From an optimization exercise on the open Yosys and OpenROAD flow, aimed at small area and a short achievable clock period; shortcuts taken in it are not production practice.
RTL that was checked went through simulation tests only; none was proved equivalent to the original.
The series may have gaps, and a smaller design here may also do less where the tests do not look.
The RTL of runs 5 to 10 was laid out without a check of its function.
Power is estimated from default activity; no workload was simulated.

$ cat design.v
module movavg(
    input logic clk,
    input logic reset,
    input logic [63:0] din,
    output logic [63:0] dout
);
   logic [63:0] 	tap1, tap1_next;
   logic [63:0] 	tap2, tap2_next;
   logic [63:0] 	tap3, tap3_next;
   always_ff @(posedge clk) begin
      if (reset) begin
         tap1 <= 64'h0;
         tap2 <= 64'h0;
         tap3 <= 64'h0;
      end else begin
         tap1 <= tap1_next;
         tap2 <= tap2_next;
         tap3 <= tap3_next;
      end 
   end
   logic [63:0] doutreg;
   always_comb begin
      doutreg   = din + tap1 + tap2 + tap3;
      tap1_next = din;
      tap2_next = tap1;
      tap3_next = tap2;
   end
   assign dout = doutreg;
endmodule
$ cat run.sh
#!/bin/bash
# synth_recipe.tcl (not shown) runs the flow's synth.tcl, then flattens the netlist and writes it again
# the make line also repeats each setting of config.mk as NAME=value (left out here)
make -C /OpenROAD-flow-scripts/flow DESIGN_CONFIG=/design/flow/config.mk WORK_HOME=/design/flow/orfs CLKGATE_MAP_FILE= SYNTH_SCRIPT=/design/flow/synth_recipe.tcl finish
$ cat config.mk
export PLATFORM = sky130hd
export DESIGN_NAME = movavg
export DESIGN_NICKNAME = movavg
export VERILOG_FILES = /design/flow/design.v
export SDC_FILE = /design/flow/constraint.sdc
export NUM_CORES = 4
export LEC_CHECK = 0
export CAP_MARGIN = 20
export CORE_MARGIN = 2
export CORE_UTILIZATION = 40
export SLEW_MARGIN = 20
$ cat constraint.sdc
create_clock -name core_clock -period 7.5 [get_ports {clk}]
set_input_delay 1.5000 -clock core_clock [delete_from_list [all_inputs] [get_ports {clk}]]
set_output_delay 1.5000 -clock core_clock [all_outputs]
set_load 0.01 [all_outputs]
==> flow_summary.toml, run 1 <==
[timing]
setup_viol = 0
final.hold.worst_slack_ns = 0.451

[synth]
synthSimpleGateAreaFrac = 0.125
synth_adder_area_share = 0.268
yosysUniqueCellTypes = 62
largest_family_of_logic_cells_by_synthesized_area = "adder cells"
synthTopCellsByArea = "sky130_fd_sc_hd__dfxtp_1 (31%), sky130_fd_sc_hd__fa_1 (20%), sky130_fd_sc_hd__inv_1 (11%)"
synth_ff_type = "sky130_fd_sc_hd__dfxtp_1"
synth_compound_gate_area_share = 0.124
count_of_flip_flops_with_a_built_in_enable_after_synthesis = 0
synthesis.instances = 1441
seq_cells_post_synth = 192
mappedNetlistArea_sq_um = 12400
yosys_warnings = 1
ys_seq_area_frac = 0.311
synth_top_cell_by_area = "sky130_fd_sc_hd__dfxtp_1"

[grt]
vias_in_the_first_global_route = 9451
maximum_number_of_pins_on_one_net_before_global_route_repair = 106
antenna_found_initial = 1
grt_use_met3 = 0.0322
met1_usage_grt = 0.233

[final_layout]
area_share_clock_buf_inv = 0.0390
finalInstanceArea_sq_um = 15300
share_of_the_final_layout_cell_area_in_multi_input_gates = 0.461
area_dominant_class = "multi-input gates"
most-common-layout-cells = "sky130_fd_sc_hd__inv_1 (366), sky130_fd_sc_hd__nor2_1 (200), sky130_fd_sc_hd__dfxtp_1 (192), sky130_fd_sc_hd__fa_1 (126), sky130_fd_sc_hd__clkdlybuf4s50_1 (103)"
num-nonclk-inverters = 366
signal_buffer_area_fraction = 0.127
nFillCells = 2952
area_occupied_by_multi_input_gates_sq_um = 7070
largest_registers_ranked_by_flip_flop_count = "tap1 (64), tap2 (64), tap3 (64)"
synthToLayoutAreaGrowth_pct = 23.9

[worst_setup_path]
timing_worst_setup_path_type = "primary input to output port"
worst-r2r-cell-count = 1
cp_data_required_time_ns = 6.00
critical_path.endpoint = "dout[56]"
worst_setup_path_end_kind = "output port"

[drt]
drc_marker_count_from_the_first_detailed_route_iteration = 438
dr_wl_met2_um = 12400
drc = 0

[placed_design]
dpl.cell_count = 1999
detailedPlace.worstSlack_ns = -0.215

[clock_tree]
worst_setup_hold_path_clk_slew_ns = 0.08
clock_tree_from_tritoncts = "yes"
clockRootBuffer = "sky130_fd_sc_hd__clkbuf_16"
cts-buffers-inserted = 17

[run_status]
run_status = "no timing/DRC/antenna violations"

[pwr]
sw_frac_of_total = 0.366
p_switching_mw = 1.34
comb_cell_power_mw = 1.65
leakagePower_nw = 7.17

[floorplan]
die-height_um = 180

[worst_hold_path]
hp-start = "tap2[15]"
timing.hold.worst_path_depth = 2

[flow_run]
cap_violations = 0
Figure 1. Met3 routing (run 1).
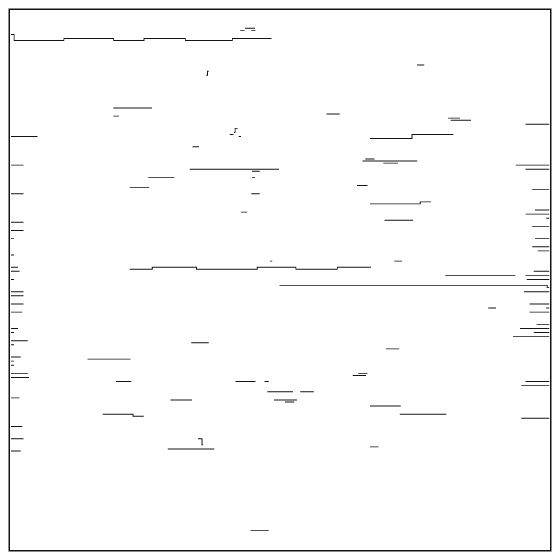
- share of all routed wire: 3.2%
- nets with wire on the layer: 88
- longest straight run: 89.0 um

Figure 2. I/O nets highlighted (run 1).
Scale bar: 50 um.
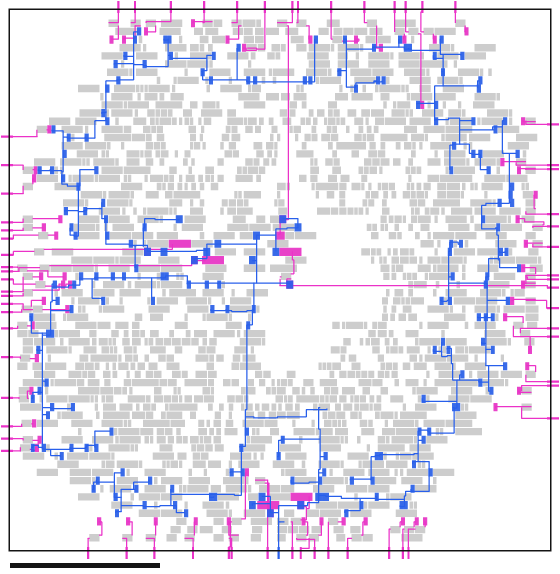
- magenta: din (direction input; end cells 70; buffers 64; wire 1140 um)
- blue: reset (direction input; end cells 192; buffers 2; wire 1610 um)
ports placed on the boundary: 130
count of buffers from port buffering: 129

Figure 3. Routed metal per tile (run 1).
Scale bar: 50 um. The die is cut into 36 by 36 equal tiles; black is low, pale yellow is high, scaled to the fullest tile. Values are wire area over tile area, all layers added.
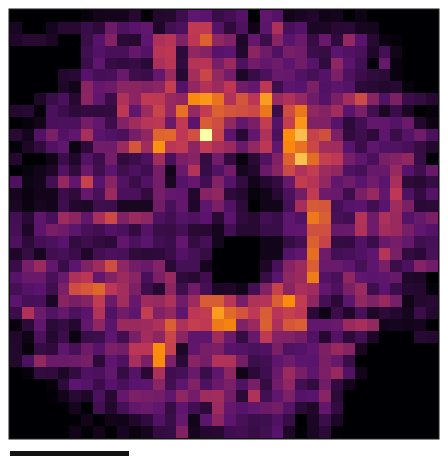
- tiles over half the peak: 7.7%
- fullest tile: 0.56
- nearly empty tiles: 14%
routed vias: 9339
Total Routed Length: 26800 um
routed wire length per instance: 13.2 um
Overall Global Routing Usage: 0.172

Figure 4. Cell sizes after repair (run 1).
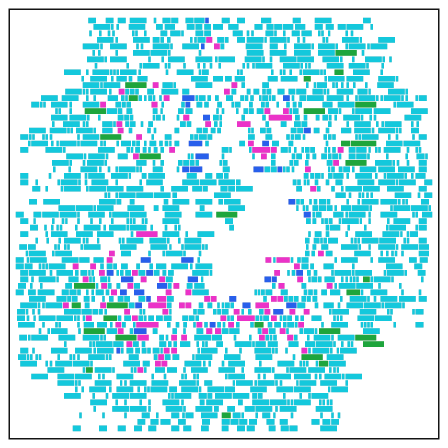

==> inputs of run 2 (changes only) <==
==> design.v (replaced) <==
module movavg(
    input logic clk,
    input logic reset,
    input logic [63:0] din,
    output logic [63:0] dout
);
   logic [63:0] s1, s2, s3;
   always_ff @(posedge clk) begin
      if (reset) begin
         s1 <= 64'h0;
         s2 <= 64'h0;
         s3 <= 64'h0;
      end else begin
         s1 <= din;
         s2 <= din + s1;
         s3 <= din + s2;
      end
   end
   assign dout = din + s3;
endmodule
==> flow/run.sh (new file) <==
#!/bin/bash
set -euo pipefail
export BUFFER_PORTS_ARGS="-buffer_cell sky130_fd_sc_hd__buf_2"
bash standard.sh > standard_make.log 2>&1
==> standard.sh (new file) <==
#!/bin/bash
# synth_recipe.tcl (not shown) runs the flow's synth.tcl, then flattens the netlist and writes it again
# the make line also repeats each setting of config.mk as NAME=value (left out here)
make -C /OpenROAD-flow-scripts/flow DESIGN_CONFIG=/design/flow/config.mk WORK_HOME=/design/flow/orfs CLKGATE_MAP_FILE= SYNTH_SCRIPT=/design/flow/synth_recipe.tcl "${@:-finish}"
--- a/config.mk
+++ b/config.mk
@@ -10,2 +10,3 @@
 export CORE_UTILIZATION = 40
+export SETUP_SLACK_MARGIN = 1.5
 export SLEW_MARGIN = 20
removed: run.sh
Figure 5. Cell sizes after repair (run 2).
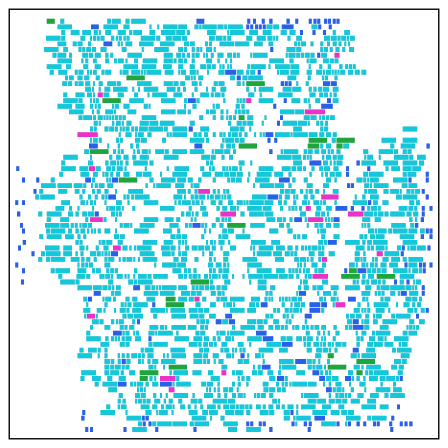
- green: _6 and larger (cells 26; share 1.2%)
- magenta: _3 and _4 cells (cells 23; share 1.1%)
- blue: _2 cells (cells 190; share 9.0%)
- cyan: _0 and _1 cells (cells 1873; share 89%)

Figure 6. Routed metal per tile (run 2).
Scale bar: 50 um. The die is cut into 21 by 21 equal tiles; black is low, pale yellow is high, scaled to the fullest tile. Values are wire area over tile area, all layers added.
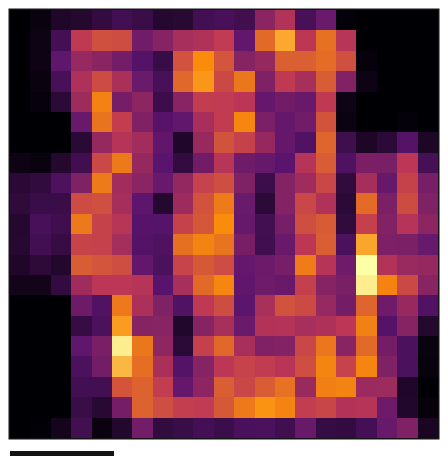
- nearly empty tiles: 13%
- tiles over half the peak: 27%
- mean over tiles: 0.18
- fullest tile: 0.55

==> run 2 against run 1 <==
Still clean. Sequential power grew 12%. Clock power shrank 3.9%. Synthesized cell count grew 43%. Die area grew 30%. Register-to-register slack lost 3.1 ns. Synthesized area grew 31%. Largest power group unchanged.
==> flow_summary.toml, run 2 <==
[drt]
vias = 14900
wl_per_cell_um = 18.3
drc = 0
dr_wl_met2_um = 19700
drc_marker_count_from_the_first_detailed_route_iteration = 1391

[synth]
ys_seq_area_frac = 0.237
synth_adder_area_share = 0.150
mappedNetlistArea_sq_um = 16200
synth_top_cell_by_area = "sky130_fd_sc_hd__dfxtp_1"
largest_family_of_logic_cells_by_synthesized_area = "compound AO/OA/AOI/OAI gates"
synth_compound_gate_area_share = 0.278
synthesis.instances = 2054
synthSimpleGateAreaFrac = 0.200
synth_ff_type = "sky130_fd_sc_hd__dfxtp_1"
seq_cells_post_synth = 192
count_of_flip_flops_with_a_built_in_enable_after_synthesis = 0
synthTopCellsByArea = "sky130_fd_sc_hd__dfxtp_1 (24%), sky130_fd_sc_hd__ha_1 (15%), sky130_fd_sc_hd__a21oi_1 (7.3%)"
yosys_warnings = 1

[final_layout]
area_occupied_by_multi_input_gates_sq_um = 11900
num-nonclk-inverters = 37
largest_registers_ranked_by_flip_flop_count = "s1 (64), s2 (64), s3 (64)"
synthToLayoutAreaGrowth_pct = 9.89
finalCoreUtilization = 0.447
signal_buffer_area_fraction = 0.0383
nFillCells = 4072
area_dominant_class = "multi-input gates"
area_share_clock_buf_inv = 0.0315
share_of_the_final_layout_cell_area_in_multi_input_gates = 0.669
most-common-layout-cells = "sky130_fd_sc_hd__a21oi_1 (229), sky130_fd_sc_hd__nor2_1 (217), sky130_fd_sc_hd__dfxtp_1 (192), sky130_fd_sc_hd__ha_1 (182), sky130_fd_sc_hd__nand2_1 (150)"
finalInstanceArea_sq_um = 17800

[pwr]
leakagePower_nw = 8.10
comb_cell_power_mw = 2.21
p_switching_mw = 1.83
sw_frac_of_total = 0.427
sequential_cell_power_mw = 1.20

[run_status]
run_status = "no timing/DRC/antenna violations"

[grt]
global_route.usage.total = 0.227
vias_in_the_first_global_route = 14000
antenna_found_initial = 4
maximum_number_of_pins_on_one_net_before_global_route_repair = 123
met1_usage_grt = 0.340
met2_track_usage_gr = 0.328
grt_use_met3 = 0.0364

[worst_setup_path]
worst_setup_path_end_kind = "output port"
worst-r2r-cell-count = 12
timing_worst_setup_path_type = "primary input to output port"
critical_path.endpoint = "dout[39]"
cp_data_required_time_ns = 6.00

[clock_tree]
clockRootBuffer = "sky130_fd_sc_hd__clkbuf_16"
cts-buffers-inserted = 17
worst_setup_hold_path_clk_slew_ns = 0.07
clock_tree_from_tritoncts = "yes"

[timing]
final.hold.worst_slack_ns = 0.579
setup_viol = 0

[floorplan]
floorplan.io_pins = 130
die-height_um = 205

[flow_run]
cap_violations = 0

[placed_design]
detailedPlace.worstSlack_ns = 1.38
io_buffer_count = 129
total_cell_area_at_the_placement_stage_sq_um = 17100

[worst_hold_path]
timing.hold.worst_path_depth = 2
Figure 7. Met3 routing (run 2).
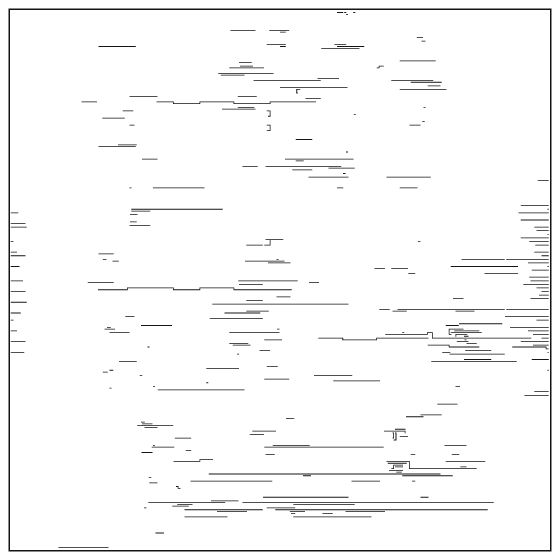

==> inputs of run 3 (changes only) <==
--- a/config.mk
+++ b/config.mk
@@ -10,3 +10,2 @@
 export CORE_UTILIZATION = 40
-export SETUP_SLACK_MARGIN = 1.5
 export SLEW_MARGIN = 20
Figure 8. Met3 routing (run 3).
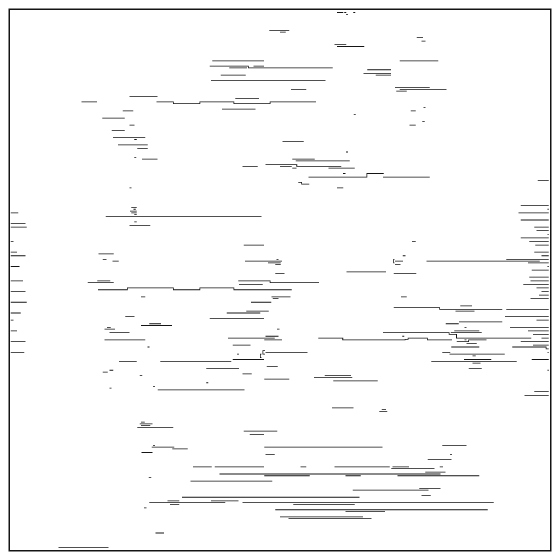
- share of all routed wire: 5.4%
- main direction: horizontal
routed vias: 14.8k
global-route met3 utilization: 0.0364
Total Routed Length: 48200 um

Figure 9. Supply voltage drop heat map (run 3).
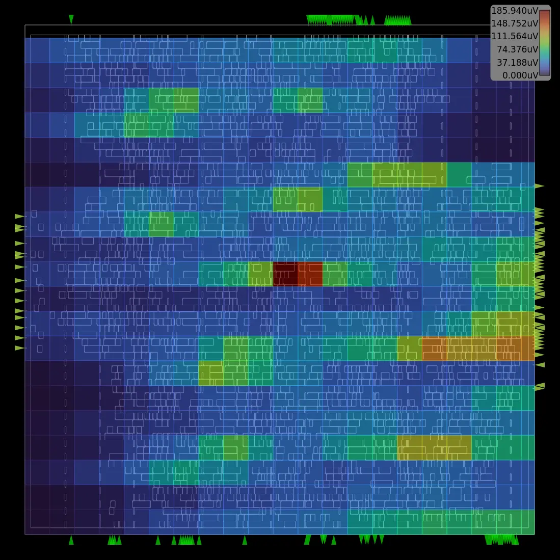
net switching power figure: 1.82 mW
Internal Dissipation: 2.44 mW

==> run 3 against run 2 <==
Still clean. Critical path depth stayed put. Setup slack worse by 0.26 ns. Flip-flop and latch count stayed put. Synthesized area stayed put. Fmax is 4.2% lower. First-iteration DRC count is 0.58% higher. Final cell count is 0.11% lower. Clock skew hardly changed. Final area is 0.88% lower. Utilization is 0.39 points lower. Synthesized cell count stayed put. Critical endpoint is now dout[58]. Largest cell class unchanged. Highest routed layer unchanged.
==> flow_summary.toml, run 3 <==
[synth]
synthTopCellsByArea = "sky130_fd_sc_hd__dfxtp_1 (24%), sky130_fd_sc_hd__ha_1 (15%), sky130_fd_sc_hd__a21oi_1 (7.3%)"
synth_adder_area_share = 0.150
synth_top_cell_by_area = "sky130_fd_sc_hd__dfxtp_1"
synth-xor-area-share = 0.0946
yosysUniqueCellTypes = 94
seq_cells_post_synth = 192
synth_most_common_cell = "sky130_fd_sc_hd__a21oi_1"
synth_compound_gate_area_share = 0.278
yosys_warnings = 1
ys_seq_area_frac = 0.237
largest_family_of_logic_cells_by_synthesized_area = "compound AO/OA/AOI/OAI gates"
post_synth.cell_area_avg_sq_um = 7.89
synthesis.instances = 2054
synth_ff_type = "sky130_fd_sc_hd__dfxtp_1"
synth_top_cell_area_share = 0.237
synthesis.nets = 2312
count_of_flip_flops_with_a_built_in_enable_after_synthesis = 0
synthSimpleGateAreaFrac = 0.200
mappedNetlistArea_sq_um = 16200

[final_layout]
area_occupied_by_multi_input_gates_sq_um = 11800
num-nonclk-inverters = 37
post_route_cells_drive_above_1_share = 0.102
nFillCells = 4090
most-common-layout-cells = "sky130_fd_sc_hd__a21oi_1 (235), sky130_fd_sc_hd__nor2_1 (217), sky130_fd_sc_hd__dfxtp_1 (192), sky130_fd_sc_hd__ha_1 (189), sky130_fd_sc_hd__nand2_1 (150)"
finalCoreUtilization = 0.443
share_of_the_final_layout_cell_area_in_multi_input_gates = 0.667
area_dominant_class = "multi-input gates"
mostFrequentLayoutCell = "sky130_fd_sc_hd__a21oi_1"
area_share_clock_buf_inv = 0.0318
signal_buffer_area_fraction = 0.0374
largest_registers_ranked_by_flip_flop_count = "s1 (64), s2 (64), s3 (64)"
synthToLayoutAreaGrowth_pct = 8.92
finalInstanceArea_sq_um = 17700

[floorplan]
dieArea_sq_um = 42100
floorplan.io_pins = 130
die_width_um = 205
die-height_um = 205

[worst_setup_path]
crit_path_leading_delay_family = "compound AO/OA/AOI/OAI gates"
crit_path_cell_trace = "buf_2 -> ha_1 -> fa_1 -> a21o_1 -> a31oi_1 -> o21bai_2 -> a2111o_1 -> a31oi_2 -> o211ai_1 -> a21oi_1 -> o21ai_1 -> xnor2_1 -> buf_2"
cp_data_required_time_ns = 6.00
timing_worst_setup_path_type = "primary input to output port"
critical_path_cell_count = 13
worst_setup_path_start_kind = "primary input"
worst-r2r-cell-count = 12
worst_setup_path_end_kind = "output port"
critical_path.endpoint = "dout[58]"

[flow_run]
cap_violations = 0

[worst_hold_path]
timing.hold.worst_path_depth = 2

[grt]
vias_in_the_first_global_route = 14000
gr-max-usage-layer = "met1"
met2_track_usage_gr = 0.328
grt_pass1_wl_um = 74900
antenna_found_initial = 4
met1_usage_grt = 0.340
global_route.usage.total = 0.227
maximum_number_of_pins_on_one_net_before_global_route_repair = 123

[timing]
setup_viol = 0
timing.clock.skew_ns = 0.0133
layout_worst_path_cycle_share = 0.820
slew_headroom = 0.377
final.hold.worst_slack_ns = 0.578

[placed_design]
io_buffer_count = 129
total_cell_area_at_the_placement_stage_sq_um = 17100
gpl.final_weighted_congestion = 0.919
detailedPlace.worstSlack_ns = 1.38

[clock_tree]
cts-buffers-inserted = 17
clock_tree_from_tritoncts = "yes"
worstSkewPairLatency_ns = 0.48
post_cts_hold_buffer_count = 0
postCtsResizedCells = 0
clockRootBuffer = "sky130_fd_sc_hd__clkbuf_16"
worst_setup_hold_path_clk_slew_ns = 0.07
clkSinkCount = 192

[drt]
detail-route-antenna-nets = 0
dr_wl_met2_um = 19600
drc_marker_count_from_the_first_detailed_route_iteration = 1399
met1_wl_um = 24900
total_length_of_routed_met3_wires_um = 2620
drc = 0
wl_per_cell_um = 18.3

[pwr]
leakagePower_nw = 8.06
sequential_cell_power_mw = 1.20
sw_frac_of_total = 0.427
clockNetworkPower_uw = 893
comb_cell_power_mw = 2.17
top_power_group = "combinational logic"
power_frac_comb = 0.509

[run_status]
run_status = "no timing/DRC/antenna violations"
Figure 10. Path with the least slack (run 3).
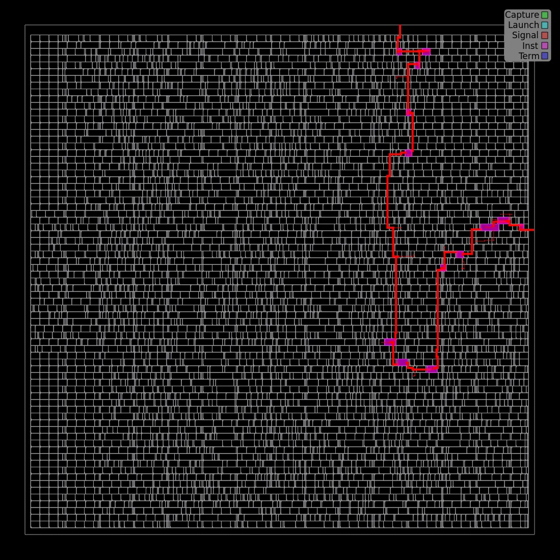

==> inputs of run 4 (changes only) <==
==> run.sh (new file) <==
#!/bin/bash
# synth_recipe.tcl (not shown) runs the flow's synth.tcl, then flattens the netlist and writes it again
# the make line also repeats each setting of config.mk as NAME=value (left out here)
make -C /OpenROAD-flow-scripts/flow DESIGN_CONFIG=/design/flow/config.mk WORK_HOME=/design/flow/orfs CLKGATE_MAP_FILE= SYNTH_SCRIPT=/design/flow/synth_recipe.tcl finish
removed: flow/run.sh
removed: standard.sh
Figure 11. Path with the least slack (run 4).
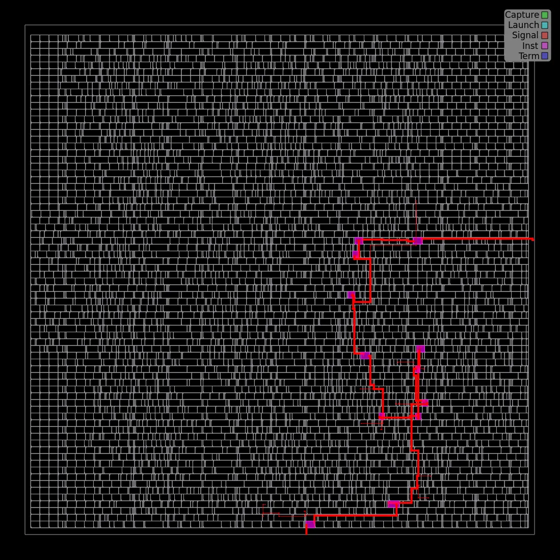
final setup margin: 0.452 ns
final total negative setup slack: 0 ns
core utilization of the finished layout: 0.460
final critical-path required period: 7.05 ns
number of non-filler instances in the completed layout: 2636

==> run 4 against run 3 <==
Utilization up 1.7 points. Fmax down 13%. Via count up 0.89%. Flip-flop and latch count unchanged. Still clean. Highest routed layer unchanged. Critical endpoint is now dout[41]. Die area unchanged. Combinational power up 9.7%. Non-clock buffer count up 2. Final cell count about the same. Critical path depth down 1.
==> flow_summary.toml, run 4 <==
[worst_setup_path]
worst_setup_path_end_kind = "output port"
worst_setup_path_start_kind = "primary input"
crit_path_cell_trace = "clkdlybuf4s50_1 -> ha_1 -> nand4_1 -> nor3_1 -> o2111ai_1 -> nand4_1 -> a31oi_1 -> o21ba_2 -> o31ai_1 -> a31oi_1 -> xnor2_1 -> clkdlybuf4s50_1"
cp_data_required_time_ns = 6.00
critical_path.endpoint = "dout[41]"
crit_path_leading_delay_family = "compound AO/OA/AOI/OAI gates"
worst-r2r-cell-count = 12

[final_layout]
nFillCells = 4028
finalInstanceArea_sq_um = 18300
post_route_cells_drive_above_1_share = 0.0426
area_dominant_class = "multi-input gates"
signal_buffer_area_fraction = 0.0718
synthToLayoutAreaGrowth_pct = 13.1
num-nonclk-inverters = 37
largest_registers_ranked_by_flip_flop_count = "s1 (64), s2 (64), s3 (64)"
area_occupied_by_multi_input_gates_sq_um = 11800
area_share_clock_buf_inv = 0.0320
most-common-layout-cells = "sky130_fd_sc_hd__a21oi_1 (235), sky130_fd_sc_hd__nor2_1 (217), sky130_fd_sc_hd__dfxtp_1 (192), sky130_fd_sc_hd__ha_1 (189), sky130_fd_sc_hd__nand2_1 (150)"
mostFrequentLayoutCell = "sky130_fd_sc_hd__a21oi_1"

[timing]
slew_headroom = 0.364
timing.clock.skew_ns = 0.0145
final.hold.worst_slack_ns = 0.575

[pwr]
leakagePower_nw = 8.09
sequential_cell_power_mw = 1.20
p_switching_mw = 1.84
power_frac_comb = 0.528
clockNetworkPower_uw = 930
comb_cell_power_mw = 2.38

[clock_tree]
worstSkewPairLatency_ns = 0.47
post_cts_hold_buffer_count = 0
clkSinkCount = 192

[flow_run]
cap_violations = 0

[grt]
met2_track_usage_gr = 0.343
gr-max-usage-layer = "met1"
grt_use_met3 = 0.0244
maximum_number_of_pins_on_one_net_before_global_route_repair = 123
met1_usage_grt = 0.355
antenna_found_initial = 0
vias_in_the_first_global_route = 14200
global_route.usage.total = 0.233

[synth]
yosysUniqueCellTypes = 94
yosys_warnings = 1
count_of_flip_flops_with_a_built_in_enable_after_synthesis = 0
synth_ff_type = "sky130_fd_sc_hd__dfxtp_1"
mappedNetlistArea_sq_um = 16200
synth-xor-area-share = 0.0946
synth_top_cell_area_share = 0.237
synthTopCellsByArea = "sky130_fd_sc_hd__dfxtp_1 (24%), sky130_fd_sc_hd__ha_1 (15%), sky130_fd_sc_hd__a21oi_1 (7.3%)"
synth_adder_area_share = 0.150
post_synth.cell_area_avg_sq_um = 7.89

[worst_hold_path]
timing.hold.worst_path_depth = 2

[floorplan]
die_width_um = 205
die-height_um = 205
floorplan.io_pins = 130
dieArea_sq_um = 42100

[placed_design]
io_buffer_count = 129
gpl.final_weighted_congestion = 0.905
detailedPlace.worstSlack_ns = 0.532

[drt]
detail-route-antenna-nets = 0
finalWirelength_um = 49400
wl_per_cell_um = 18.7
drc_marker_count_from_the_first_detailed_route_iteration = 1266

[run_status]
run_status = "no timing/DRC/antenna violations"
Figure 12. Cell sizes after repair (run 4).
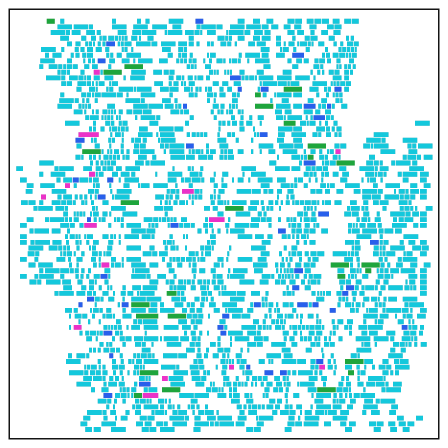
- cyan: _0 and _1 cells (cells 2021; share 96%)
- magenta: _3 and _4 cells (cells 15; share 0.71%)
- green: _6 and larger (cells 27; share 1.3%)
- blue: _2 cells (cells 48; share 2.3%)

Figure 13. Supply voltage drop heat map (run 4).
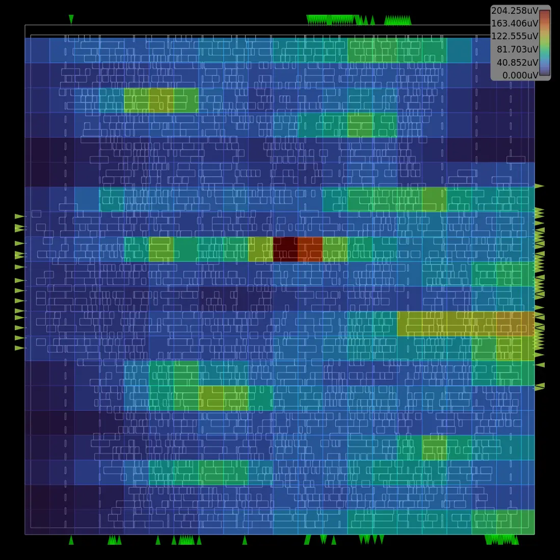

==> inputs of run 5 (changes only) <==
==> design.v (replaced) <==
module movavg(
    input logic clk,
    input logic reset,
    input logic [63:0] din,
    output logic [63:0] dout
);
   logic [63:0] t1, t2, r, r_next;
   logic [63:0] cs_s, cs_c;
   assign dout = din + r;
   assign r_next = din + t1 + t2;
   always_ff @(posedge clk) begin
      if (reset) begin
         t1 <= 64'h0;
         t2 <= 64'h0;
         r  <= 64'h0;
      end else begin
         t1 <= din;
         t2 <= t1;
         r  <= r_next;
      end
   end
endmodule
==> flow/run.sh (new file) <==
#!/bin/bash
set -euo pipefail
export BUFFER_PORTS_ARGS="-buffer_cell sky130_fd_sc_hd__buf_2"
bash standard.sh > standard_make.log 2>&1
==> standard.sh (new file) <==
#!/bin/bash
# synth_recipe.tcl (not shown) runs the flow's synth.tcl, then flattens the netlist and writes it again
# the make line also repeats each setting of config.mk as NAME=value (left out here)
make -C /OpenROAD-flow-scripts/flow DESIGN_CONFIG=/design/flow/config.mk WORK_HOME=/design/flow/orfs CLKGATE_MAP_FILE= SYNTH_SCRIPT=/design/flow/synth_recipe.tcl "${@:-finish}"
--- a/config.mk
+++ b/config.mk
@@ -10,2 +10,3 @@
 export CORE_UTILIZATION = 40
+export SETUP_SLACK_MARGIN = 1.5
 export SLEW_MARGIN = 20
removed: run.sh
Figure 14. Supply voltage drop heat map (run 5).
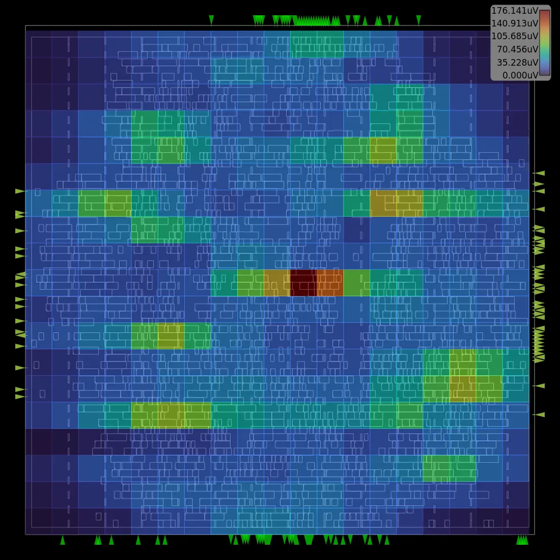
Power, Total: 4.06 mW
Internal Dissipation: 2.42 mW

Figure 15. Routed metal per tile (run 5).
Scale bar: 50 um. The die is cut into 38 by 38 equal tiles; black is low, pale yellow is high, scaled to the fullest tile. Values are wire area over tile area, all layers added.
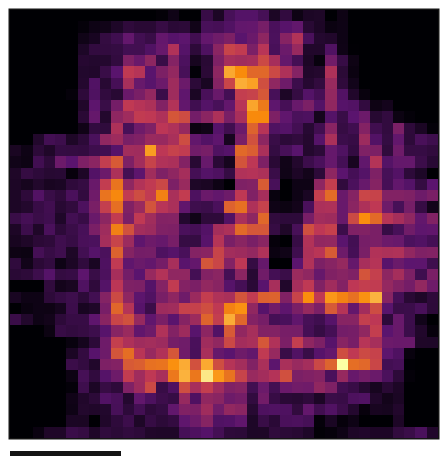
- emptiest ninth of the die: top right
- nearly empty tiles: 17%
- fullest tile: 0.69
- mean over tiles: 0.17
- tiles over half the peak: 11%
routed wire length per instance: 17.7 um
Total Routed Length: 38400 um
Overall Global Routing Usage: 0.212

==> run 5 against run 4 <==
Clock skew is 0.0038 ns lower. Highest routed layer unchanged. Largest cell class unchanged. Utilization decreased by 0.54 points. Wire length is 22% lower. Register-to-register slack got worse by 0.26 ns. Combinational power decreased by 19%. Sequential share of layout area increased by 3.4 points. Total power shrank 9.8%. Still clean on timing, DRC and antenna.
==> flow_summary.toml, run 5 <==
[grt]
met1_usage_grt = 0.293
grt_use_met3 = 0.0291
vias_in_the_first_global_route = 11700
antenna_found_initial = 0
gr-max-usage-layer = "met2"
maximum_number_of_pins_on_one_net_before_global_route_repair = 80
met2_track_usage_gr = 0.334

[floorplan]
die-height_um = 192
floorplan.io_pins = 130
dieArea_sq_um = 36900
die_width_um = 192

[pwr]
p_switching_mw = 1.64
ir_drop_v = 0.000169
sequential_cell_power_mw = 1.16
power_frac_seq = 0.287
clockNetworkPower_uw = 977
power_frac_comb = 0.473
leakagePower_nw = 7.14
comb_cell_power_mw = 1.92

[synth]
yosysUniqueCellTypes = 84
count_of_flip_flops_with_a_built_in_enable_after_synthesis = 0
synthTopCellsByCount = "sky130_fd_sc_hd__dfxtp_1 (192), sky130_fd_sc_hd__nor2b_1 (141), sky130_fd_sc_hd__a21oi_1 (136), sky130_fd_sc_hd__nor2_1 (136), sky130_fd_sc_hd__ha_1 (125)"
synth-xor-area-share = 0.0644
synth_most_common_cell = "sky130_fd_sc_hd__dfxtp_1"
synthesis.instances = 1623
yosys_warnings = 1
mappedNetlistArea_sq_um = 14100
synth.area.mux_share = 0.00681
post_synth.cell_area_avg_sq_um = 8.72
synth_ff_type = "sky130_fd_sc_hd__dfxtp_1"
synth_adder_area_share = 0.202
synthTopCellsByArea = "sky130_fd_sc_hd__dfxtp_1 (27%), sky130_fd_sc_hd__ha_1 (11%), sky130_fd_sc_hd__fa_1 (9.2%)"
ys_async_sr_fraction = 0
synth_top_cell_area_share = 0.272

[timing]
final.min_clock_period_ns = 5.87
clock.fmax_ghz = 0.170
totalNegativeSetupSlack_ns = 0
slew_headroom = 0.443
setup_viol = 0
rsz0062_at_grt = "true"
final_hold_viol_count = 0
timing.clock.skew_ns = 0.0107
final_setup_margin_ns = 1.63
final.hold.worst_slack_ns = 0.472

[worst_setup_path]
worst-r2r-cell-count = 12
worst_setup_path_end_kind = "output port"
crit_path_leading_delay_family = "compound AO/OA/AOI/OAI gates"
cp_data_required_time_ns = 6.00
critical_path.endpoint = "dout[36]"
crit_path_cell_trace = "buf_2 -> ha_2 -> fa_2 -> a211oi_2 -> nor2_2 -> o211ai_1 -> o21a_1 -> o22ai_1 -> or3_1 -> a31oi_2 -> o21ai_0 -> xor2_1 -> buf_2"
worst_setup_path_start_kind = "primary input"

[clock_tree]
post_cts_hold_buffer_count = 0
cts-buffers-inserted = 17
clkSinkCount = 192
worstSkewPairLatency_ns = 0.46

[final_layout]
area_occupied_by_multi_input_gates_sq_um = 9900
layoutNonFillerInstCount = 2170
nFillCells = 3443
finalCoreUtilization = 0.455
most-common-layout-cells = "sky130_fd_sc_hd__dfxtp_1 (192), sky130_fd_sc_hd__nor2b_1 (141), sky130_fd_sc_hd__a21oi_1 (134), sky130_fd_sc_hd__nor2_1 (134), sky130_fd_sc_hd__buf_2 (128)"
num-nonclk-inverters = 40
area_dominant_class = "multi-input gates"
post_route_cells_drive_above_1_share = 0.136
finalInstanceArea_sq_um = 15800
largest_registers_ranked_by_flip_flop_count = "r (64), t1 (64), t2 (64)"
area_share_clock_buf_inv = 0.0390
signal_buffer_area_fraction = 0.0446
mostFrequentLayoutCell = "sky130_fd_sc_hd__dfxtp_1"
synthToLayoutAreaGrowth_pct = 11.5

[drt]
routed_via_density = 5.47
drc_marker_count_from_the_first_detailed_route_iteration = 737
detail-route-antenna-nets = 0

[flow_run]
cap_violations = 0

[run_status]
run_status = "no timing/DRC/antenna violations"

[placed_design]
detailedPlace.worstSlack_ns = 1.23
gpl.final_weighted_congestion = 0.895
io_buffer_count = 129

[worst_hold_path]
timing.hold.worst_path_depth = 2
Figure 16. Cell sizes after repair (run 5).
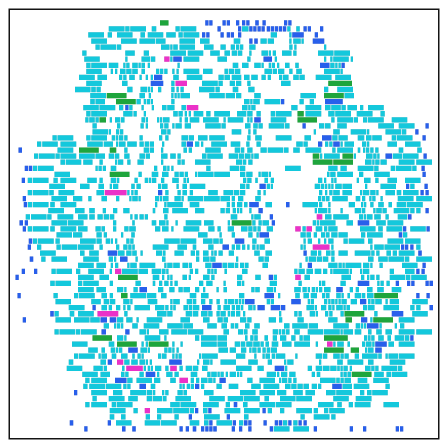

## Run 6: files that changed since run 5, shown whole
==> design.v <==
module movavg_add_out(input logic [63:0] a, input logic [63:0] b, output logic [63:0] y);
   assign y = a + b;
endmodule
module movavg_add_state(input logic [63:0] a, input logic [63:0] b, output logic [63:0] y);
   logic x_w1;
   logic x_w2;
   logic x_w3;
   logic x_w4;
   logic x_w5;
   logic x_w6;
   logic x_w7;
   logic x_w8;
   logic x_w9;
   logic x_w10;
   logic x_w11;
   logic x_w12;
   logic x_w13;
   logic x_w14;
   logic x_w15;
   logic x_w16;
   logic x_w17;
   logic x_w18;
   logic x_w19;
   logic x_w20;
   logic x_w21;
   logic x_w22;
   logic x_w23;
   logic x_w24;
   logic x_w25;
   logic x_w26;
   logic x_w27;
   logic x_w28;
   logic x_w29;
   logic x_w30;
   logic x_w31;
   logic x_w32;
   logic x_w33;
   logic x_w34;
   logic x_w35;
   logic x_w36;
   logic x_w37;
   logic x_w38;
   logic x_w39;
   logic x_w40;
   logic x_w41;
   logic x_w42;
   logic x_w43;
   logic x_w44;
   logic x_w45;
   logic x_w46;
   logic x_w47;
   logic x_w48;
   logic x_w49;
   logic x_w50;
   logic x_w51;
   logic x_w52;
   logic x_w53;
   logic x_w54;
   logic x_w55;
   logic x_w56;
   logic x_w57;
   logic x_w58;
   logic x_w59;
   logic x_w60;
   logic x_w61;
   logic x_w62;
   logic x_w63;
   logic x_w64;
   logic x_w65;
   logic x_w66;
   logic x_w67;
   logic x_w68;
   logic x_w69;
   logic x_w70;
   logic x_w71;
   logic x_w72;
   logic x_w73;
   logic x_w74;
   logic x_w75;
   logic x_w76;
   logic x_w77;
   logic x_w78;
   logic x_w79;
   logic x_w80;
   logic x_w81;
   logic x_w82;
   logic x_w83;
   logic x_w84;
   logic x_w85;
   logic x_w86;
   logic x_w87;
   logic x_w88;
   logic x_w89;
   logic x_w90;
   logic x_w91;
   logic x_w92;
   logic x_w93;
   logic x_w94;
   logic x_w95;
   logic x_w96;
   logic x_w97;
   logic x_w98;
   logic x_w99;
   logic x_w100;
   logic x_w101;
   logic x_w102;
   logic x_w103;
   logic x_w104;
   logic x_w105;
   logic x_w106;
   logic x_w107;
   logic x_w108;
   logic x_w109;
   logic x_w110;
   logic x_w111;
   logic x_w112;
   logic x_w113;
   logic x_w114;
   logic x_w115;
   logic x_w116;
   logic x_w117;
   logic x_w118;
   logic x_w119;
   logic x_w120;
   logic x_w121;
   logic x_w122;
   logic x_w123;
   logic x_w124;
   logic x_w125;
   logic x_w126;
   logic x_w127;
   logic x_w128;
   logic x_w129;
   logic x_w130;
   logic x_w131;
   logic x_w132;
   logic x_w133;
   logic x_w134;
   logic x_w135;
   logic x_w136;
   logic x_w137;
   logic x_w138;
   logic x_w139;
   logic x_w140;
   logic x_w141;
   logic x_w142;
   logic x_w143;
   logic x_w144;
   logic x_w145;
   logic x_w146;
   logic x_w147;
   logic x_w148;
   logic x_w149;
   logic x_w150;
   logic x_w151;
   logic x_w152;
   logic x_w153;
   logic x_w154;
   logic x_w155;
   logic x_w156;
   logic x_w157;
   logic x_w158;
   logic x_w159;
   logic x_w160;
   logic x_w161;
   logic x_w162;
   logic x_w163;
   logic x_w164;
   logic x_w165;
   logic x_w166;
   logic x_w167;
   logic x_w168;
   logic x_w169;
   logic x_w170;
   logic x_w171;
   logic x_w172;
   logic x_w173;
   logic x_w174;
   logic x_w175;
   logic x_w176;
   logic x_w177;
   logic x_w178;
   logic x_w179;
   logic x_w180;
   logic x_w181;
   logic x_w182;
   logic x_w183;
   logic x_w184;
   logic x_w185;
   logic x_w186;
   logic x_w187;
   logic x_w188;
   logic x_w189;
   logic x_w190;
   logic x_w191;
   logic x_w192;
   logic x_w193;
   logic x_w194;
   logic x_w195;
   logic x_w196;
   logic x_w197;
   logic x_w198;
   logic x_w199;
   logic x_w200;
   logic x_w201;
   logic x_w202;
   logic x_w203;
   logic x_w204;
   logic x_w205;
   logic x_w206;
   logic x_w207;
   logic x_w208;
   logic x_w209;
   logic x_w210;
   logic x_w211;
   logic x_w212;
   logic x_w213;
   logic x_w214;
   logic x_w215;
   logic x_w216;
   logic x_w217;
   logic x_w218;
   logic x_w219;
   logic x_w220;
   logic x_w221;
   logic x_w222;
   logic x_w223;
   logic x_w224;
   logic x_w225;
   logic x_w226;
   logic x_w227;
   logic x_w228;
   logic x_w229;
   logic x_w230;
   logic x_w231;
   logic x_w232;
   logic x_w233;
   logic x_w234;
   logic x_w235;
   logic x_w236;
   logic x_w237;
   logic x_w238;
   logic x_w239;
   logic x_w240;
   logic x_w241;
   logic x_w242;
   logic x_w243;
   logic x_w244;
   logic x_w245;
   logic x_w246;
   logic x_w247;
   logic x_w248;
   logic x_w249;
   logic x_w250;
   logic x_w251;
   logic x_w252;
   logic x_w253;
   logic x_w254;
   logic x_w255;
   logic x_w256;
   logic x_w257;
   logic x_w258;
   logic x_w259;
   logic x_w260;
   logic x_w261;
   logic x_w262;
   logic x_w263;
   logic x_w264;
   logic x_w265;
   logic x_w266;
   logic x_w267;
   logic x_w268;
   logic x_w269;
   logic x_w270;
   logic x_w271;
   logic x_w272;
   logic x_w273;
   logic x_w274;
   logic x_w275;
   logic x_w276;
   logic x_w277;
   logic x_w278;
   logic x_w279;
   logic x_w280;
   logic x_w281;
   logic x_w282;
   logic x_w283;
   logic x_w284;
   logic x_w285;
   logic x_w286;
   logic x_w287;
   logic x_w288;
   logic x_w289;
   logic x_w290;
   logic x_w291;
   logic x_w292;
   logic x_w293;
   logic x_w294;
   logic x_w295;
   logic x_w296;
   logic x_w297;
   logic x_w298;
   logic x_w299;
   logic x_w300;
   logic x_w301;
   logic x_w302;
   logic x_w303;
   logic x_w304;
   logic x_w305;
   logic x_w306;
   logic x_w307;
   logic x_w308;
   logic x_w309;
   logic x_w310;
   logic x_w311;
   logic x_w312;
   logic x_w313;
   logic x_w314;
   logic x_w315;
   logic x_w316;
   logic x_w317;
   logic x_w318;
   logic x_w319;
   logic x_w320;
   logic x_w321;
   logic x_w322;
   logic x_w323;
   logic x_w324;
   logic x_w325;
   logic x_w326;
   logic x_w327;
   logic x_w328;
   logic x_w329;
   logic x_w330;
   logic x_w331;
   logic x_w332;
   logic x_w333;
   logic x_w334;
   logic x_w335;
   logic x_w336;
   logic x_w337;
   logic x_w338;
   logic x_w339;
   logic x_w340;
   logic x_w341;
   logic x_w342;
   logic x_w343;
   logic x_w344;
   logic x_w345;
   logic x_w346;
   logic x_w347;
   logic x_w348;
   logic x_w349;
   logic x_w350;
   logic x_w351;
   logic x_w352;
   logic x_w353;
   logic x_w354;
   logic x_w355;
   logic x_w356;
   logic x_w357;
   logic x_w358;
   logic x_w359;
   logic x_w360;
   logic x_w361;
   logic x_w362;
   logic x_w363;
   logic x_w364;
   logic x_w365;
   logic x_w366;
   logic x_w367;
   logic x_w368;
   logic x_w369;
   logic x_w370;
   logic x_w371;
   logic x_w372;
   logic x_w373;
   logic x_w374;
   assign x_w1 = a[0] & b[0];
   assign x_w2 = a[1] & b[1];
   assign x_w3 = a[2] & b[2];
   assign x_w4 = a[3] & b[3];
   assign x_w5 = a[4] & b[4];
   assign x_w6 = a[5] & b[5];
   assign x_w7 = a[6] & b[6];
   assign x_w8 = a[7] & b[7];
   assign x_w9 = a[8] & b[8];
   assign x_w10 = a[9] & b[9];
   assign x_w11 = a[10] & b[10];
   assign x_w12 = a[11] & b[11];
   assign x_w13 = a[12] & b[12];
   assign x_w14 = a[13] & b[13];
   assign x_w15 = a[14] & b[14];
   assign x_w16 = a[15] & b[15];
   assign x_w17 = a[16] & b[16];
   assign x_w18 = a[17] & b[17];
   assign x_w19 = a[18] & b[18];
   assign x_w20 = a[19] & b[19];
   assign x_w21 = a[20] & b[20];
   assign x_w22 = a[21] & b[21];
   assign x_w23 = a[22] & b[22];
   assign x_w24 = a[23] & b[23];
   assign x_w25 = a[24] & b[24];
   assign x_w26 = a[25] & b[25];
   assign x_w27 = a[26] & b[26];
   assign x_w28 = a[27] & b[27];
   assign x_w29 = a[28] & b[28];
   assign x_w30 = a[29] & b[29];
   assign x_w31 = a[30] & b[30];
   assign x_w32 = a[31] & b[31];
   assign x_w33 = a[32] & b[32];
   assign x_w34 = a[33] & b[33];
   assign x_w35 = a[34] & b[34];
   assign x_w36 = a[35] & b[35];
   assign x_w37 = a[36] & b[36];
   assign x_w38 = a[37] & b[37];
   assign x_w39 = a[38] & b[38];
   assign x_w40 = a[39] & b[39];
   assign x_w41 = a[40] & b[40];
   assign x_w42 = a[41] & b[41];
   assign x_w43 = a[42] & b[42];
   assign x_w44 = a[43] & b[43];
   assign x_w45 = a[44] & b[44];
   assign x_w46 = a[45] & b[45];
   assign x_w47 = a[46] & b[46];
   assign x_w48 = a[47] & b[47];
   assign x_w49 = a[48] & b[48];
   assign x_w50 = a[49] & b[49];
   assign x_w51 = a[50] & b[50];
   assign x_w52 = a[51] & b[51];
   assign x_w53 = a[52] & b[52];
   assign x_w54 = a[53] & b[53];
   assign x_w55 = a[54] & b[54];
   assign x_w56 = a[55] & b[55];
   assign x_w57 = a[56] & b[56];
   assign x_w58 = a[57] & b[57];
   assign x_w59 = a[58] & b[58];
   assign x_w60 = a[59] & b[59];
   assign x_w61 = a[60] & b[60];
   assign x_w62 = a[61] & b[61];
   assign x_w63 = a[62] & b[62];
   assign x_w64 = a[63] & b[63];
   assign x_w65 = a[0] ^ b[0];
   assign x_w66 = a[1] ^ b[1];
   assign x_w67 = a[2] ^ b[2];
   assign x_w68 = a[3] ^ b[3];
   assign x_w69 = a[4] ^ b[4];
   assign x_w70 = a[5] ^ b[5];
   assign x_w71 = a[6] ^ b[6];
   assign x_w72 = a[7] ^ b[7];
   assign x_w73 = a[8] ^ b[8];
   assign x_w74 = a[9] ^ b[9];
   assign x_w75 = a[10] ^ b[10];
   assign x_w76 = a[11] ^ b[11];
   assign x_w77 = a[12] ^ b[12];
   assign x_w78 = a[13] ^ b[13];
   assign x_w79 = a[14] ^ b[14];
   assign x_w80 = a[15] ^ b[15];
   assign x_w81 = a[16] ^ b[16];
   assign x_w82 = a[17] ^ b[17];
   assign x_w83 = a[18] ^ b[18];
   assign x_w84 = a[19] ^ b[19];
   assign x_w85 = a[20] ^ b[20];
   assign x_w86 = a[21] ^ b[21];
   assign x_w87 = a[22] ^ b[22];
   assign x_w88 = a[23] ^ b[23];
   assign x_w89 = a[24] ^ b[24];
   assign x_w90 = a[25] ^ b[25];
   assign x_w91 = a[26] ^ b[26];
   assign x_w92 = a[27] ^ b[27];
   assign x_w93 = a[28] ^ b[28];
   assign x_w94 = a[29] ^ b[29];
   assign x_w95 = a[30] ^ b[30];
   assign x_w96 = a[31] ^ b[31];
   assign x_w97 = a[32] ^ b[32];
   assign x_w98 = a[33] ^ b[33];
   assign x_w99 = a[34] ^ b[34];
   assign x_w100 = a[35] ^ b[35];
   assign x_w101 = a[36] ^ b[36];
   assign x_w102 = a[37] ^ b[37];
   assign x_w103 = a[38] ^ b[38];
   assign x_w104 = a[39] ^ b[39];
   assign x_w105 = a[40] ^ b[40];
   assign x_w106 = a[41] ^ b[41];
   assign x_w107 = a[42] ^ b[42];
   assign x_w108 = a[43] ^ b[43];
   assign x_w109 = a[44] ^ b[44];
   assign x_w110 = a[45] ^ b[45];
   assign x_w111 = a[46] ^ b[46];
   assign x_w112 = a[47] ^ b[47];
   assign x_w113 = a[48] ^ b[48];
   assign x_w114 = a[49] ^ b[49];
   assign x_w115 = a[50] ^ b[50];
   assign x_w116 = a[51] ^ b[51];
   assign x_w117 = a[52] ^ b[52];
   assign x_w118 = a[53] ^ b[53];
   assign x_w119 = a[54] ^ b[54];
   assign x_w120 = a[55] ^ b[55];
   assign x_w121 = a[56] ^ b[56];
   assign x_w122 = a[57] ^ b[57];
   assign x_w123 = a[58] ^ b[58];
   assign x_w124 = a[59] ^ b[59];
   assign x_w125 = a[60] ^ b[60];
   assign x_w126 = a[61] ^ b[61];
   assign x_w127 = a[62] ^ b[62];
   assign x_w128 = a[63] ^ b[63];
   assign x_w129 = x_w2 | (x_w66 & x_w1);
   assign x_w130 = x_w66 & x_w65;
   assign x_w131 = x_w4 | (x_w68 & x_w3);
   assign x_w132 = x_w68 & x_w67;
   assign x_w133 = x_w6 | (x_w70 & x_w5);
   assign x_w134 = x_w70 & x_w69;
   assign x_w135 = x_w8 | (x_w72 & x_w7);
   assign x_w136 = x_w72 & x_w71;
   assign x_w137 = x_w10 | (x_w74 & x_w9);
   assign x_w138 = x_w74 & x_w73;
   assign x_w139 = x_w12 | (x_w76 & x_w11);
   assign x_w140 = x_w76 & x_w75;
   assign x_w141 = x_w14 | (x_w78 & x_w13);
   assign x_w142 = x_w78 & x_w77;
   assign x_w143 = x_w16 | (x_w80 & x_w15);
   assign x_w144 = x_w80 & x_w79;
   assign x_w145 = x_w18 | (x_w82 & x_w17);
   assign x_w146 = x_w82 & x_w81;
   assign x_w147 = x_w20 | (x_w84 & x_w19);
   assign x_w148 = x_w84 & x_w83;
   assign x_w149 = x_w22 | (x_w86 & x_w21);
   assign x_w150 = x_w86 & x_w85;
   assign x_w151 = x_w24 | (x_w88 & x_w23);
   assign x_w152 = x_w88 & x_w87;
   assign x_w153 = x_w26 | (x_w90 & x_w25);
   assign x_w154 = x_w90 & x_w89;
   assign x_w155 = x_w28 | (x_w92 & x_w27);
   assign x_w156 = x_w92 & x_w91;
   assign x_w157 = x_w30 | (x_w94 & x_w29);
   assign x_w158 = x_w94 & x_w93;
   assign x_w159 = x_w32 | (x_w96 & x_w31);
   assign x_w160 = x_w96 & x_w95;
   assign x_w161 = x_w34 | (x_w98 & x_w33);
   assign x_w162 = x_w98 & x_w97;
   assign x_w163 = x_w36 | (x_w100 & x_w35);
   assign x_w164 = x_w100 & x_w99;
   assign x_w165 = x_w38 | (x_w102 & x_w37);
   assign x_w166 = x_w102 & x_w101;
   assign x_w167 = x_w40 | (x_w104 & x_w39);
   assign x_w168 = x_w104 & x_w103;
   assign x_w169 = x_w42 | (x_w106 & x_w41);
   assign x_w170 = x_w106 & x_w105;
   assign x_w171 = x_w44 | (x_w108 & x_w43);
   assign x_w172 = x_w108 & x_w107;
   assign x_w173 = x_w46 | (x_w110 & x_w45);
   assign x_w174 = x_w110 & x_w109;
   assign x_w175 = x_w48 | (x_w112 & x_w47);
   assign x_w176 = x_w112 & x_w111;
   assign x_w177 = x_w50 | (x_w114 & x_w49);
   assign x_w178 = x_w114 & x_w113;
   assign x_w179 = x_w52 | (x_w116 & x_w51);
   assign x_w180 = x_w116 & x_w115;
   assign x_w181 = x_w54 | (x_w118 & x_w53);
   assign x_w182 = x_w118 & x_w117;
   assign x_w183 = x_w56 | (x_w120 & x_w55);
   assign x_w184 = x_w120 & x_w119;
   assign x_w185 = x_w58 | (x_w122 & x_w57);
   assign x_w186 = x_w122 & x_w121;
   assign x_w187 = x_w60 | (x_w124 & x_w59);
   assign x_w188 = x_w124 & x_w123;
   assign x_w189 = x_w62 | (x_w126 & x_w61);
   assign x_w190 = x_w126 & x_w125;
   assign x_w191 = x_w64 | (x_w128 & x_w63);
   assign x_w192 = x_w128 & x_w127;
   assign x_w193 = x_w131 | (x_w132 & x_w129);
   assign x_w194 = x_w132 & x_w130;
   assign x_w195 = x_w135 | (x_w136 & x_w133);
   assign x_w196 = x_w136 & x_w134;
   assign x_w197 = x_w139 | (x_w140 & x_w137);
   assign x_w198 = x_w140 & x_w138;
   assign x_w199 = x_w143 | (x_w144 & x_w141);
   assign x_w200 = x_w144 & x_w142;
   assign x_w201 = x_w147 | (x_w148 & x_w145);
   assign x_w202 = x_w148 & x_w146;
   assign x_w203 = x_w151 | (x_w152 & x_w149);
   assign x_w204 = x_w152 & x_w150;
   assign x_w205 = x_w155 | (x_w156 & x_w153);
   assign x_w206 = x_w156 & x_w154;
   assign x_w207 = x_w159 | (x_w160 & x_w157);
   assign x_w208 = x_w160 & x_w158;
   assign x_w209 = x_w163 | (x_w164 & x_w161);
   assign x_w210 = x_w164 & x_w162;
   assign x_w211 = x_w167 | (x_w168 & x_w165);
   assign x_w212 = x_w168 & x_w166;
   assign x_w213 = x_w171 | (x_w172 & x_w169);
   assign x_w214 = x_w172 & x_w170;
   assign x_w215 = x_w175 | (x_w176 & x_w173);
   assign x_w216 = x_w176 & x_w174;
   assign x_w217 = x_w179 | (x_w180 & x_w177);
   assign x_w218 = x_w180 & x_w178;
   assign x_w219 = x_w183 | (x_w184 & x_w181);
   assign x_w220 = x_w184 & x_w182;
   assign x_w221 = x_w187 | (x_w188 & x_w185);
   assign x_w222 = x_w188 & x_w186;
   assign x_w223 = x_w191 | (x_w192 & x_w189);
   assign x_w224 = x_w192 & x_w190;
   assign x_w225 = x_w195 | (x_w196 & x_w193);
   assign x_w226 = x_w196 & x_w194;
   assign x_w227 = x_w199 | (x_w200 & x_w197);
   assign x_w228 = x_w200 & x_w198;
   assign x_w229 = x_w203 | (x_w204 & x_w201);
   assign x_w230 = x_w204 & x_w202;
   assign x_w231 = x_w207 | (x_w208 & x_w205);
   assign x_w232 = x_w208 & x_w206;
   assign x_w233 = x_w211 | (x_w212 & x_w209);
   assign x_w234 = x_w212 & x_w210;
   assign x_w235 = x_w215 | (x_w216 & x_w213);
   assign x_w236 = x_w216 & x_w214;
   assign x_w237 = x_w219 | (x_w220 & x_w217);
   assign x_w238 = x_w220 & x_w218;
   assign x_w239 = x_w223 | (x_w224 & x_w221);
   assign x_w240 = x_w224 & x_w222;
   assign x_w241 = x_w227 | (x_w228 & x_w225);
   assign x_w242 = x_w228 & x_w226;
   assign x_w243 = x_w231 | (x_w232 & x_w229);
   assign x_w244 = x_w232 & x_w230;
   assign x_w245 = x_w235 | (x_w236 & x_w233);
   assign x_w246 = x_w236 & x_w234;
   assign x_w247 = x_w239 | (x_w240 & x_w237);
   assign x_w248 = x_w240 & x_w238;
   assign x_w249 = x_w243 | (x_w244 & x_w241);
   assign x_w250 = x_w244 & x_w242;
   assign x_w251 = x_w247 | (x_w248 & x_w245);
   assign x_w252 = x_w248 & x_w246;
   assign x_w253 = x_w251 | (x_w252 & x_w249);
   assign x_w254 = x_w252 & x_w250;
   assign x_w255 = x_w245 | (x_w246 & x_w249);
   assign x_w256 = x_w229 | (x_w230 & x_w241);
   assign x_w257 = x_w233 | (x_w234 & x_w249);
   assign x_w258 = x_w237 | (x_w238 & x_w255);
   assign x_w259 = x_w197 | (x_w198 & x_w225);
   assign x_w260 = x_w201 | (x_w202 & x_w241);
   assign x_w261 = x_w205 | (x_w206 & x_w256);
   assign x_w262 = x_w209 | (x_w210 & x_w249);
   assign x_w263 = x_w213 | (x_w214 & x_w257);
   assign x_w264 = x_w217 | (x_w218 & x_w255);
   assign x_w265 = x_w221 | (x_w222 & x_w258);
   assign x_w266 = x_w133 | (x_w134 & x_w193);
   assign x_w267 = x_w137 | (x_w138 & x_w225);
   assign x_w268 = x_w141 | (x_w142 & x_w259);
   assign x_w269 = x_w145 | (x_w146 & x_w241);
   assign x_w270 = x_w149 | (x_w150 & x_w260);
   assign x_w271 = x_w153 | (x_w154 & x_w256);
   assign x_w272 = x_w157 | (x_w158 & x_w261);
   assign x_w273 = x_w161 | (x_w162 & x_w249);
   assign x_w274 = x_w165 | (x_w166 & x_w262);
   assign x_w275 = x_w169 | (x_w170 & x_w257);
   assign x_w276 = x_w173 | (x_w174 & x_w263);
   assign x_w277 = x_w177 | (x_w178 & x_w255);
   assign x_w278 = x_w181 | (x_w182 & x_w264);
   assign x_w279 = x_w185 | (x_w186 & x_w258);
   assign x_w280 = x_w189 | (x_w190 & x_w265);
   assign x_w281 = x_w3 | (x_w67 & x_w129);
   assign x_w282 = x_w5 | (x_w69 & x_w193);
   assign x_w283 = x_w7 | (x_w71 & x_w266);
   assign x_w284 = x_w9 | (x_w73 & x_w225);
   assign x_w285 = x_w11 | (x_w75 & x_w267);
   assign x_w286 = x_w13 | (x_w77 & x_w259);
   assign x_w287 = x_w15 | (x_w79 & x_w268);
   assign x_w288 = x_w17 | (x_w81 & x_w241);
   assign x_w289 = x_w19 | (x_w83 & x_w269);
   assign x_w290 = x_w21 | (x_w85 & x_w260);
   assign x_w291 = x_w23 | (x_w87 & x_w270);
   assign x_w292 = x_w25 | (x_w89 & x_w256);
   assign x_w293 = x_w27 | (x_w91 & x_w271);
   assign x_w294 = x_w29 | (x_w93 & x_w261);
   assign x_w295 = x_w31 | (x_w95 & x_w272);
   assign x_w296 = x_w33 | (x_w97 & x_w249);
   assign x_w297 = x_w35 | (x_w99 & x_w273);
   assign x_w298 = x_w37 | (x_w101 & x_w262);
   assign x_w299 = x_w39 | (x_w103 & x_w274);
   assign x_w300 = x_w41 | (x_w105 & x_w257);
   assign x_w301 = x_w43 | (x_w107 & x_w275);
   assign x_w302 = x_w45 | (x_w109 & x_w263);
   assign x_w303 = x_w47 | (x_w111 & x_w276);
   assign x_w304 = x_w49 | (x_w113 & x_w255);
   assign x_w305 = x_w51 | (x_w115 & x_w277);
   assign x_w306 = x_w53 | (x_w117 & x_w264);
   assign x_w307 = x_w55 | (x_w119 & x_w278);
   assign x_w308 = x_w57 | (x_w121 & x_w258);
   assign x_w309 = x_w59 | (x_w123 & x_w279);
   assign x_w310 = x_w61 | (x_w125 & x_w265);
   assign x_w311 = x_w63 | (x_w127 & x_w280);
   assign x_w312 = x_w66 ^ x_w1;
   assign x_w313 = x_w67 ^ x_w129;
   assign x_w314 = x_w68 ^ x_w281;
   assign x_w315 = x_w69 ^ x_w193;
   assign x_w316 = x_w70 ^ x_w282;
   assign x_w317 = x_w71 ^ x_w266;
   assign x_w318 = x_w72 ^ x_w283;
   assign x_w319 = x_w73 ^ x_w225;
   assign x_w320 = x_w74 ^ x_w284;
   assign x_w321 = x_w75 ^ x_w267;
   assign x_w322 = x_w76 ^ x_w285;
   assign x_w323 = x_w77 ^ x_w259;
   assign x_w324 = x_w78 ^ x_w286;
   assign x_w325 = x_w79 ^ x_w268;
   assign x_w326 = x_w80 ^ x_w287;
   assign x_w327 = x_w81 ^ x_w241;
   assign x_w328 = x_w82 ^ x_w288;
   assign x_w329 = x_w83 ^ x_w269;
   assign x_w330 = x_w84 ^ x_w289;
   assign x_w331 = x_w85 ^ x_w260;
   assign x_w332 = x_w86 ^ x_w290;
   assign x_w333 = x_w87 ^ x_w270;
   assign x_w334 = x_w88 ^ x_w291;
   assign x_w335 = x_w89 ^ x_w256;
   assign x_w336 = x_w90 ^ x_w292;
   assign x_w337 = x_w91 ^ x_w271;
   assign x_w338 = x_w92 ^ x_w293;
   assign x_w339 = x_w93 ^ x_w261;
   assign x_w340 = x_w94 ^ x_w294;
   assign x_w341 = x_w95 ^ x_w272;
   assign x_w342 = x_w96 ^ x_w295;
   assign x_w343 = x_w97 ^ x_w249;
   assign x_w344 = x_w98 ^ x_w296;
   assign x_w345 = x_w99 ^ x_w273;
   assign x_w346 = x_w100 ^ x_w297;
   assign x_w347 = x_w101 ^ x_w262;
   assign x_w348 = x_w102 ^ x_w298;
   assign x_w349 = x_w103 ^ x_w274;
   assign x_w350 = x_w104 ^ x_w299;
   assign x_w351 = x_w105 ^ x_w257;
   assign x_w352 = x_w106 ^ x_w300;
   assign x_w353 = x_w107 ^ x_w275;
   assign x_w354 = x_w108 ^ x_w301;
   assign x_w355 = x_w109 ^ x_w263;
   assign x_w356 = x_w110 ^ x_w302;
   assign x_w357 = x_w111 ^ x_w276;
   assign x_w358 = x_w112 ^ x_w303;
   assign x_w359 = x_w113 ^ x_w255;
   assign x_w360 = x_w114 ^ x_w304;
   assign x_w361 = x_w115 ^ x_w277;
   assign x_w362 = x_w116 ^ x_w305;
   assign x_w363 = x_w117 ^ x_w264;
   assign x_w364 = x_w118 ^ x_w306;
   assign x_w365 = x_w119 ^ x_w278;
   assign x_w366 = x_w120 ^ x_w307;
   assign x_w367 = x_w121 ^ x_w258;
   assign x_w368 = x_w122 ^ x_w308;
   assign x_w369 = x_w123 ^ x_w279;
   assign x_w370 = x_w124 ^ x_w309;
   assign x_w371 = x_w125 ^ x_w265;
   assign x_w372 = x_w126 ^ x_w310;
   assign x_w373 = x_w127 ^ x_w280;
   assign x_w374 = x_w128 ^ x_w311;
   assign y = {x_w374, x_w373, x_w372, x_w371, x_w370, x_w369, x_w368, x_w367, x_w366, x_w365, x_w364, x_w363, x_w362, x_w361, x_w360, x_w359, x_w358, x_w357, x_w356, x_w355, x_w354, x_w353, x_w352, x_w351, x_w350, x_w349, x_w348, x_w347, x_w346, x_w345, x_w344, x_w343, x_w342, x_w341, x_w340, x_w339, x_w338, x_w337, x_w336, x_w335, x_w334, x_w333, x_w332, x_w331, x_w330, x_w329, x_w328, x_w327, x_w326, x_w325, x_w324, x_w323, x_w322, x_w321, x_w320, x_w319, x_w318, x_w317, x_w316, x_w315, x_w314, x_w313, x_w312, x_w65};
endmodule
module movavg_csa(input logic [63:0] a, input logic [63:0] b, input logic [63:0] c,
                  output logic [63:0] s, output logic [63:0] k);
   assign s = a ^ b ^ c;
   assign k = {(a[62:0] & b[62:0]) | (c[62:0] & (a[62:0] | b[62:0])), 1'b0};
endmodule
module movavg(
    input logic clk,
    input logic reset,
    input logic [63:0] din,
    output logic [63:0] dout
);
   logic [63:0] t1, t2, r, r_next, cs_s, cs_c;
   movavg_add_out u_out (.a(din), .b(r), .y(dout));
   movavg_csa u_csa (.a(t1), .b(t2), .c(din), .s(cs_s), .k(cs_c));
   movavg_add_state u_state (.a(cs_s), .b(cs_c), .y(r_next));
   always_ff @(posedge clk) begin
      if (reset) begin
         t1 <= 64'h0;
         t2 <= 64'h0;
         r  <= 64'h0;
      end else begin
         t1 <= din;
         t2 <= t1;
         r  <= r_next;
      end
   end
endmodule
==> config.mk <==
export PLATFORM = sky130hd
export DESIGN_NAME = movavg
export DESIGN_NICKNAME = movavg
export VERILOG_FILES = /design/flow/design.v
export SDC_FILE = /design/flow/constraint.sdc
export NUM_CORES = 4
export LEC_CHECK = 0
export CAP_MARGIN = 20
export CORE_MARGIN = 2
export CORE_UTILIZATION = 40
export SETUP_SLACK_MARGIN = 1.5
export SLEW_MARGIN = 20
export SYNTH_HIERARCHICAL = 1
Figure 17. Cell sizes after repair (run 6).
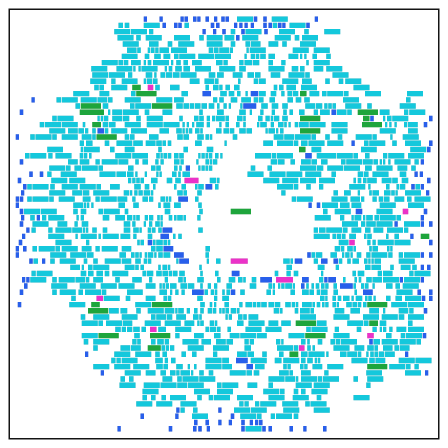
- green: _6 and larger (cells 28; share 1.9%)
- magenta: _3 and _4 cells (cells 10; share 0.69%)
- cyan: _0 and _1 cells (cells 1263; share 87%)
- blue: _2 cells (cells 157; share 11%)

Figure 18. Met3 routing (run 6).
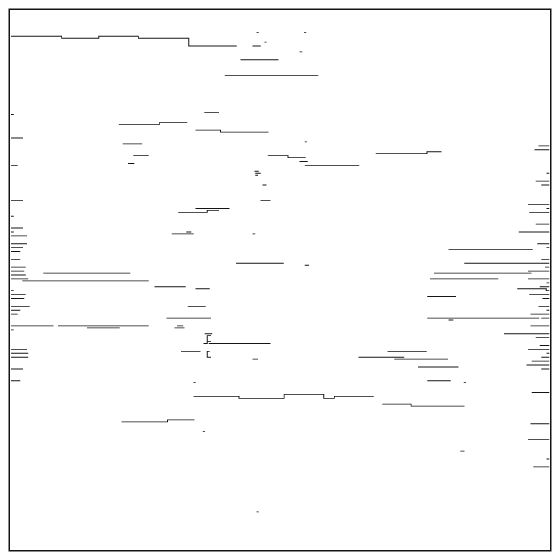
- main direction: horizontal
- nets with wire on the layer: 115

==> run 6 against run 5 <==
First-iteration DRC count fell by 43%. Die area fell by 4.6%. Register-to-register slack got worse by 0.52 ns. Clock-buffer cell count fell by 2. Critical path depth did not move. Utilization fell by 1.7 points. Global-route usage fell by 3.4 points. Fmax barely moved.
==> flow_summary.toml, run 6 <==
[pwr]
power_frac_seq = 0.309
power_frac_comb = 0.444
p_switching_mw = 1.48
ir_drop_v = 0.000154
comb_cell_power_mw = 1.67
power.total_mw = 3.77
clockNetworkPower_uw = 934
internal_power_mw = 2.29

[synth]
synth.area.mux_share = 0
synth_adder_area_share = 0.258
mappedNetlistArea_sq_um = 13500
post_synth.cell_area_avg_sq_um = 9.54
synthTopCellsByArea = "sky130_fd_sc_hd__dfxtp_1 (28%), sky130_fd_sc_hd__fa_1 (14%), sky130_fd_sc_hd__ha_1 (12%)"
ys_async_sr_fraction = 0
yosys_warnings = 7
synthTopCellsByCount = "sky130_fd_sc_hd__nor2b_1 (203), sky130_fd_sc_hd__dfxtp_1 (192), sky130_fd_sc_hd__ha_1 (124)"
synth_ff_type = "sky130_fd_sc_hd__dfxtp_1"
synthesis.instances = 1413
synth_top_cell_area_share = 0.285
count_of_flip_flops_with_a_built_in_enable_after_synthesis = 0

[final_layout]
area_share_clock_buf_inv = 0.0408
layoutNonFillerInstCount = 1906
area_dominant_class = "multi-input gates"
synthToLayoutAreaGrowth_pct = 8.35
mostFrequentLayoutCell = "sky130_fd_sc_hd__nor2b_1"
post_route_cells_drive_above_1_share = 0.134
most-common-layout-cells = "sky130_fd_sc_hd__nor2b_1 (203), sky130_fd_sc_hd__dfxtp_1 (192), sky130_fd_sc_hd__buf_2 (128), sky130_fd_sc_hd__ha_1 (124), sky130_fd_sc_hd__a21oi_1 (102)"
num-nonclk-inverters = 64
nFillCells = 3350

[grt]
global_route.usage.total = 0.178

[clock_tree]
post_cts_hold_buffer_count = 0
worstSkewPairLatency_ns = 0.46
cts-buffers-inserted = 17

[flow_run]
cap_violations = 0

[worst_setup_path]
crit_path_cell_trace = "buf_2 -> ha_1 -> fa_1 -> a21o_1 -> nand4_1 -> a31o_1 -> a21oi_2 -> a41o_4 -> o31a_4 -> and4bb_1 -> nor3_2 -> xnor2_1 -> buf_2"
worst_setup_path_start_kind = "primary input"
crit_path_leading_delay_family = "compound AO/OA/AOI/OAI gates"
worst_setup_path_end_kind = "output port"

[drt]
routed_via_density = 5.06
detail-route-antenna-nets = 0
drc_marker_count_from_the_first_detailed_route_iteration = 423
finalWirelength_um = 30100

[run_status]
run_status = "no timing/DRC/antenna violations"

[timing]
timing.clock.skew_ns = 0.0148
final.min_clock_period_ns = 5.88
rsz0062_at_grt = "true"

[placed_design]
detailedPlace.worstSlack_ns = 1.61

[floorplan]
die_width_um = 188
Figure 19. I/O nets highlighted (run 6).
Scale bar: 50 um.
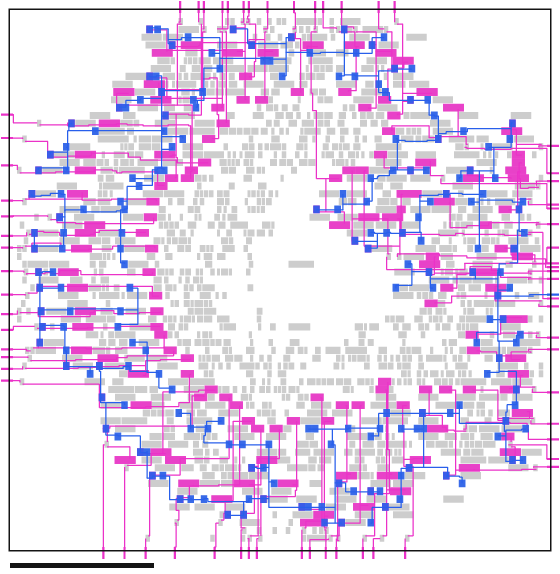

==> run 7: too many edits to list; what changed since run 6 <==
design.v: 781 -> 912 lines; modules unchanged: 0
  movavg: edited, 22 -> 912 lines
  removed: movavg_add_out, movavg_add_state, movavg_csa
--- a/config.mk
+++ b/config.mk
@@ -8,6 +8,7 @@
 export CAP_MARGIN = 20
 export CORE_MARGIN = 2
-export CORE_UTILIZATION = 40
+export CORE_UTILIZATION = 65
+export CTS_BUF_LIST = sky130_fd_sc_hd__clkbuf_4 sky130_fd_sc_hd__clkbuf_8
+export PLACE_DENSITY = 0.75
 export SETUP_SLACK_MARGIN = 1.5
 export SLEW_MARGIN = 20
-export SYNTH_HIERARCHICAL = 1
Figure 20. I/O nets highlighted (run 7).
Scale bar: 50 um.
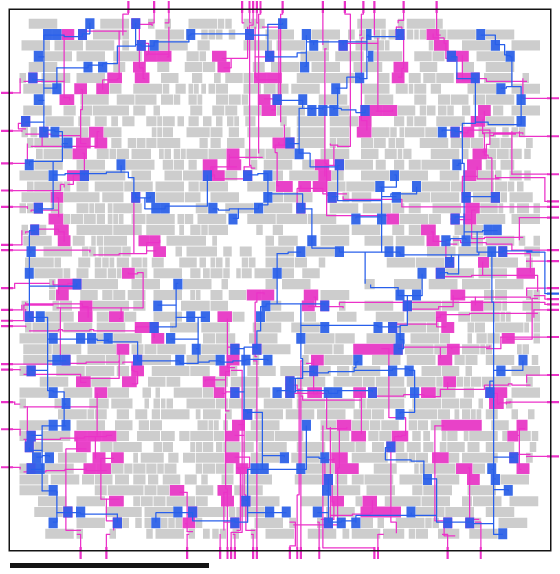
- magenta: din (direction input; end cells 193; buffers 64; wire 2610 um)
- blue: reset (direction input; end cells 192; buffers 2; wire 1520 um)

Figure 21. Supply voltage drop heat map (run 7).
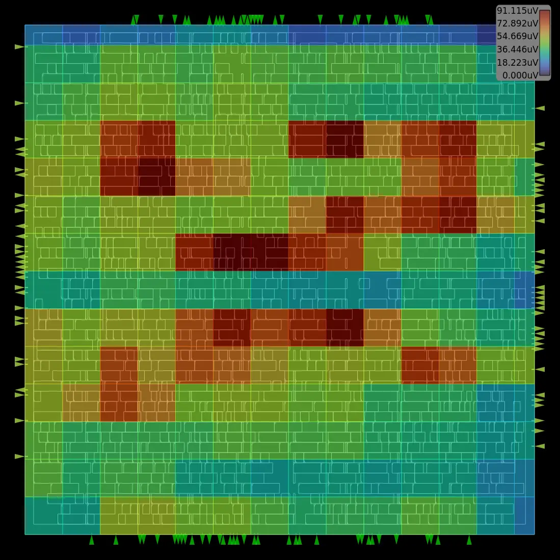
Internal Dissipation: 1.90 mW
Power, Total: 2.93 mW

==> run 7 against run 6 <==
Critical path type unchanged. Total power down 22%. Clock-buffer cell count unchanged. Flip-flop and latch count unchanged. Critical endpoint is now dout[31].
==> flow_summary.toml, run 7 <==
[final_layout]
layoutNonFillerInstCount = 1381
num-nonclk-inverters = 30
area_occupied_by_multi_input_gates_sq_um = 7190
most-common-layout-cells = "sky130_fd_sc_hd__nor2b_1 (193), sky130_fd_sc_hd__dfxtp_1 (192), sky130_fd_sc_hd__xnor2_1 (151), sky130_fd_sc_hd__buf_2 (125), sky130_fd_sc_hd__fa_1 (69)"
post_route_cells_drive_above_1_share = 0.215
synthToLayoutAreaGrowth_pct = 12.7
area_share_clock_buf_inv = 0.0292
mostFrequentLayoutCell = "sky130_fd_sc_hd__nor2b_1"
area_dominant_class = "multi-input gates"
sh_seq_area = 0.304

[pwr]
clockNetworkPower_uw = 649
top_power_group = "combinational logic"
ir_drop_v = 0.000159
power_frac_seq = 0.371
p_switching_mw = 1.03
pwr_density_cell_nw_per_um2 = 232
comb_cell_power_mw = 1.20
power_frac_comb = 0.408

[timing]
slew_headroom = 0.469
rsz0062_at_grt = "true"
final.min_clock_period_ns = 6.01

[run_status]
run_status = "no timing/DRC/antenna violations"

[drt]
detail-route-antenna-nets = 0
first_pass_iters = 4
routed_via_density = 5.16
drc_marker_count_from_the_first_detailed_route_iteration = 280
drc = 0
finalWirelength_um = 19900

[synth]
synth_compound_gate_area_share = 0.0667
yosysUniqueCellTypes = 47
synth_adder_area_share = 0.244
synthTopCellsByCount = "sky130_fd_sc_hd__nor2b_1 (194), sky130_fd_sc_hd__dfxtp_1 (192), sky130_fd_sc_hd__xnor2_1 (160)"
mappedNetlistArea_sq_um = 11200
post_synth.cell_area_avg_sq_um = 10.6
ys_async_sr_fraction = 0
synth_top_cell_area_share = 0.343
synthesis.instances = 1059
synth.area.mux_share = 0
count_of_flip_flops_with_a_built_in_enable_after_synthesis = 0
synth_ff_type = "sky130_fd_sc_hd__dfxtp_1"
synthTopCellsByArea = "sky130_fd_sc_hd__dfxtp_1 (34%), sky130_fd_sc_hd__xnor2_1 (12%), sky130_fd_sc_hd__fa_1 (12%)"
yosys_warnings = 1

[placed_design]
detailedPlace.worstSlack_ns = 1.09

[worst_setup_path]
worst_r2r_endpoint = "t2[10]"
crit_path_leading_delay_family = "compound AO/OA/AOI/OAI gates"
worst_setup_path_end_kind = "output port"
crit_path_cell_trace = "buf_8 -> maj3_2 -> ha_4 -> and2_4 -> a221o_1 -> a221oi_4 -> nand2_2 -> a21o_1 -> a21o_1 -> a311o_1 -> a31oi_1 -> xnor2_1 -> buf_2"
critical_path.endpoint = "dout[31]"
worst_setup_path_start_kind = "primary input"

[clock_tree]
worstSkewPairLatency_ns = 0.45
cts-buffers-inserted = 17
clockRootBuffer = "sky130_fd_sc_hd__clkbuf_8"
post_cts_hold_buffer_count = 0

[grt]
global_route.usage.total = 0.218
vias_in_the_first_global_route = 7171

[floorplan]
die_width_um = 135
floorplan.rows = 48

[flow_run]
cap_violations = 0
Figure 22. Path with the least slack (run 7).
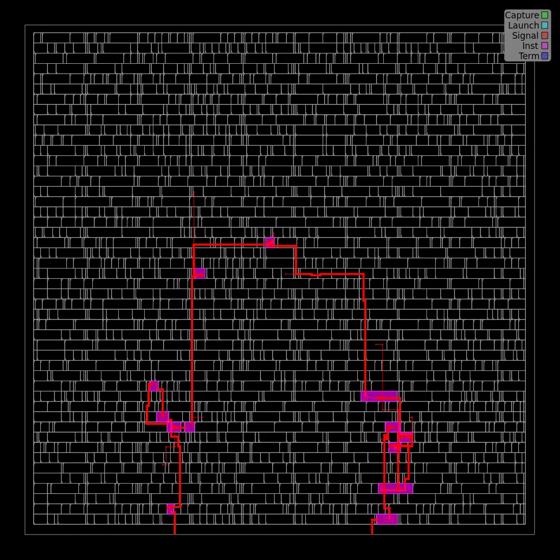

==> run 8: too many edits to list; what changed since run 7 <==
design.v: 912 -> 1032 lines; modules unchanged: 0
  movavg: edited, 912 -> 1032 lines
Figure 23. Path with the least slack (run 8).
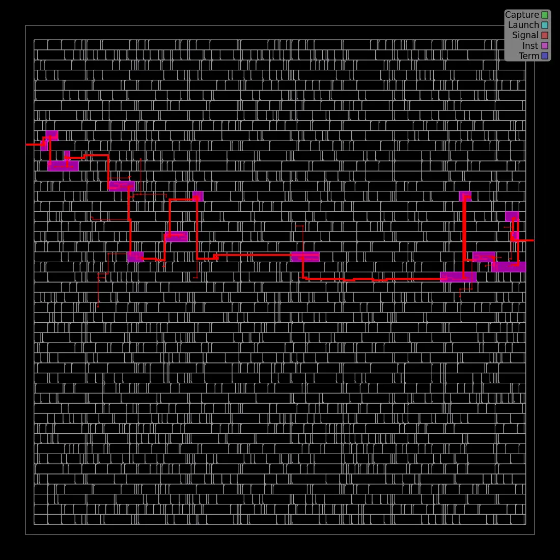
final critical-path required period: 5.98 ns
number of non-filler instances in the completed layout: 1414

==> run 8 against run 7 <==
Critical path depth increased by 2. Wire length increased by 3.4%. Non-clock buffer count is 3 higher. Global-route usage up 0.31 points. Final area grew 4.2%. Synthesized area grew 2.8%. Still clean. Combinational power is 7% higher. Hold slack worse by 0.0016 ns. Critical path type unchanged. Sequential share of layout area shrank 1.2 points. Sequential power about the same. Flip-flop and latch count is the same.
==> flow_summary.toml, run 8 <==
[synth]
synth_top_cell_area_share = 0.334
ys_async_sr_fraction = 0
synth_ff_type = "sky130_fd_sc_hd__dfxtp_1"
synth_compound_gate_area_share = 0.0825
synthesis.instances = 1087
synth_most_common_cell = "sky130_fd_sc_hd__dfxtp_1"
synth.area.mux_share = 0
post_synth.cell_area_avg_sq_um = 10.6
synth-xor-area-share = 0.135
synth_adder_area_share = 0.240
count_of_flip_flops_with_a_built_in_enable_after_synthesis = 0
synthTopCellsByCount = "sky130_fd_sc_hd__dfxtp_1 (192), sky130_fd_sc_hd__nor2b_1 (189), sky130_fd_sc_hd__xnor2_1 (153)"
mappedNetlistArea_sq_um = 11500
synthTopCellsByArea = "sky130_fd_sc_hd__dfxtp_1 (33%), sky130_fd_sc_hd__fa_1 (12%), sky130_fd_sc_hd__xnor2_1 (12%)"
yosysUniqueCellTypes = 66
yosys_warnings = 1

[final_layout]
most-common-layout-cells = "sky130_fd_sc_hd__dfxtp_1 (192), sky130_fd_sc_hd__nor2b_1 (189), sky130_fd_sc_hd__xnor2_1 (145), sky130_fd_sc_hd__buf_2 (126), sky130_fd_sc_hd__fa_1 (68)"
layout.non_clock_buffers = 154
sh_seq_area = 0.292
num-nonclk-inverters = 33
n_sequential_cell = 192
synthToLayoutAreaGrowth_pct = 14.3
number_of_antenna_cells_inserted = 1
area_occupied_by_multi_input_gates_sq_um = 7650
mostFrequentLayoutCell = "sky130_fd_sc_hd__dfxtp_1"
area_share_clock_buf_inv = 0.0310
area_dominant_class = "multi-input gates"
post_route_cells_drive_above_1_share = 0.258
multi_input_comb_cells = 777
finalInstanceArea_sq_um = 13200

[clock_tree]
cts-buffers-inserted = 17
cts_buffer_depth = 2
clockRootBuffer = "sky130_fd_sc_hd__clkbuf_8"
worst_setup_hold_path_clk_slew_ns = 0.10
worstSkewPairLatency_ns = 0.48
post_cts_hold_buffer_count = 0

[placed_design]
detailedPlace.worstSlack_ns = 1.23
gpl.final_weighted_congestion = 0.837
io_buffer_count = 129
hpwlAfterDp_um = 14900

[drt]
total_length_of_routed_met3_wires_um = 826
drc_marker_count_from_the_first_detailed_route_iteration = 229
drc = 0
met1_wl_um = 9330
routed_via_density = 5.18
detail-route-antenna-nets = 0
first_pass_iters = 4

[pwr]
top_power_group = "combinational logic"
sw_frac_of_total = 0.355
power_frac_seq = 0.355
power_frac_comb = 0.417
comb_cell_power_mw = 1.28
pwr_density_cell_nw_per_um2 = 233
ir_drop_v = 0.000144
p_switching_mw = 1.09
internal_power_mw = 1.98
power.total_mw = 3.07
clockNetworkPower_uw = 700

[worst_setup_path]
worst_setup_path_end_kind = "output port"
crit_path_cell_trace = "buf_2 -> maj3_1 -> ha_4 -> a21oi_4 -> o21ai_2 -> a221oi_4 -> a211oi_4 -> buf_4 -> o21ai_4 -> nand2_4 -> a21boi_4 -> inv_2 -> fa_2 -> xor2_1 -> buf_2"
critical_path.endpoint = "dout[49]"
critical_path_cell_count = 15
worst_setup_path_start_kind = "primary input"
crit_path_leading_delay_family = "compound AO/OA/AOI/OAI gates"
r2r_setup_slk_ns = 6.87
worst_r2r_endpoint = "t2[20]"

[floorplan]
die_width_um = 137
floorplan.rows = 48
initial_utilization = 0.666
taps = 225

[grt]
global_route.usage.total = 0.221
vias_in_the_first_global_route = 7200
met2_track_usage_gr = 0.370
met1_usage_grt = 0.287

[run_status]
run_status = "no timing/DRC/antenna violations"

[flow_run]
cap_violations = 0

[timing]
timing.clock.skew_ns = 0.0123
slew_headroom = 0.278
rsz0062_at_grt = "true"
Figure 24. Met3 routing (run 8).
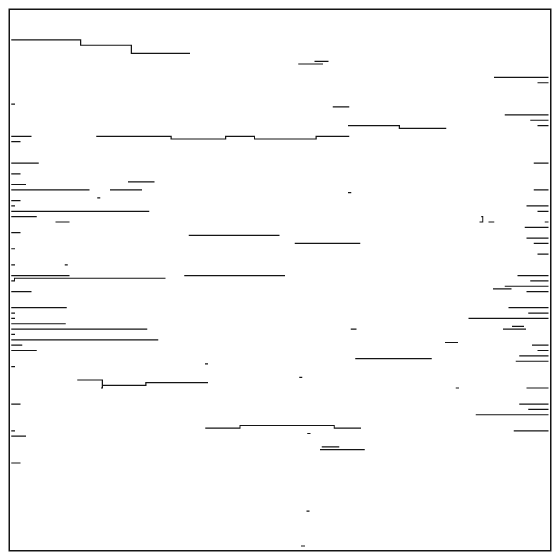
- main direction: horizontal
- nets with wire on the layer: 77
- longest straight run: 38.2 um
- share of all routed wire: 4.0%
- wire length on this layer: 827 um
global-route met3 utilization: 0.0533
routed vias: 7323
Total Routed Length: 20600 um

Figure 25. Routed metal per tile (run 8).
Scale bar: 50 um. The die is cut into 27 by 27 equal tiles; black is low, pale yellow is high, scaled to the fullest tile. Values are wire area over tile area, all layers added.
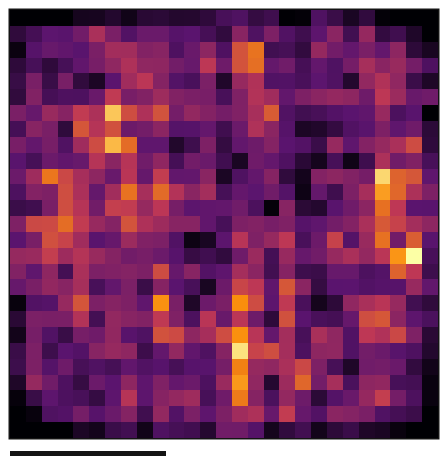

## Run 9: large edit since run 8, in outline
design.v: 1032 -> 2036 lines; modules unchanged: 0
  movavg: edited, 1032 -> 2036 lines
Figure 26. Routed metal per tile (run 9).
Scale bar: 50 um. The die is cut into 28 by 28 equal tiles; black is low, pale yellow is high, scaled to the fullest tile. Values are wire area over tile area, all layers added.
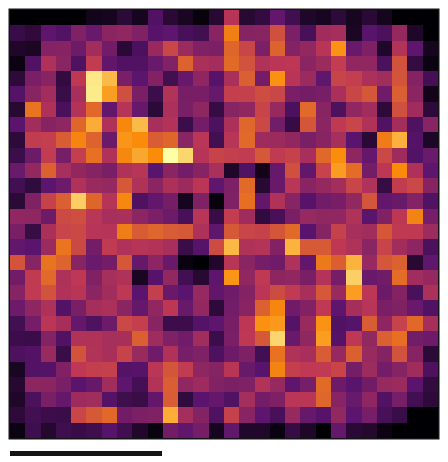
- nearly empty tiles: 2.2%
- mean over tiles: 0.17
- fullest tile: 0.46
- tiles over half the peak: 24%

==> run 9 against run 8 <==
Final area down 0.88%. Flip-flop and latch count is the same. Sequential power up 7%. Global-route usage grew 1.2 points. Largest cell class unchanged. Clock-buffer cell count up 2. Critical endpoint is now dout[38]. Final cell count grew 11%. Critical path depth down 1.
==> flow_summary.toml, run 9 <==
[clock_tree]
clockRootBuffer = "sky130_fd_sc_hd__clkbuf_8"
post_cts_hold_buffer_count = 0
clock_tree_from_tritoncts = "yes"
worstSkewPairLatency_ns = 0.46
worst_setup_hold_path_clk_slew_ns = 0.09
cts-buffers-inserted = 17
cts_buffer_depth = 2

[final_layout]
num-nonclk-inverters = 100
sh_seq_area = 0.295
post_route_cells_drive_above_1_share = 0.160
area_share_clock_buf_inv = 0.0310
n_sequential_cell = 192
area_occupied_by_multi_input_gates_sq_um = 7420
layoutNonFillerInstCount = 1564
multi_input_comb_cells = 875
area_dominant_class = "multi-input gates"
layout.non_clock_buffers = 137
finalInstanceArea_sq_um = 13100
most-common-layout-cells = "sky130_fd_sc_hd__dfxtp_1 (192), sky130_fd_sc_hd__buf_2 (127), sky130_fd_sc_hd__ha_1 (118), sky130_fd_sc_hd__nor2b_1 (113), sky130_fd_sc_hd__nor2_1 (113)"
number_of_antenna_cells_inserted = 0
synthToLayoutAreaGrowth_pct = 7.99
mostFrequentLayoutCell = "sky130_fd_sc_hd__dfxtp_1"

[synth]
count_of_flip_flops_with_a_built_in_enable_after_synthesis = 0
post_synth.cell_area_avg_sq_um = 9.64
yosys_warnings = 1
synthesis.instances = 1254
synth.area.mux_share = 0.00435
synth_compound_gate_area_share = 0.118
synthTopCellsByCount = "sky130_fd_sc_hd__dfxtp_1 (192), sky130_fd_sc_hd__ha_1 (124), sky130_fd_sc_hd__nor2b_1 (114)"
synth_adder_area_share = 0.254
synth_top_cell_area_share = 0.318
mappedNetlistArea_sq_um = 12100
synth_most_common_cell = "sky130_fd_sc_hd__dfxtp_1"
yosysUniqueCellTypes = 68
synthTopCellsByArea = "sky130_fd_sc_hd__dfxtp_1 (32%), sky130_fd_sc_hd__ha_1 (13%), sky130_fd_sc_hd__fa_1 (13%)"
synth_ff_type = "sky130_fd_sc_hd__dfxtp_1"
synth-xor-area-share = 0.0696
ys_async_sr_fraction = 0
largest_family_of_logic_cells_by_synthesized_area = "adder cells"

[placed_design]
io_buffer_count = 129
detailedPlace.worstSlack_ns = 1.28
hpwlAfterDp_um = 17200
gpl.final_weighted_congestion = 0.835

[pwr]
internal_power_mw = 2.04
comb_cell_power_mw = 1.33
ir_drop_v = 0.000164
power_frac_comb = 0.415
p_switching_mw = 1.15
power.total_mw = 3.19
pwr_density_cell_nw_per_um2 = 245
power_frac_seq = 0.366
top_power_group = "combinational logic"
clockNetworkPower_uw = 701

[floorplan]
initial_utilization = 0.668
floorplan.rows = 49
taps = 229
die_width_um = 140

[drt]
vias = 8402
detail-route-antenna-nets = 0
met1_wl_um = 10900
first_pass_iters = 5
total_length_of_routed_met3_wires_um = 732
drc_marker_count_from_the_first_detailed_route_iteration = 319
routed_via_density = 5.37
finalWirelength_um = 22100
drc = 0

[timing]
number_of_max_slew_violations_in_the_final_report = 0
timing.clock.skew_ns = 0.0197
final.min_clock_period_ns = 5.98
rsz0062_at_grt = "true"
slew_headroom = 0.396
worst_slew_pin_slew_ns = 0.906

[flow_run]
cap_violations = 0

[worst_setup_path]
r2r_setup_slk_ns = 3.56
worst_setup_path_start_kind = "primary input"
crit_path_leading_delay_family = "compound AO/OA/AOI/OAI gates"
worst_setup_path_end_kind = "output port"
crit_path_cell_trace = "buf_2 -> ha_4 -> or4_4 -> o2111ai_2 -> a21oi_2 -> a41o_1 -> a32o_2 -> buf_4 -> o21a_1 -> o21ai_2 -> a21boi_2 -> or4_1 -> nand3_2 -> buf_2"
worst_r2r_endpoint = "r[43]"
critical_path_cell_count = 14
critical_path.endpoint = "dout[38]"

[grt]
vias_in_the_first_global_route = 8221
met2_track_usage_gr = 0.389
global_route.usage.total = 0.234
grt_use_met3 = 0.0393
met1_usage_grt = 0.324

[run_status]
run_status = "no timing/DRC/antenna violations"
Figure 27. I/O nets highlighted (run 9).
Scale bar: 50 um.
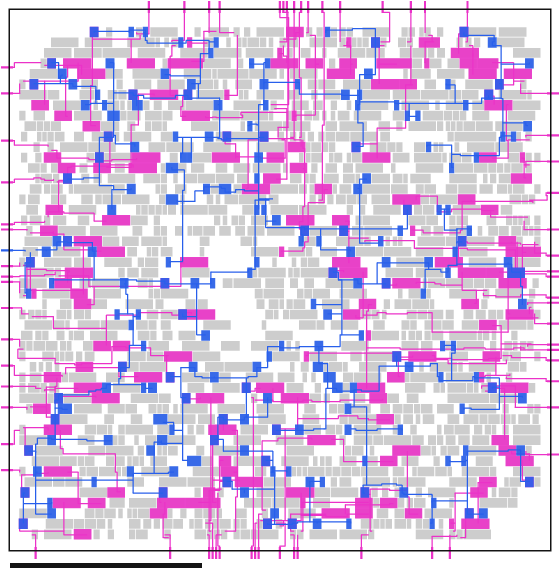
- blue: reset (direction input; end cells 201; buffers 2; wire 1680 um)
- magenta: din (direction input; end cells 182; buffers 65; wire 2760 um)

Figure 28. Path with the least slack (run 9).
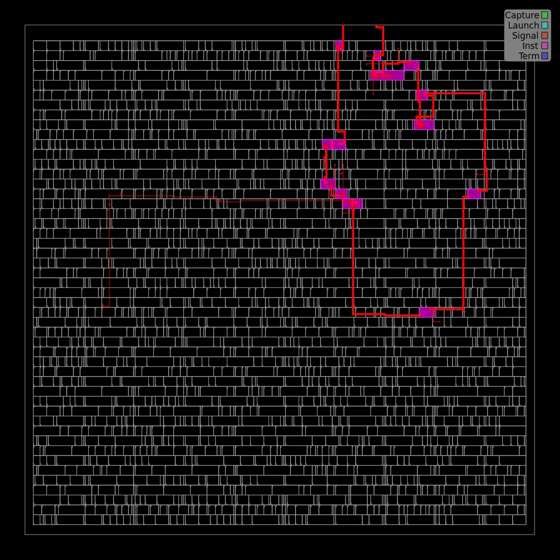

==> run 10: too many edits to list; what changed since run 9 <==
design.v: 2036 -> 1956 lines; modules unchanged: 0
  movavg: edited, 2036 -> 1956 lines
Figure 29. Path with the least slack (run 10).
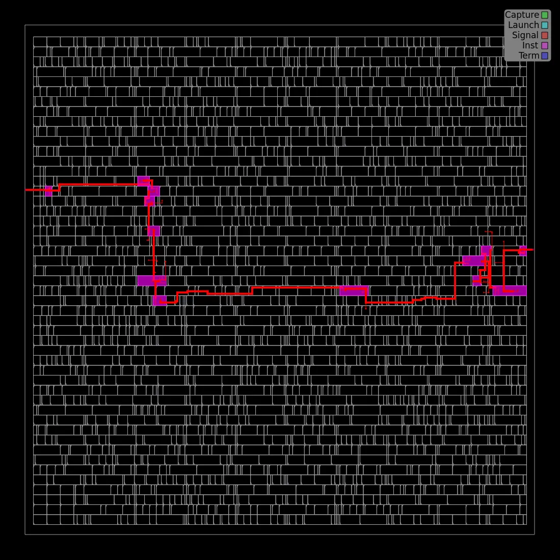
number of non-filler instances in the completed layout: 1526
final critical-path required period: 5.88 ns
core utilization of the finished layout: 0.710

Figure 30. Cell sizes after repair (run 10).
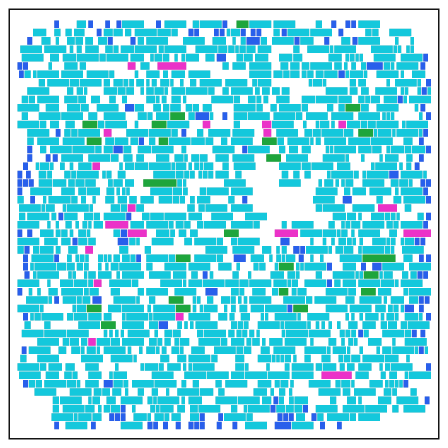
- blue: _2 cells (cells 151; share 12%)
- cyan: _0 and _1 cells (cells 1103; share 85%)
- magenta: _3 and _4 cells (cells 19; share 1.5%)
- green: _6 and larger (cells 23; share 1.8%)

==> run 10 against run 9 <==
Sequential share of layout area increased by 0.68 points. Synthesized cell count decreased by 2.9%. Via count decreased by 3.3%. Synthesized area decreased by 1.6%. Final cell count decreased by 2.4%. Critical path depth decreased by 1. Die area decreased by 1.6%. Clock power decreased by 2%. Largest cell class unchanged.
==> flow_summary.toml, run 10 <==
[clock_tree]
clock_tree_from_tritoncts = "yes"
worstSkewPairLatency_ns = 0.46
post_cts_hold_buffer_count = 0
cts-buffers-inserted = 17

[placed_design]
gpl.final_weighted_congestion = 0.826
io_buffer_count = 129
hpwlAfterDp_um = 16700
detailedPlace.worstSlack_ns = 1.31

[floorplan]
taps = 229
floorplan.rows = 49
initial_utilization = 0.662

[grt]
global_route.usage.total = 0.229
grt_use_met3 = 0.0492
met1_usage_grt = 0.313
met2_track_usage_gr = 0.375

[synth]
ys_async_sr_fraction = 0
post_synth.cell_area_avg_sq_um = 9.76
synth.area.mux_share = 0.00189
yosys_warnings = 1
synth_top_cell_area_share = 0.323
synthesis.instances = 1218
largest_family_of_logic_cells_by_synthesized_area = "adder cells"
yosysUniqueCellTypes = 58
synth_compound_gate_area_share = 0.122
synth_ff_type = "sky130_fd_sc_hd__dfxtp_1"
synth_most_common_cell = "sky130_fd_sc_hd__dfxtp_1"
synth-xor-area-share = 0.0663
count_of_flip_flops_with_a_built_in_enable_after_synthesis = 0
synthTopCellsByCount = "sky130_fd_sc_hd__dfxtp_1 (192), sky130_fd_sc_hd__ha_1 (124), sky130_fd_sc_hd__nor2_1 (117), sky130_fd_sc_hd__nor2b_1 (117), sky130_fd_sc_hd__inv_1 (91)"

[run_status]
run_status = "no timing/DRC/antenna violations"

[pwr]
power_frac_comb = 0.410
comb_cell_power_mw = 1.28
clockNetworkPower_uw = 684
top_power_group = "combinational logic"
share_of_power_burned_in_the_clock_network = 0.218
power.total_mw = 3.13
power_frac_seq = 0.371
p_switching_mw = 1.12

[final_layout]
area_occupied_by_multi_input_gates_sq_um = 7210
most-common-layout-cells = "sky130_fd_sc_hd__dfxtp_1 (192), sky130_fd_sc_hd__buf_2 (128), sky130_fd_sc_hd__ha_1 (122), sky130_fd_sc_hd__nor2_1 (117), sky130_fd_sc_hd__nor2b_1 (117)"
post_route_cells_drive_above_1_share = 0.149
sh_seq_area = 0.301
n_sequential_cell = 192
multi_input_comb_cells = 848
finalInstanceArea_sq_um = 12800
area_share_clock_buf_inv = 0.0311
layout.non_clock_buffers = 133
area_dominant_class = "multi-input gates"

[drt]
total_length_of_routed_met3_wires_um = 802
finalWirelength_um = 21500
first_pass_iters = 4
detail-route-antenna-nets = 0
drc = 0
drc_marker_count_from_the_first_detailed_route_iteration = 247
vias = 8127
routed_via_density = 5.33

[worst_setup_path]
critical_path_cell_count = 13
crit_path_cell_trace = "buf_2 -> ha_4 -> a21o_1 -> or3_1 -> o211a_4 -> nor4_4 -> o31a_2 -> o31ai_4 -> a211o_1 -> a21o_1 -> a21oi_2 -> xnor2_1 -> buf_2"
worst_r2r_endpoint = "r[49]"
worst_setup_path_start_kind = "primary input"
regToRegStartpoint = "t1[4]"
r2r_setup_slk_ns = 3.58
worst_setup_path_end_kind = "output port"

[flow_run]
cap_violations = 0

[timing]
number_of_max_slew_violations_in_the_final_report = 0
slew_headroom = 0.439
timing.clock.skew_ns = 0.0196
rsz0062_at_grt = "true"

## what the ideal ports hide
Ports are ideal in the flow. The routed layouts listed here were re-timed in OpenROAD.
Step 1 sets driving cells, clkbuf_16 on the clock port and buf_2 on the other inputs (assumed; they add their load-dependent delay and slew).
Step 2, shift: input delay + t, output delay - t, t = (earliest + latest rising clock arrival at the registers) / 2. This alone moves slack from input paths to output paths.
Three values: no drivers, after step 1, after step 2; two values: the first two.
run | t, ns | setup slack, ns | worst register clock-pin slew, ns
run 1 | 0.499 | 0.141 / 0.118 / 0.118 | 0.08 / 0.08
run 2 | 0.522 | 1.607 / 1.587 / 1.587 | 0.08 / 0.08
run 3 | 0.526 | 1.349 / 1.329 / 1.329 | 0.08 / 0.08
run 4 | 0.511 | 0.452 / 0.432 / 0.432 | 0.08 / 0.08
run 5 | 0.502 | 1.625 / 1.604 / 1.604 | 0.08 / 0.08
run 6 | 0.498 | 1.624 / 1.606 / 1.606 | 0.08 / 0.08
run 7 | 0.484 | 1.493 / 1.455 / 1.455 | 0.10 / 0.10
run 8 | 0.514 | 1.520 / 1.496 / 1.496 | 0.11 / 0.11
run 9 | 0.495 | 1.518 / 1.496 / 1.496 | 0.11 / 0.11
run 10 | 0.494 | 1.617 / 1.598 / 1.598 | 0.11 / 0.11
After both steps setup and hold are still met in every run listed. The setup slack of run 7, which loses most, moves by -0.038 ns with the drivers and by -0.038 ns with both steps.
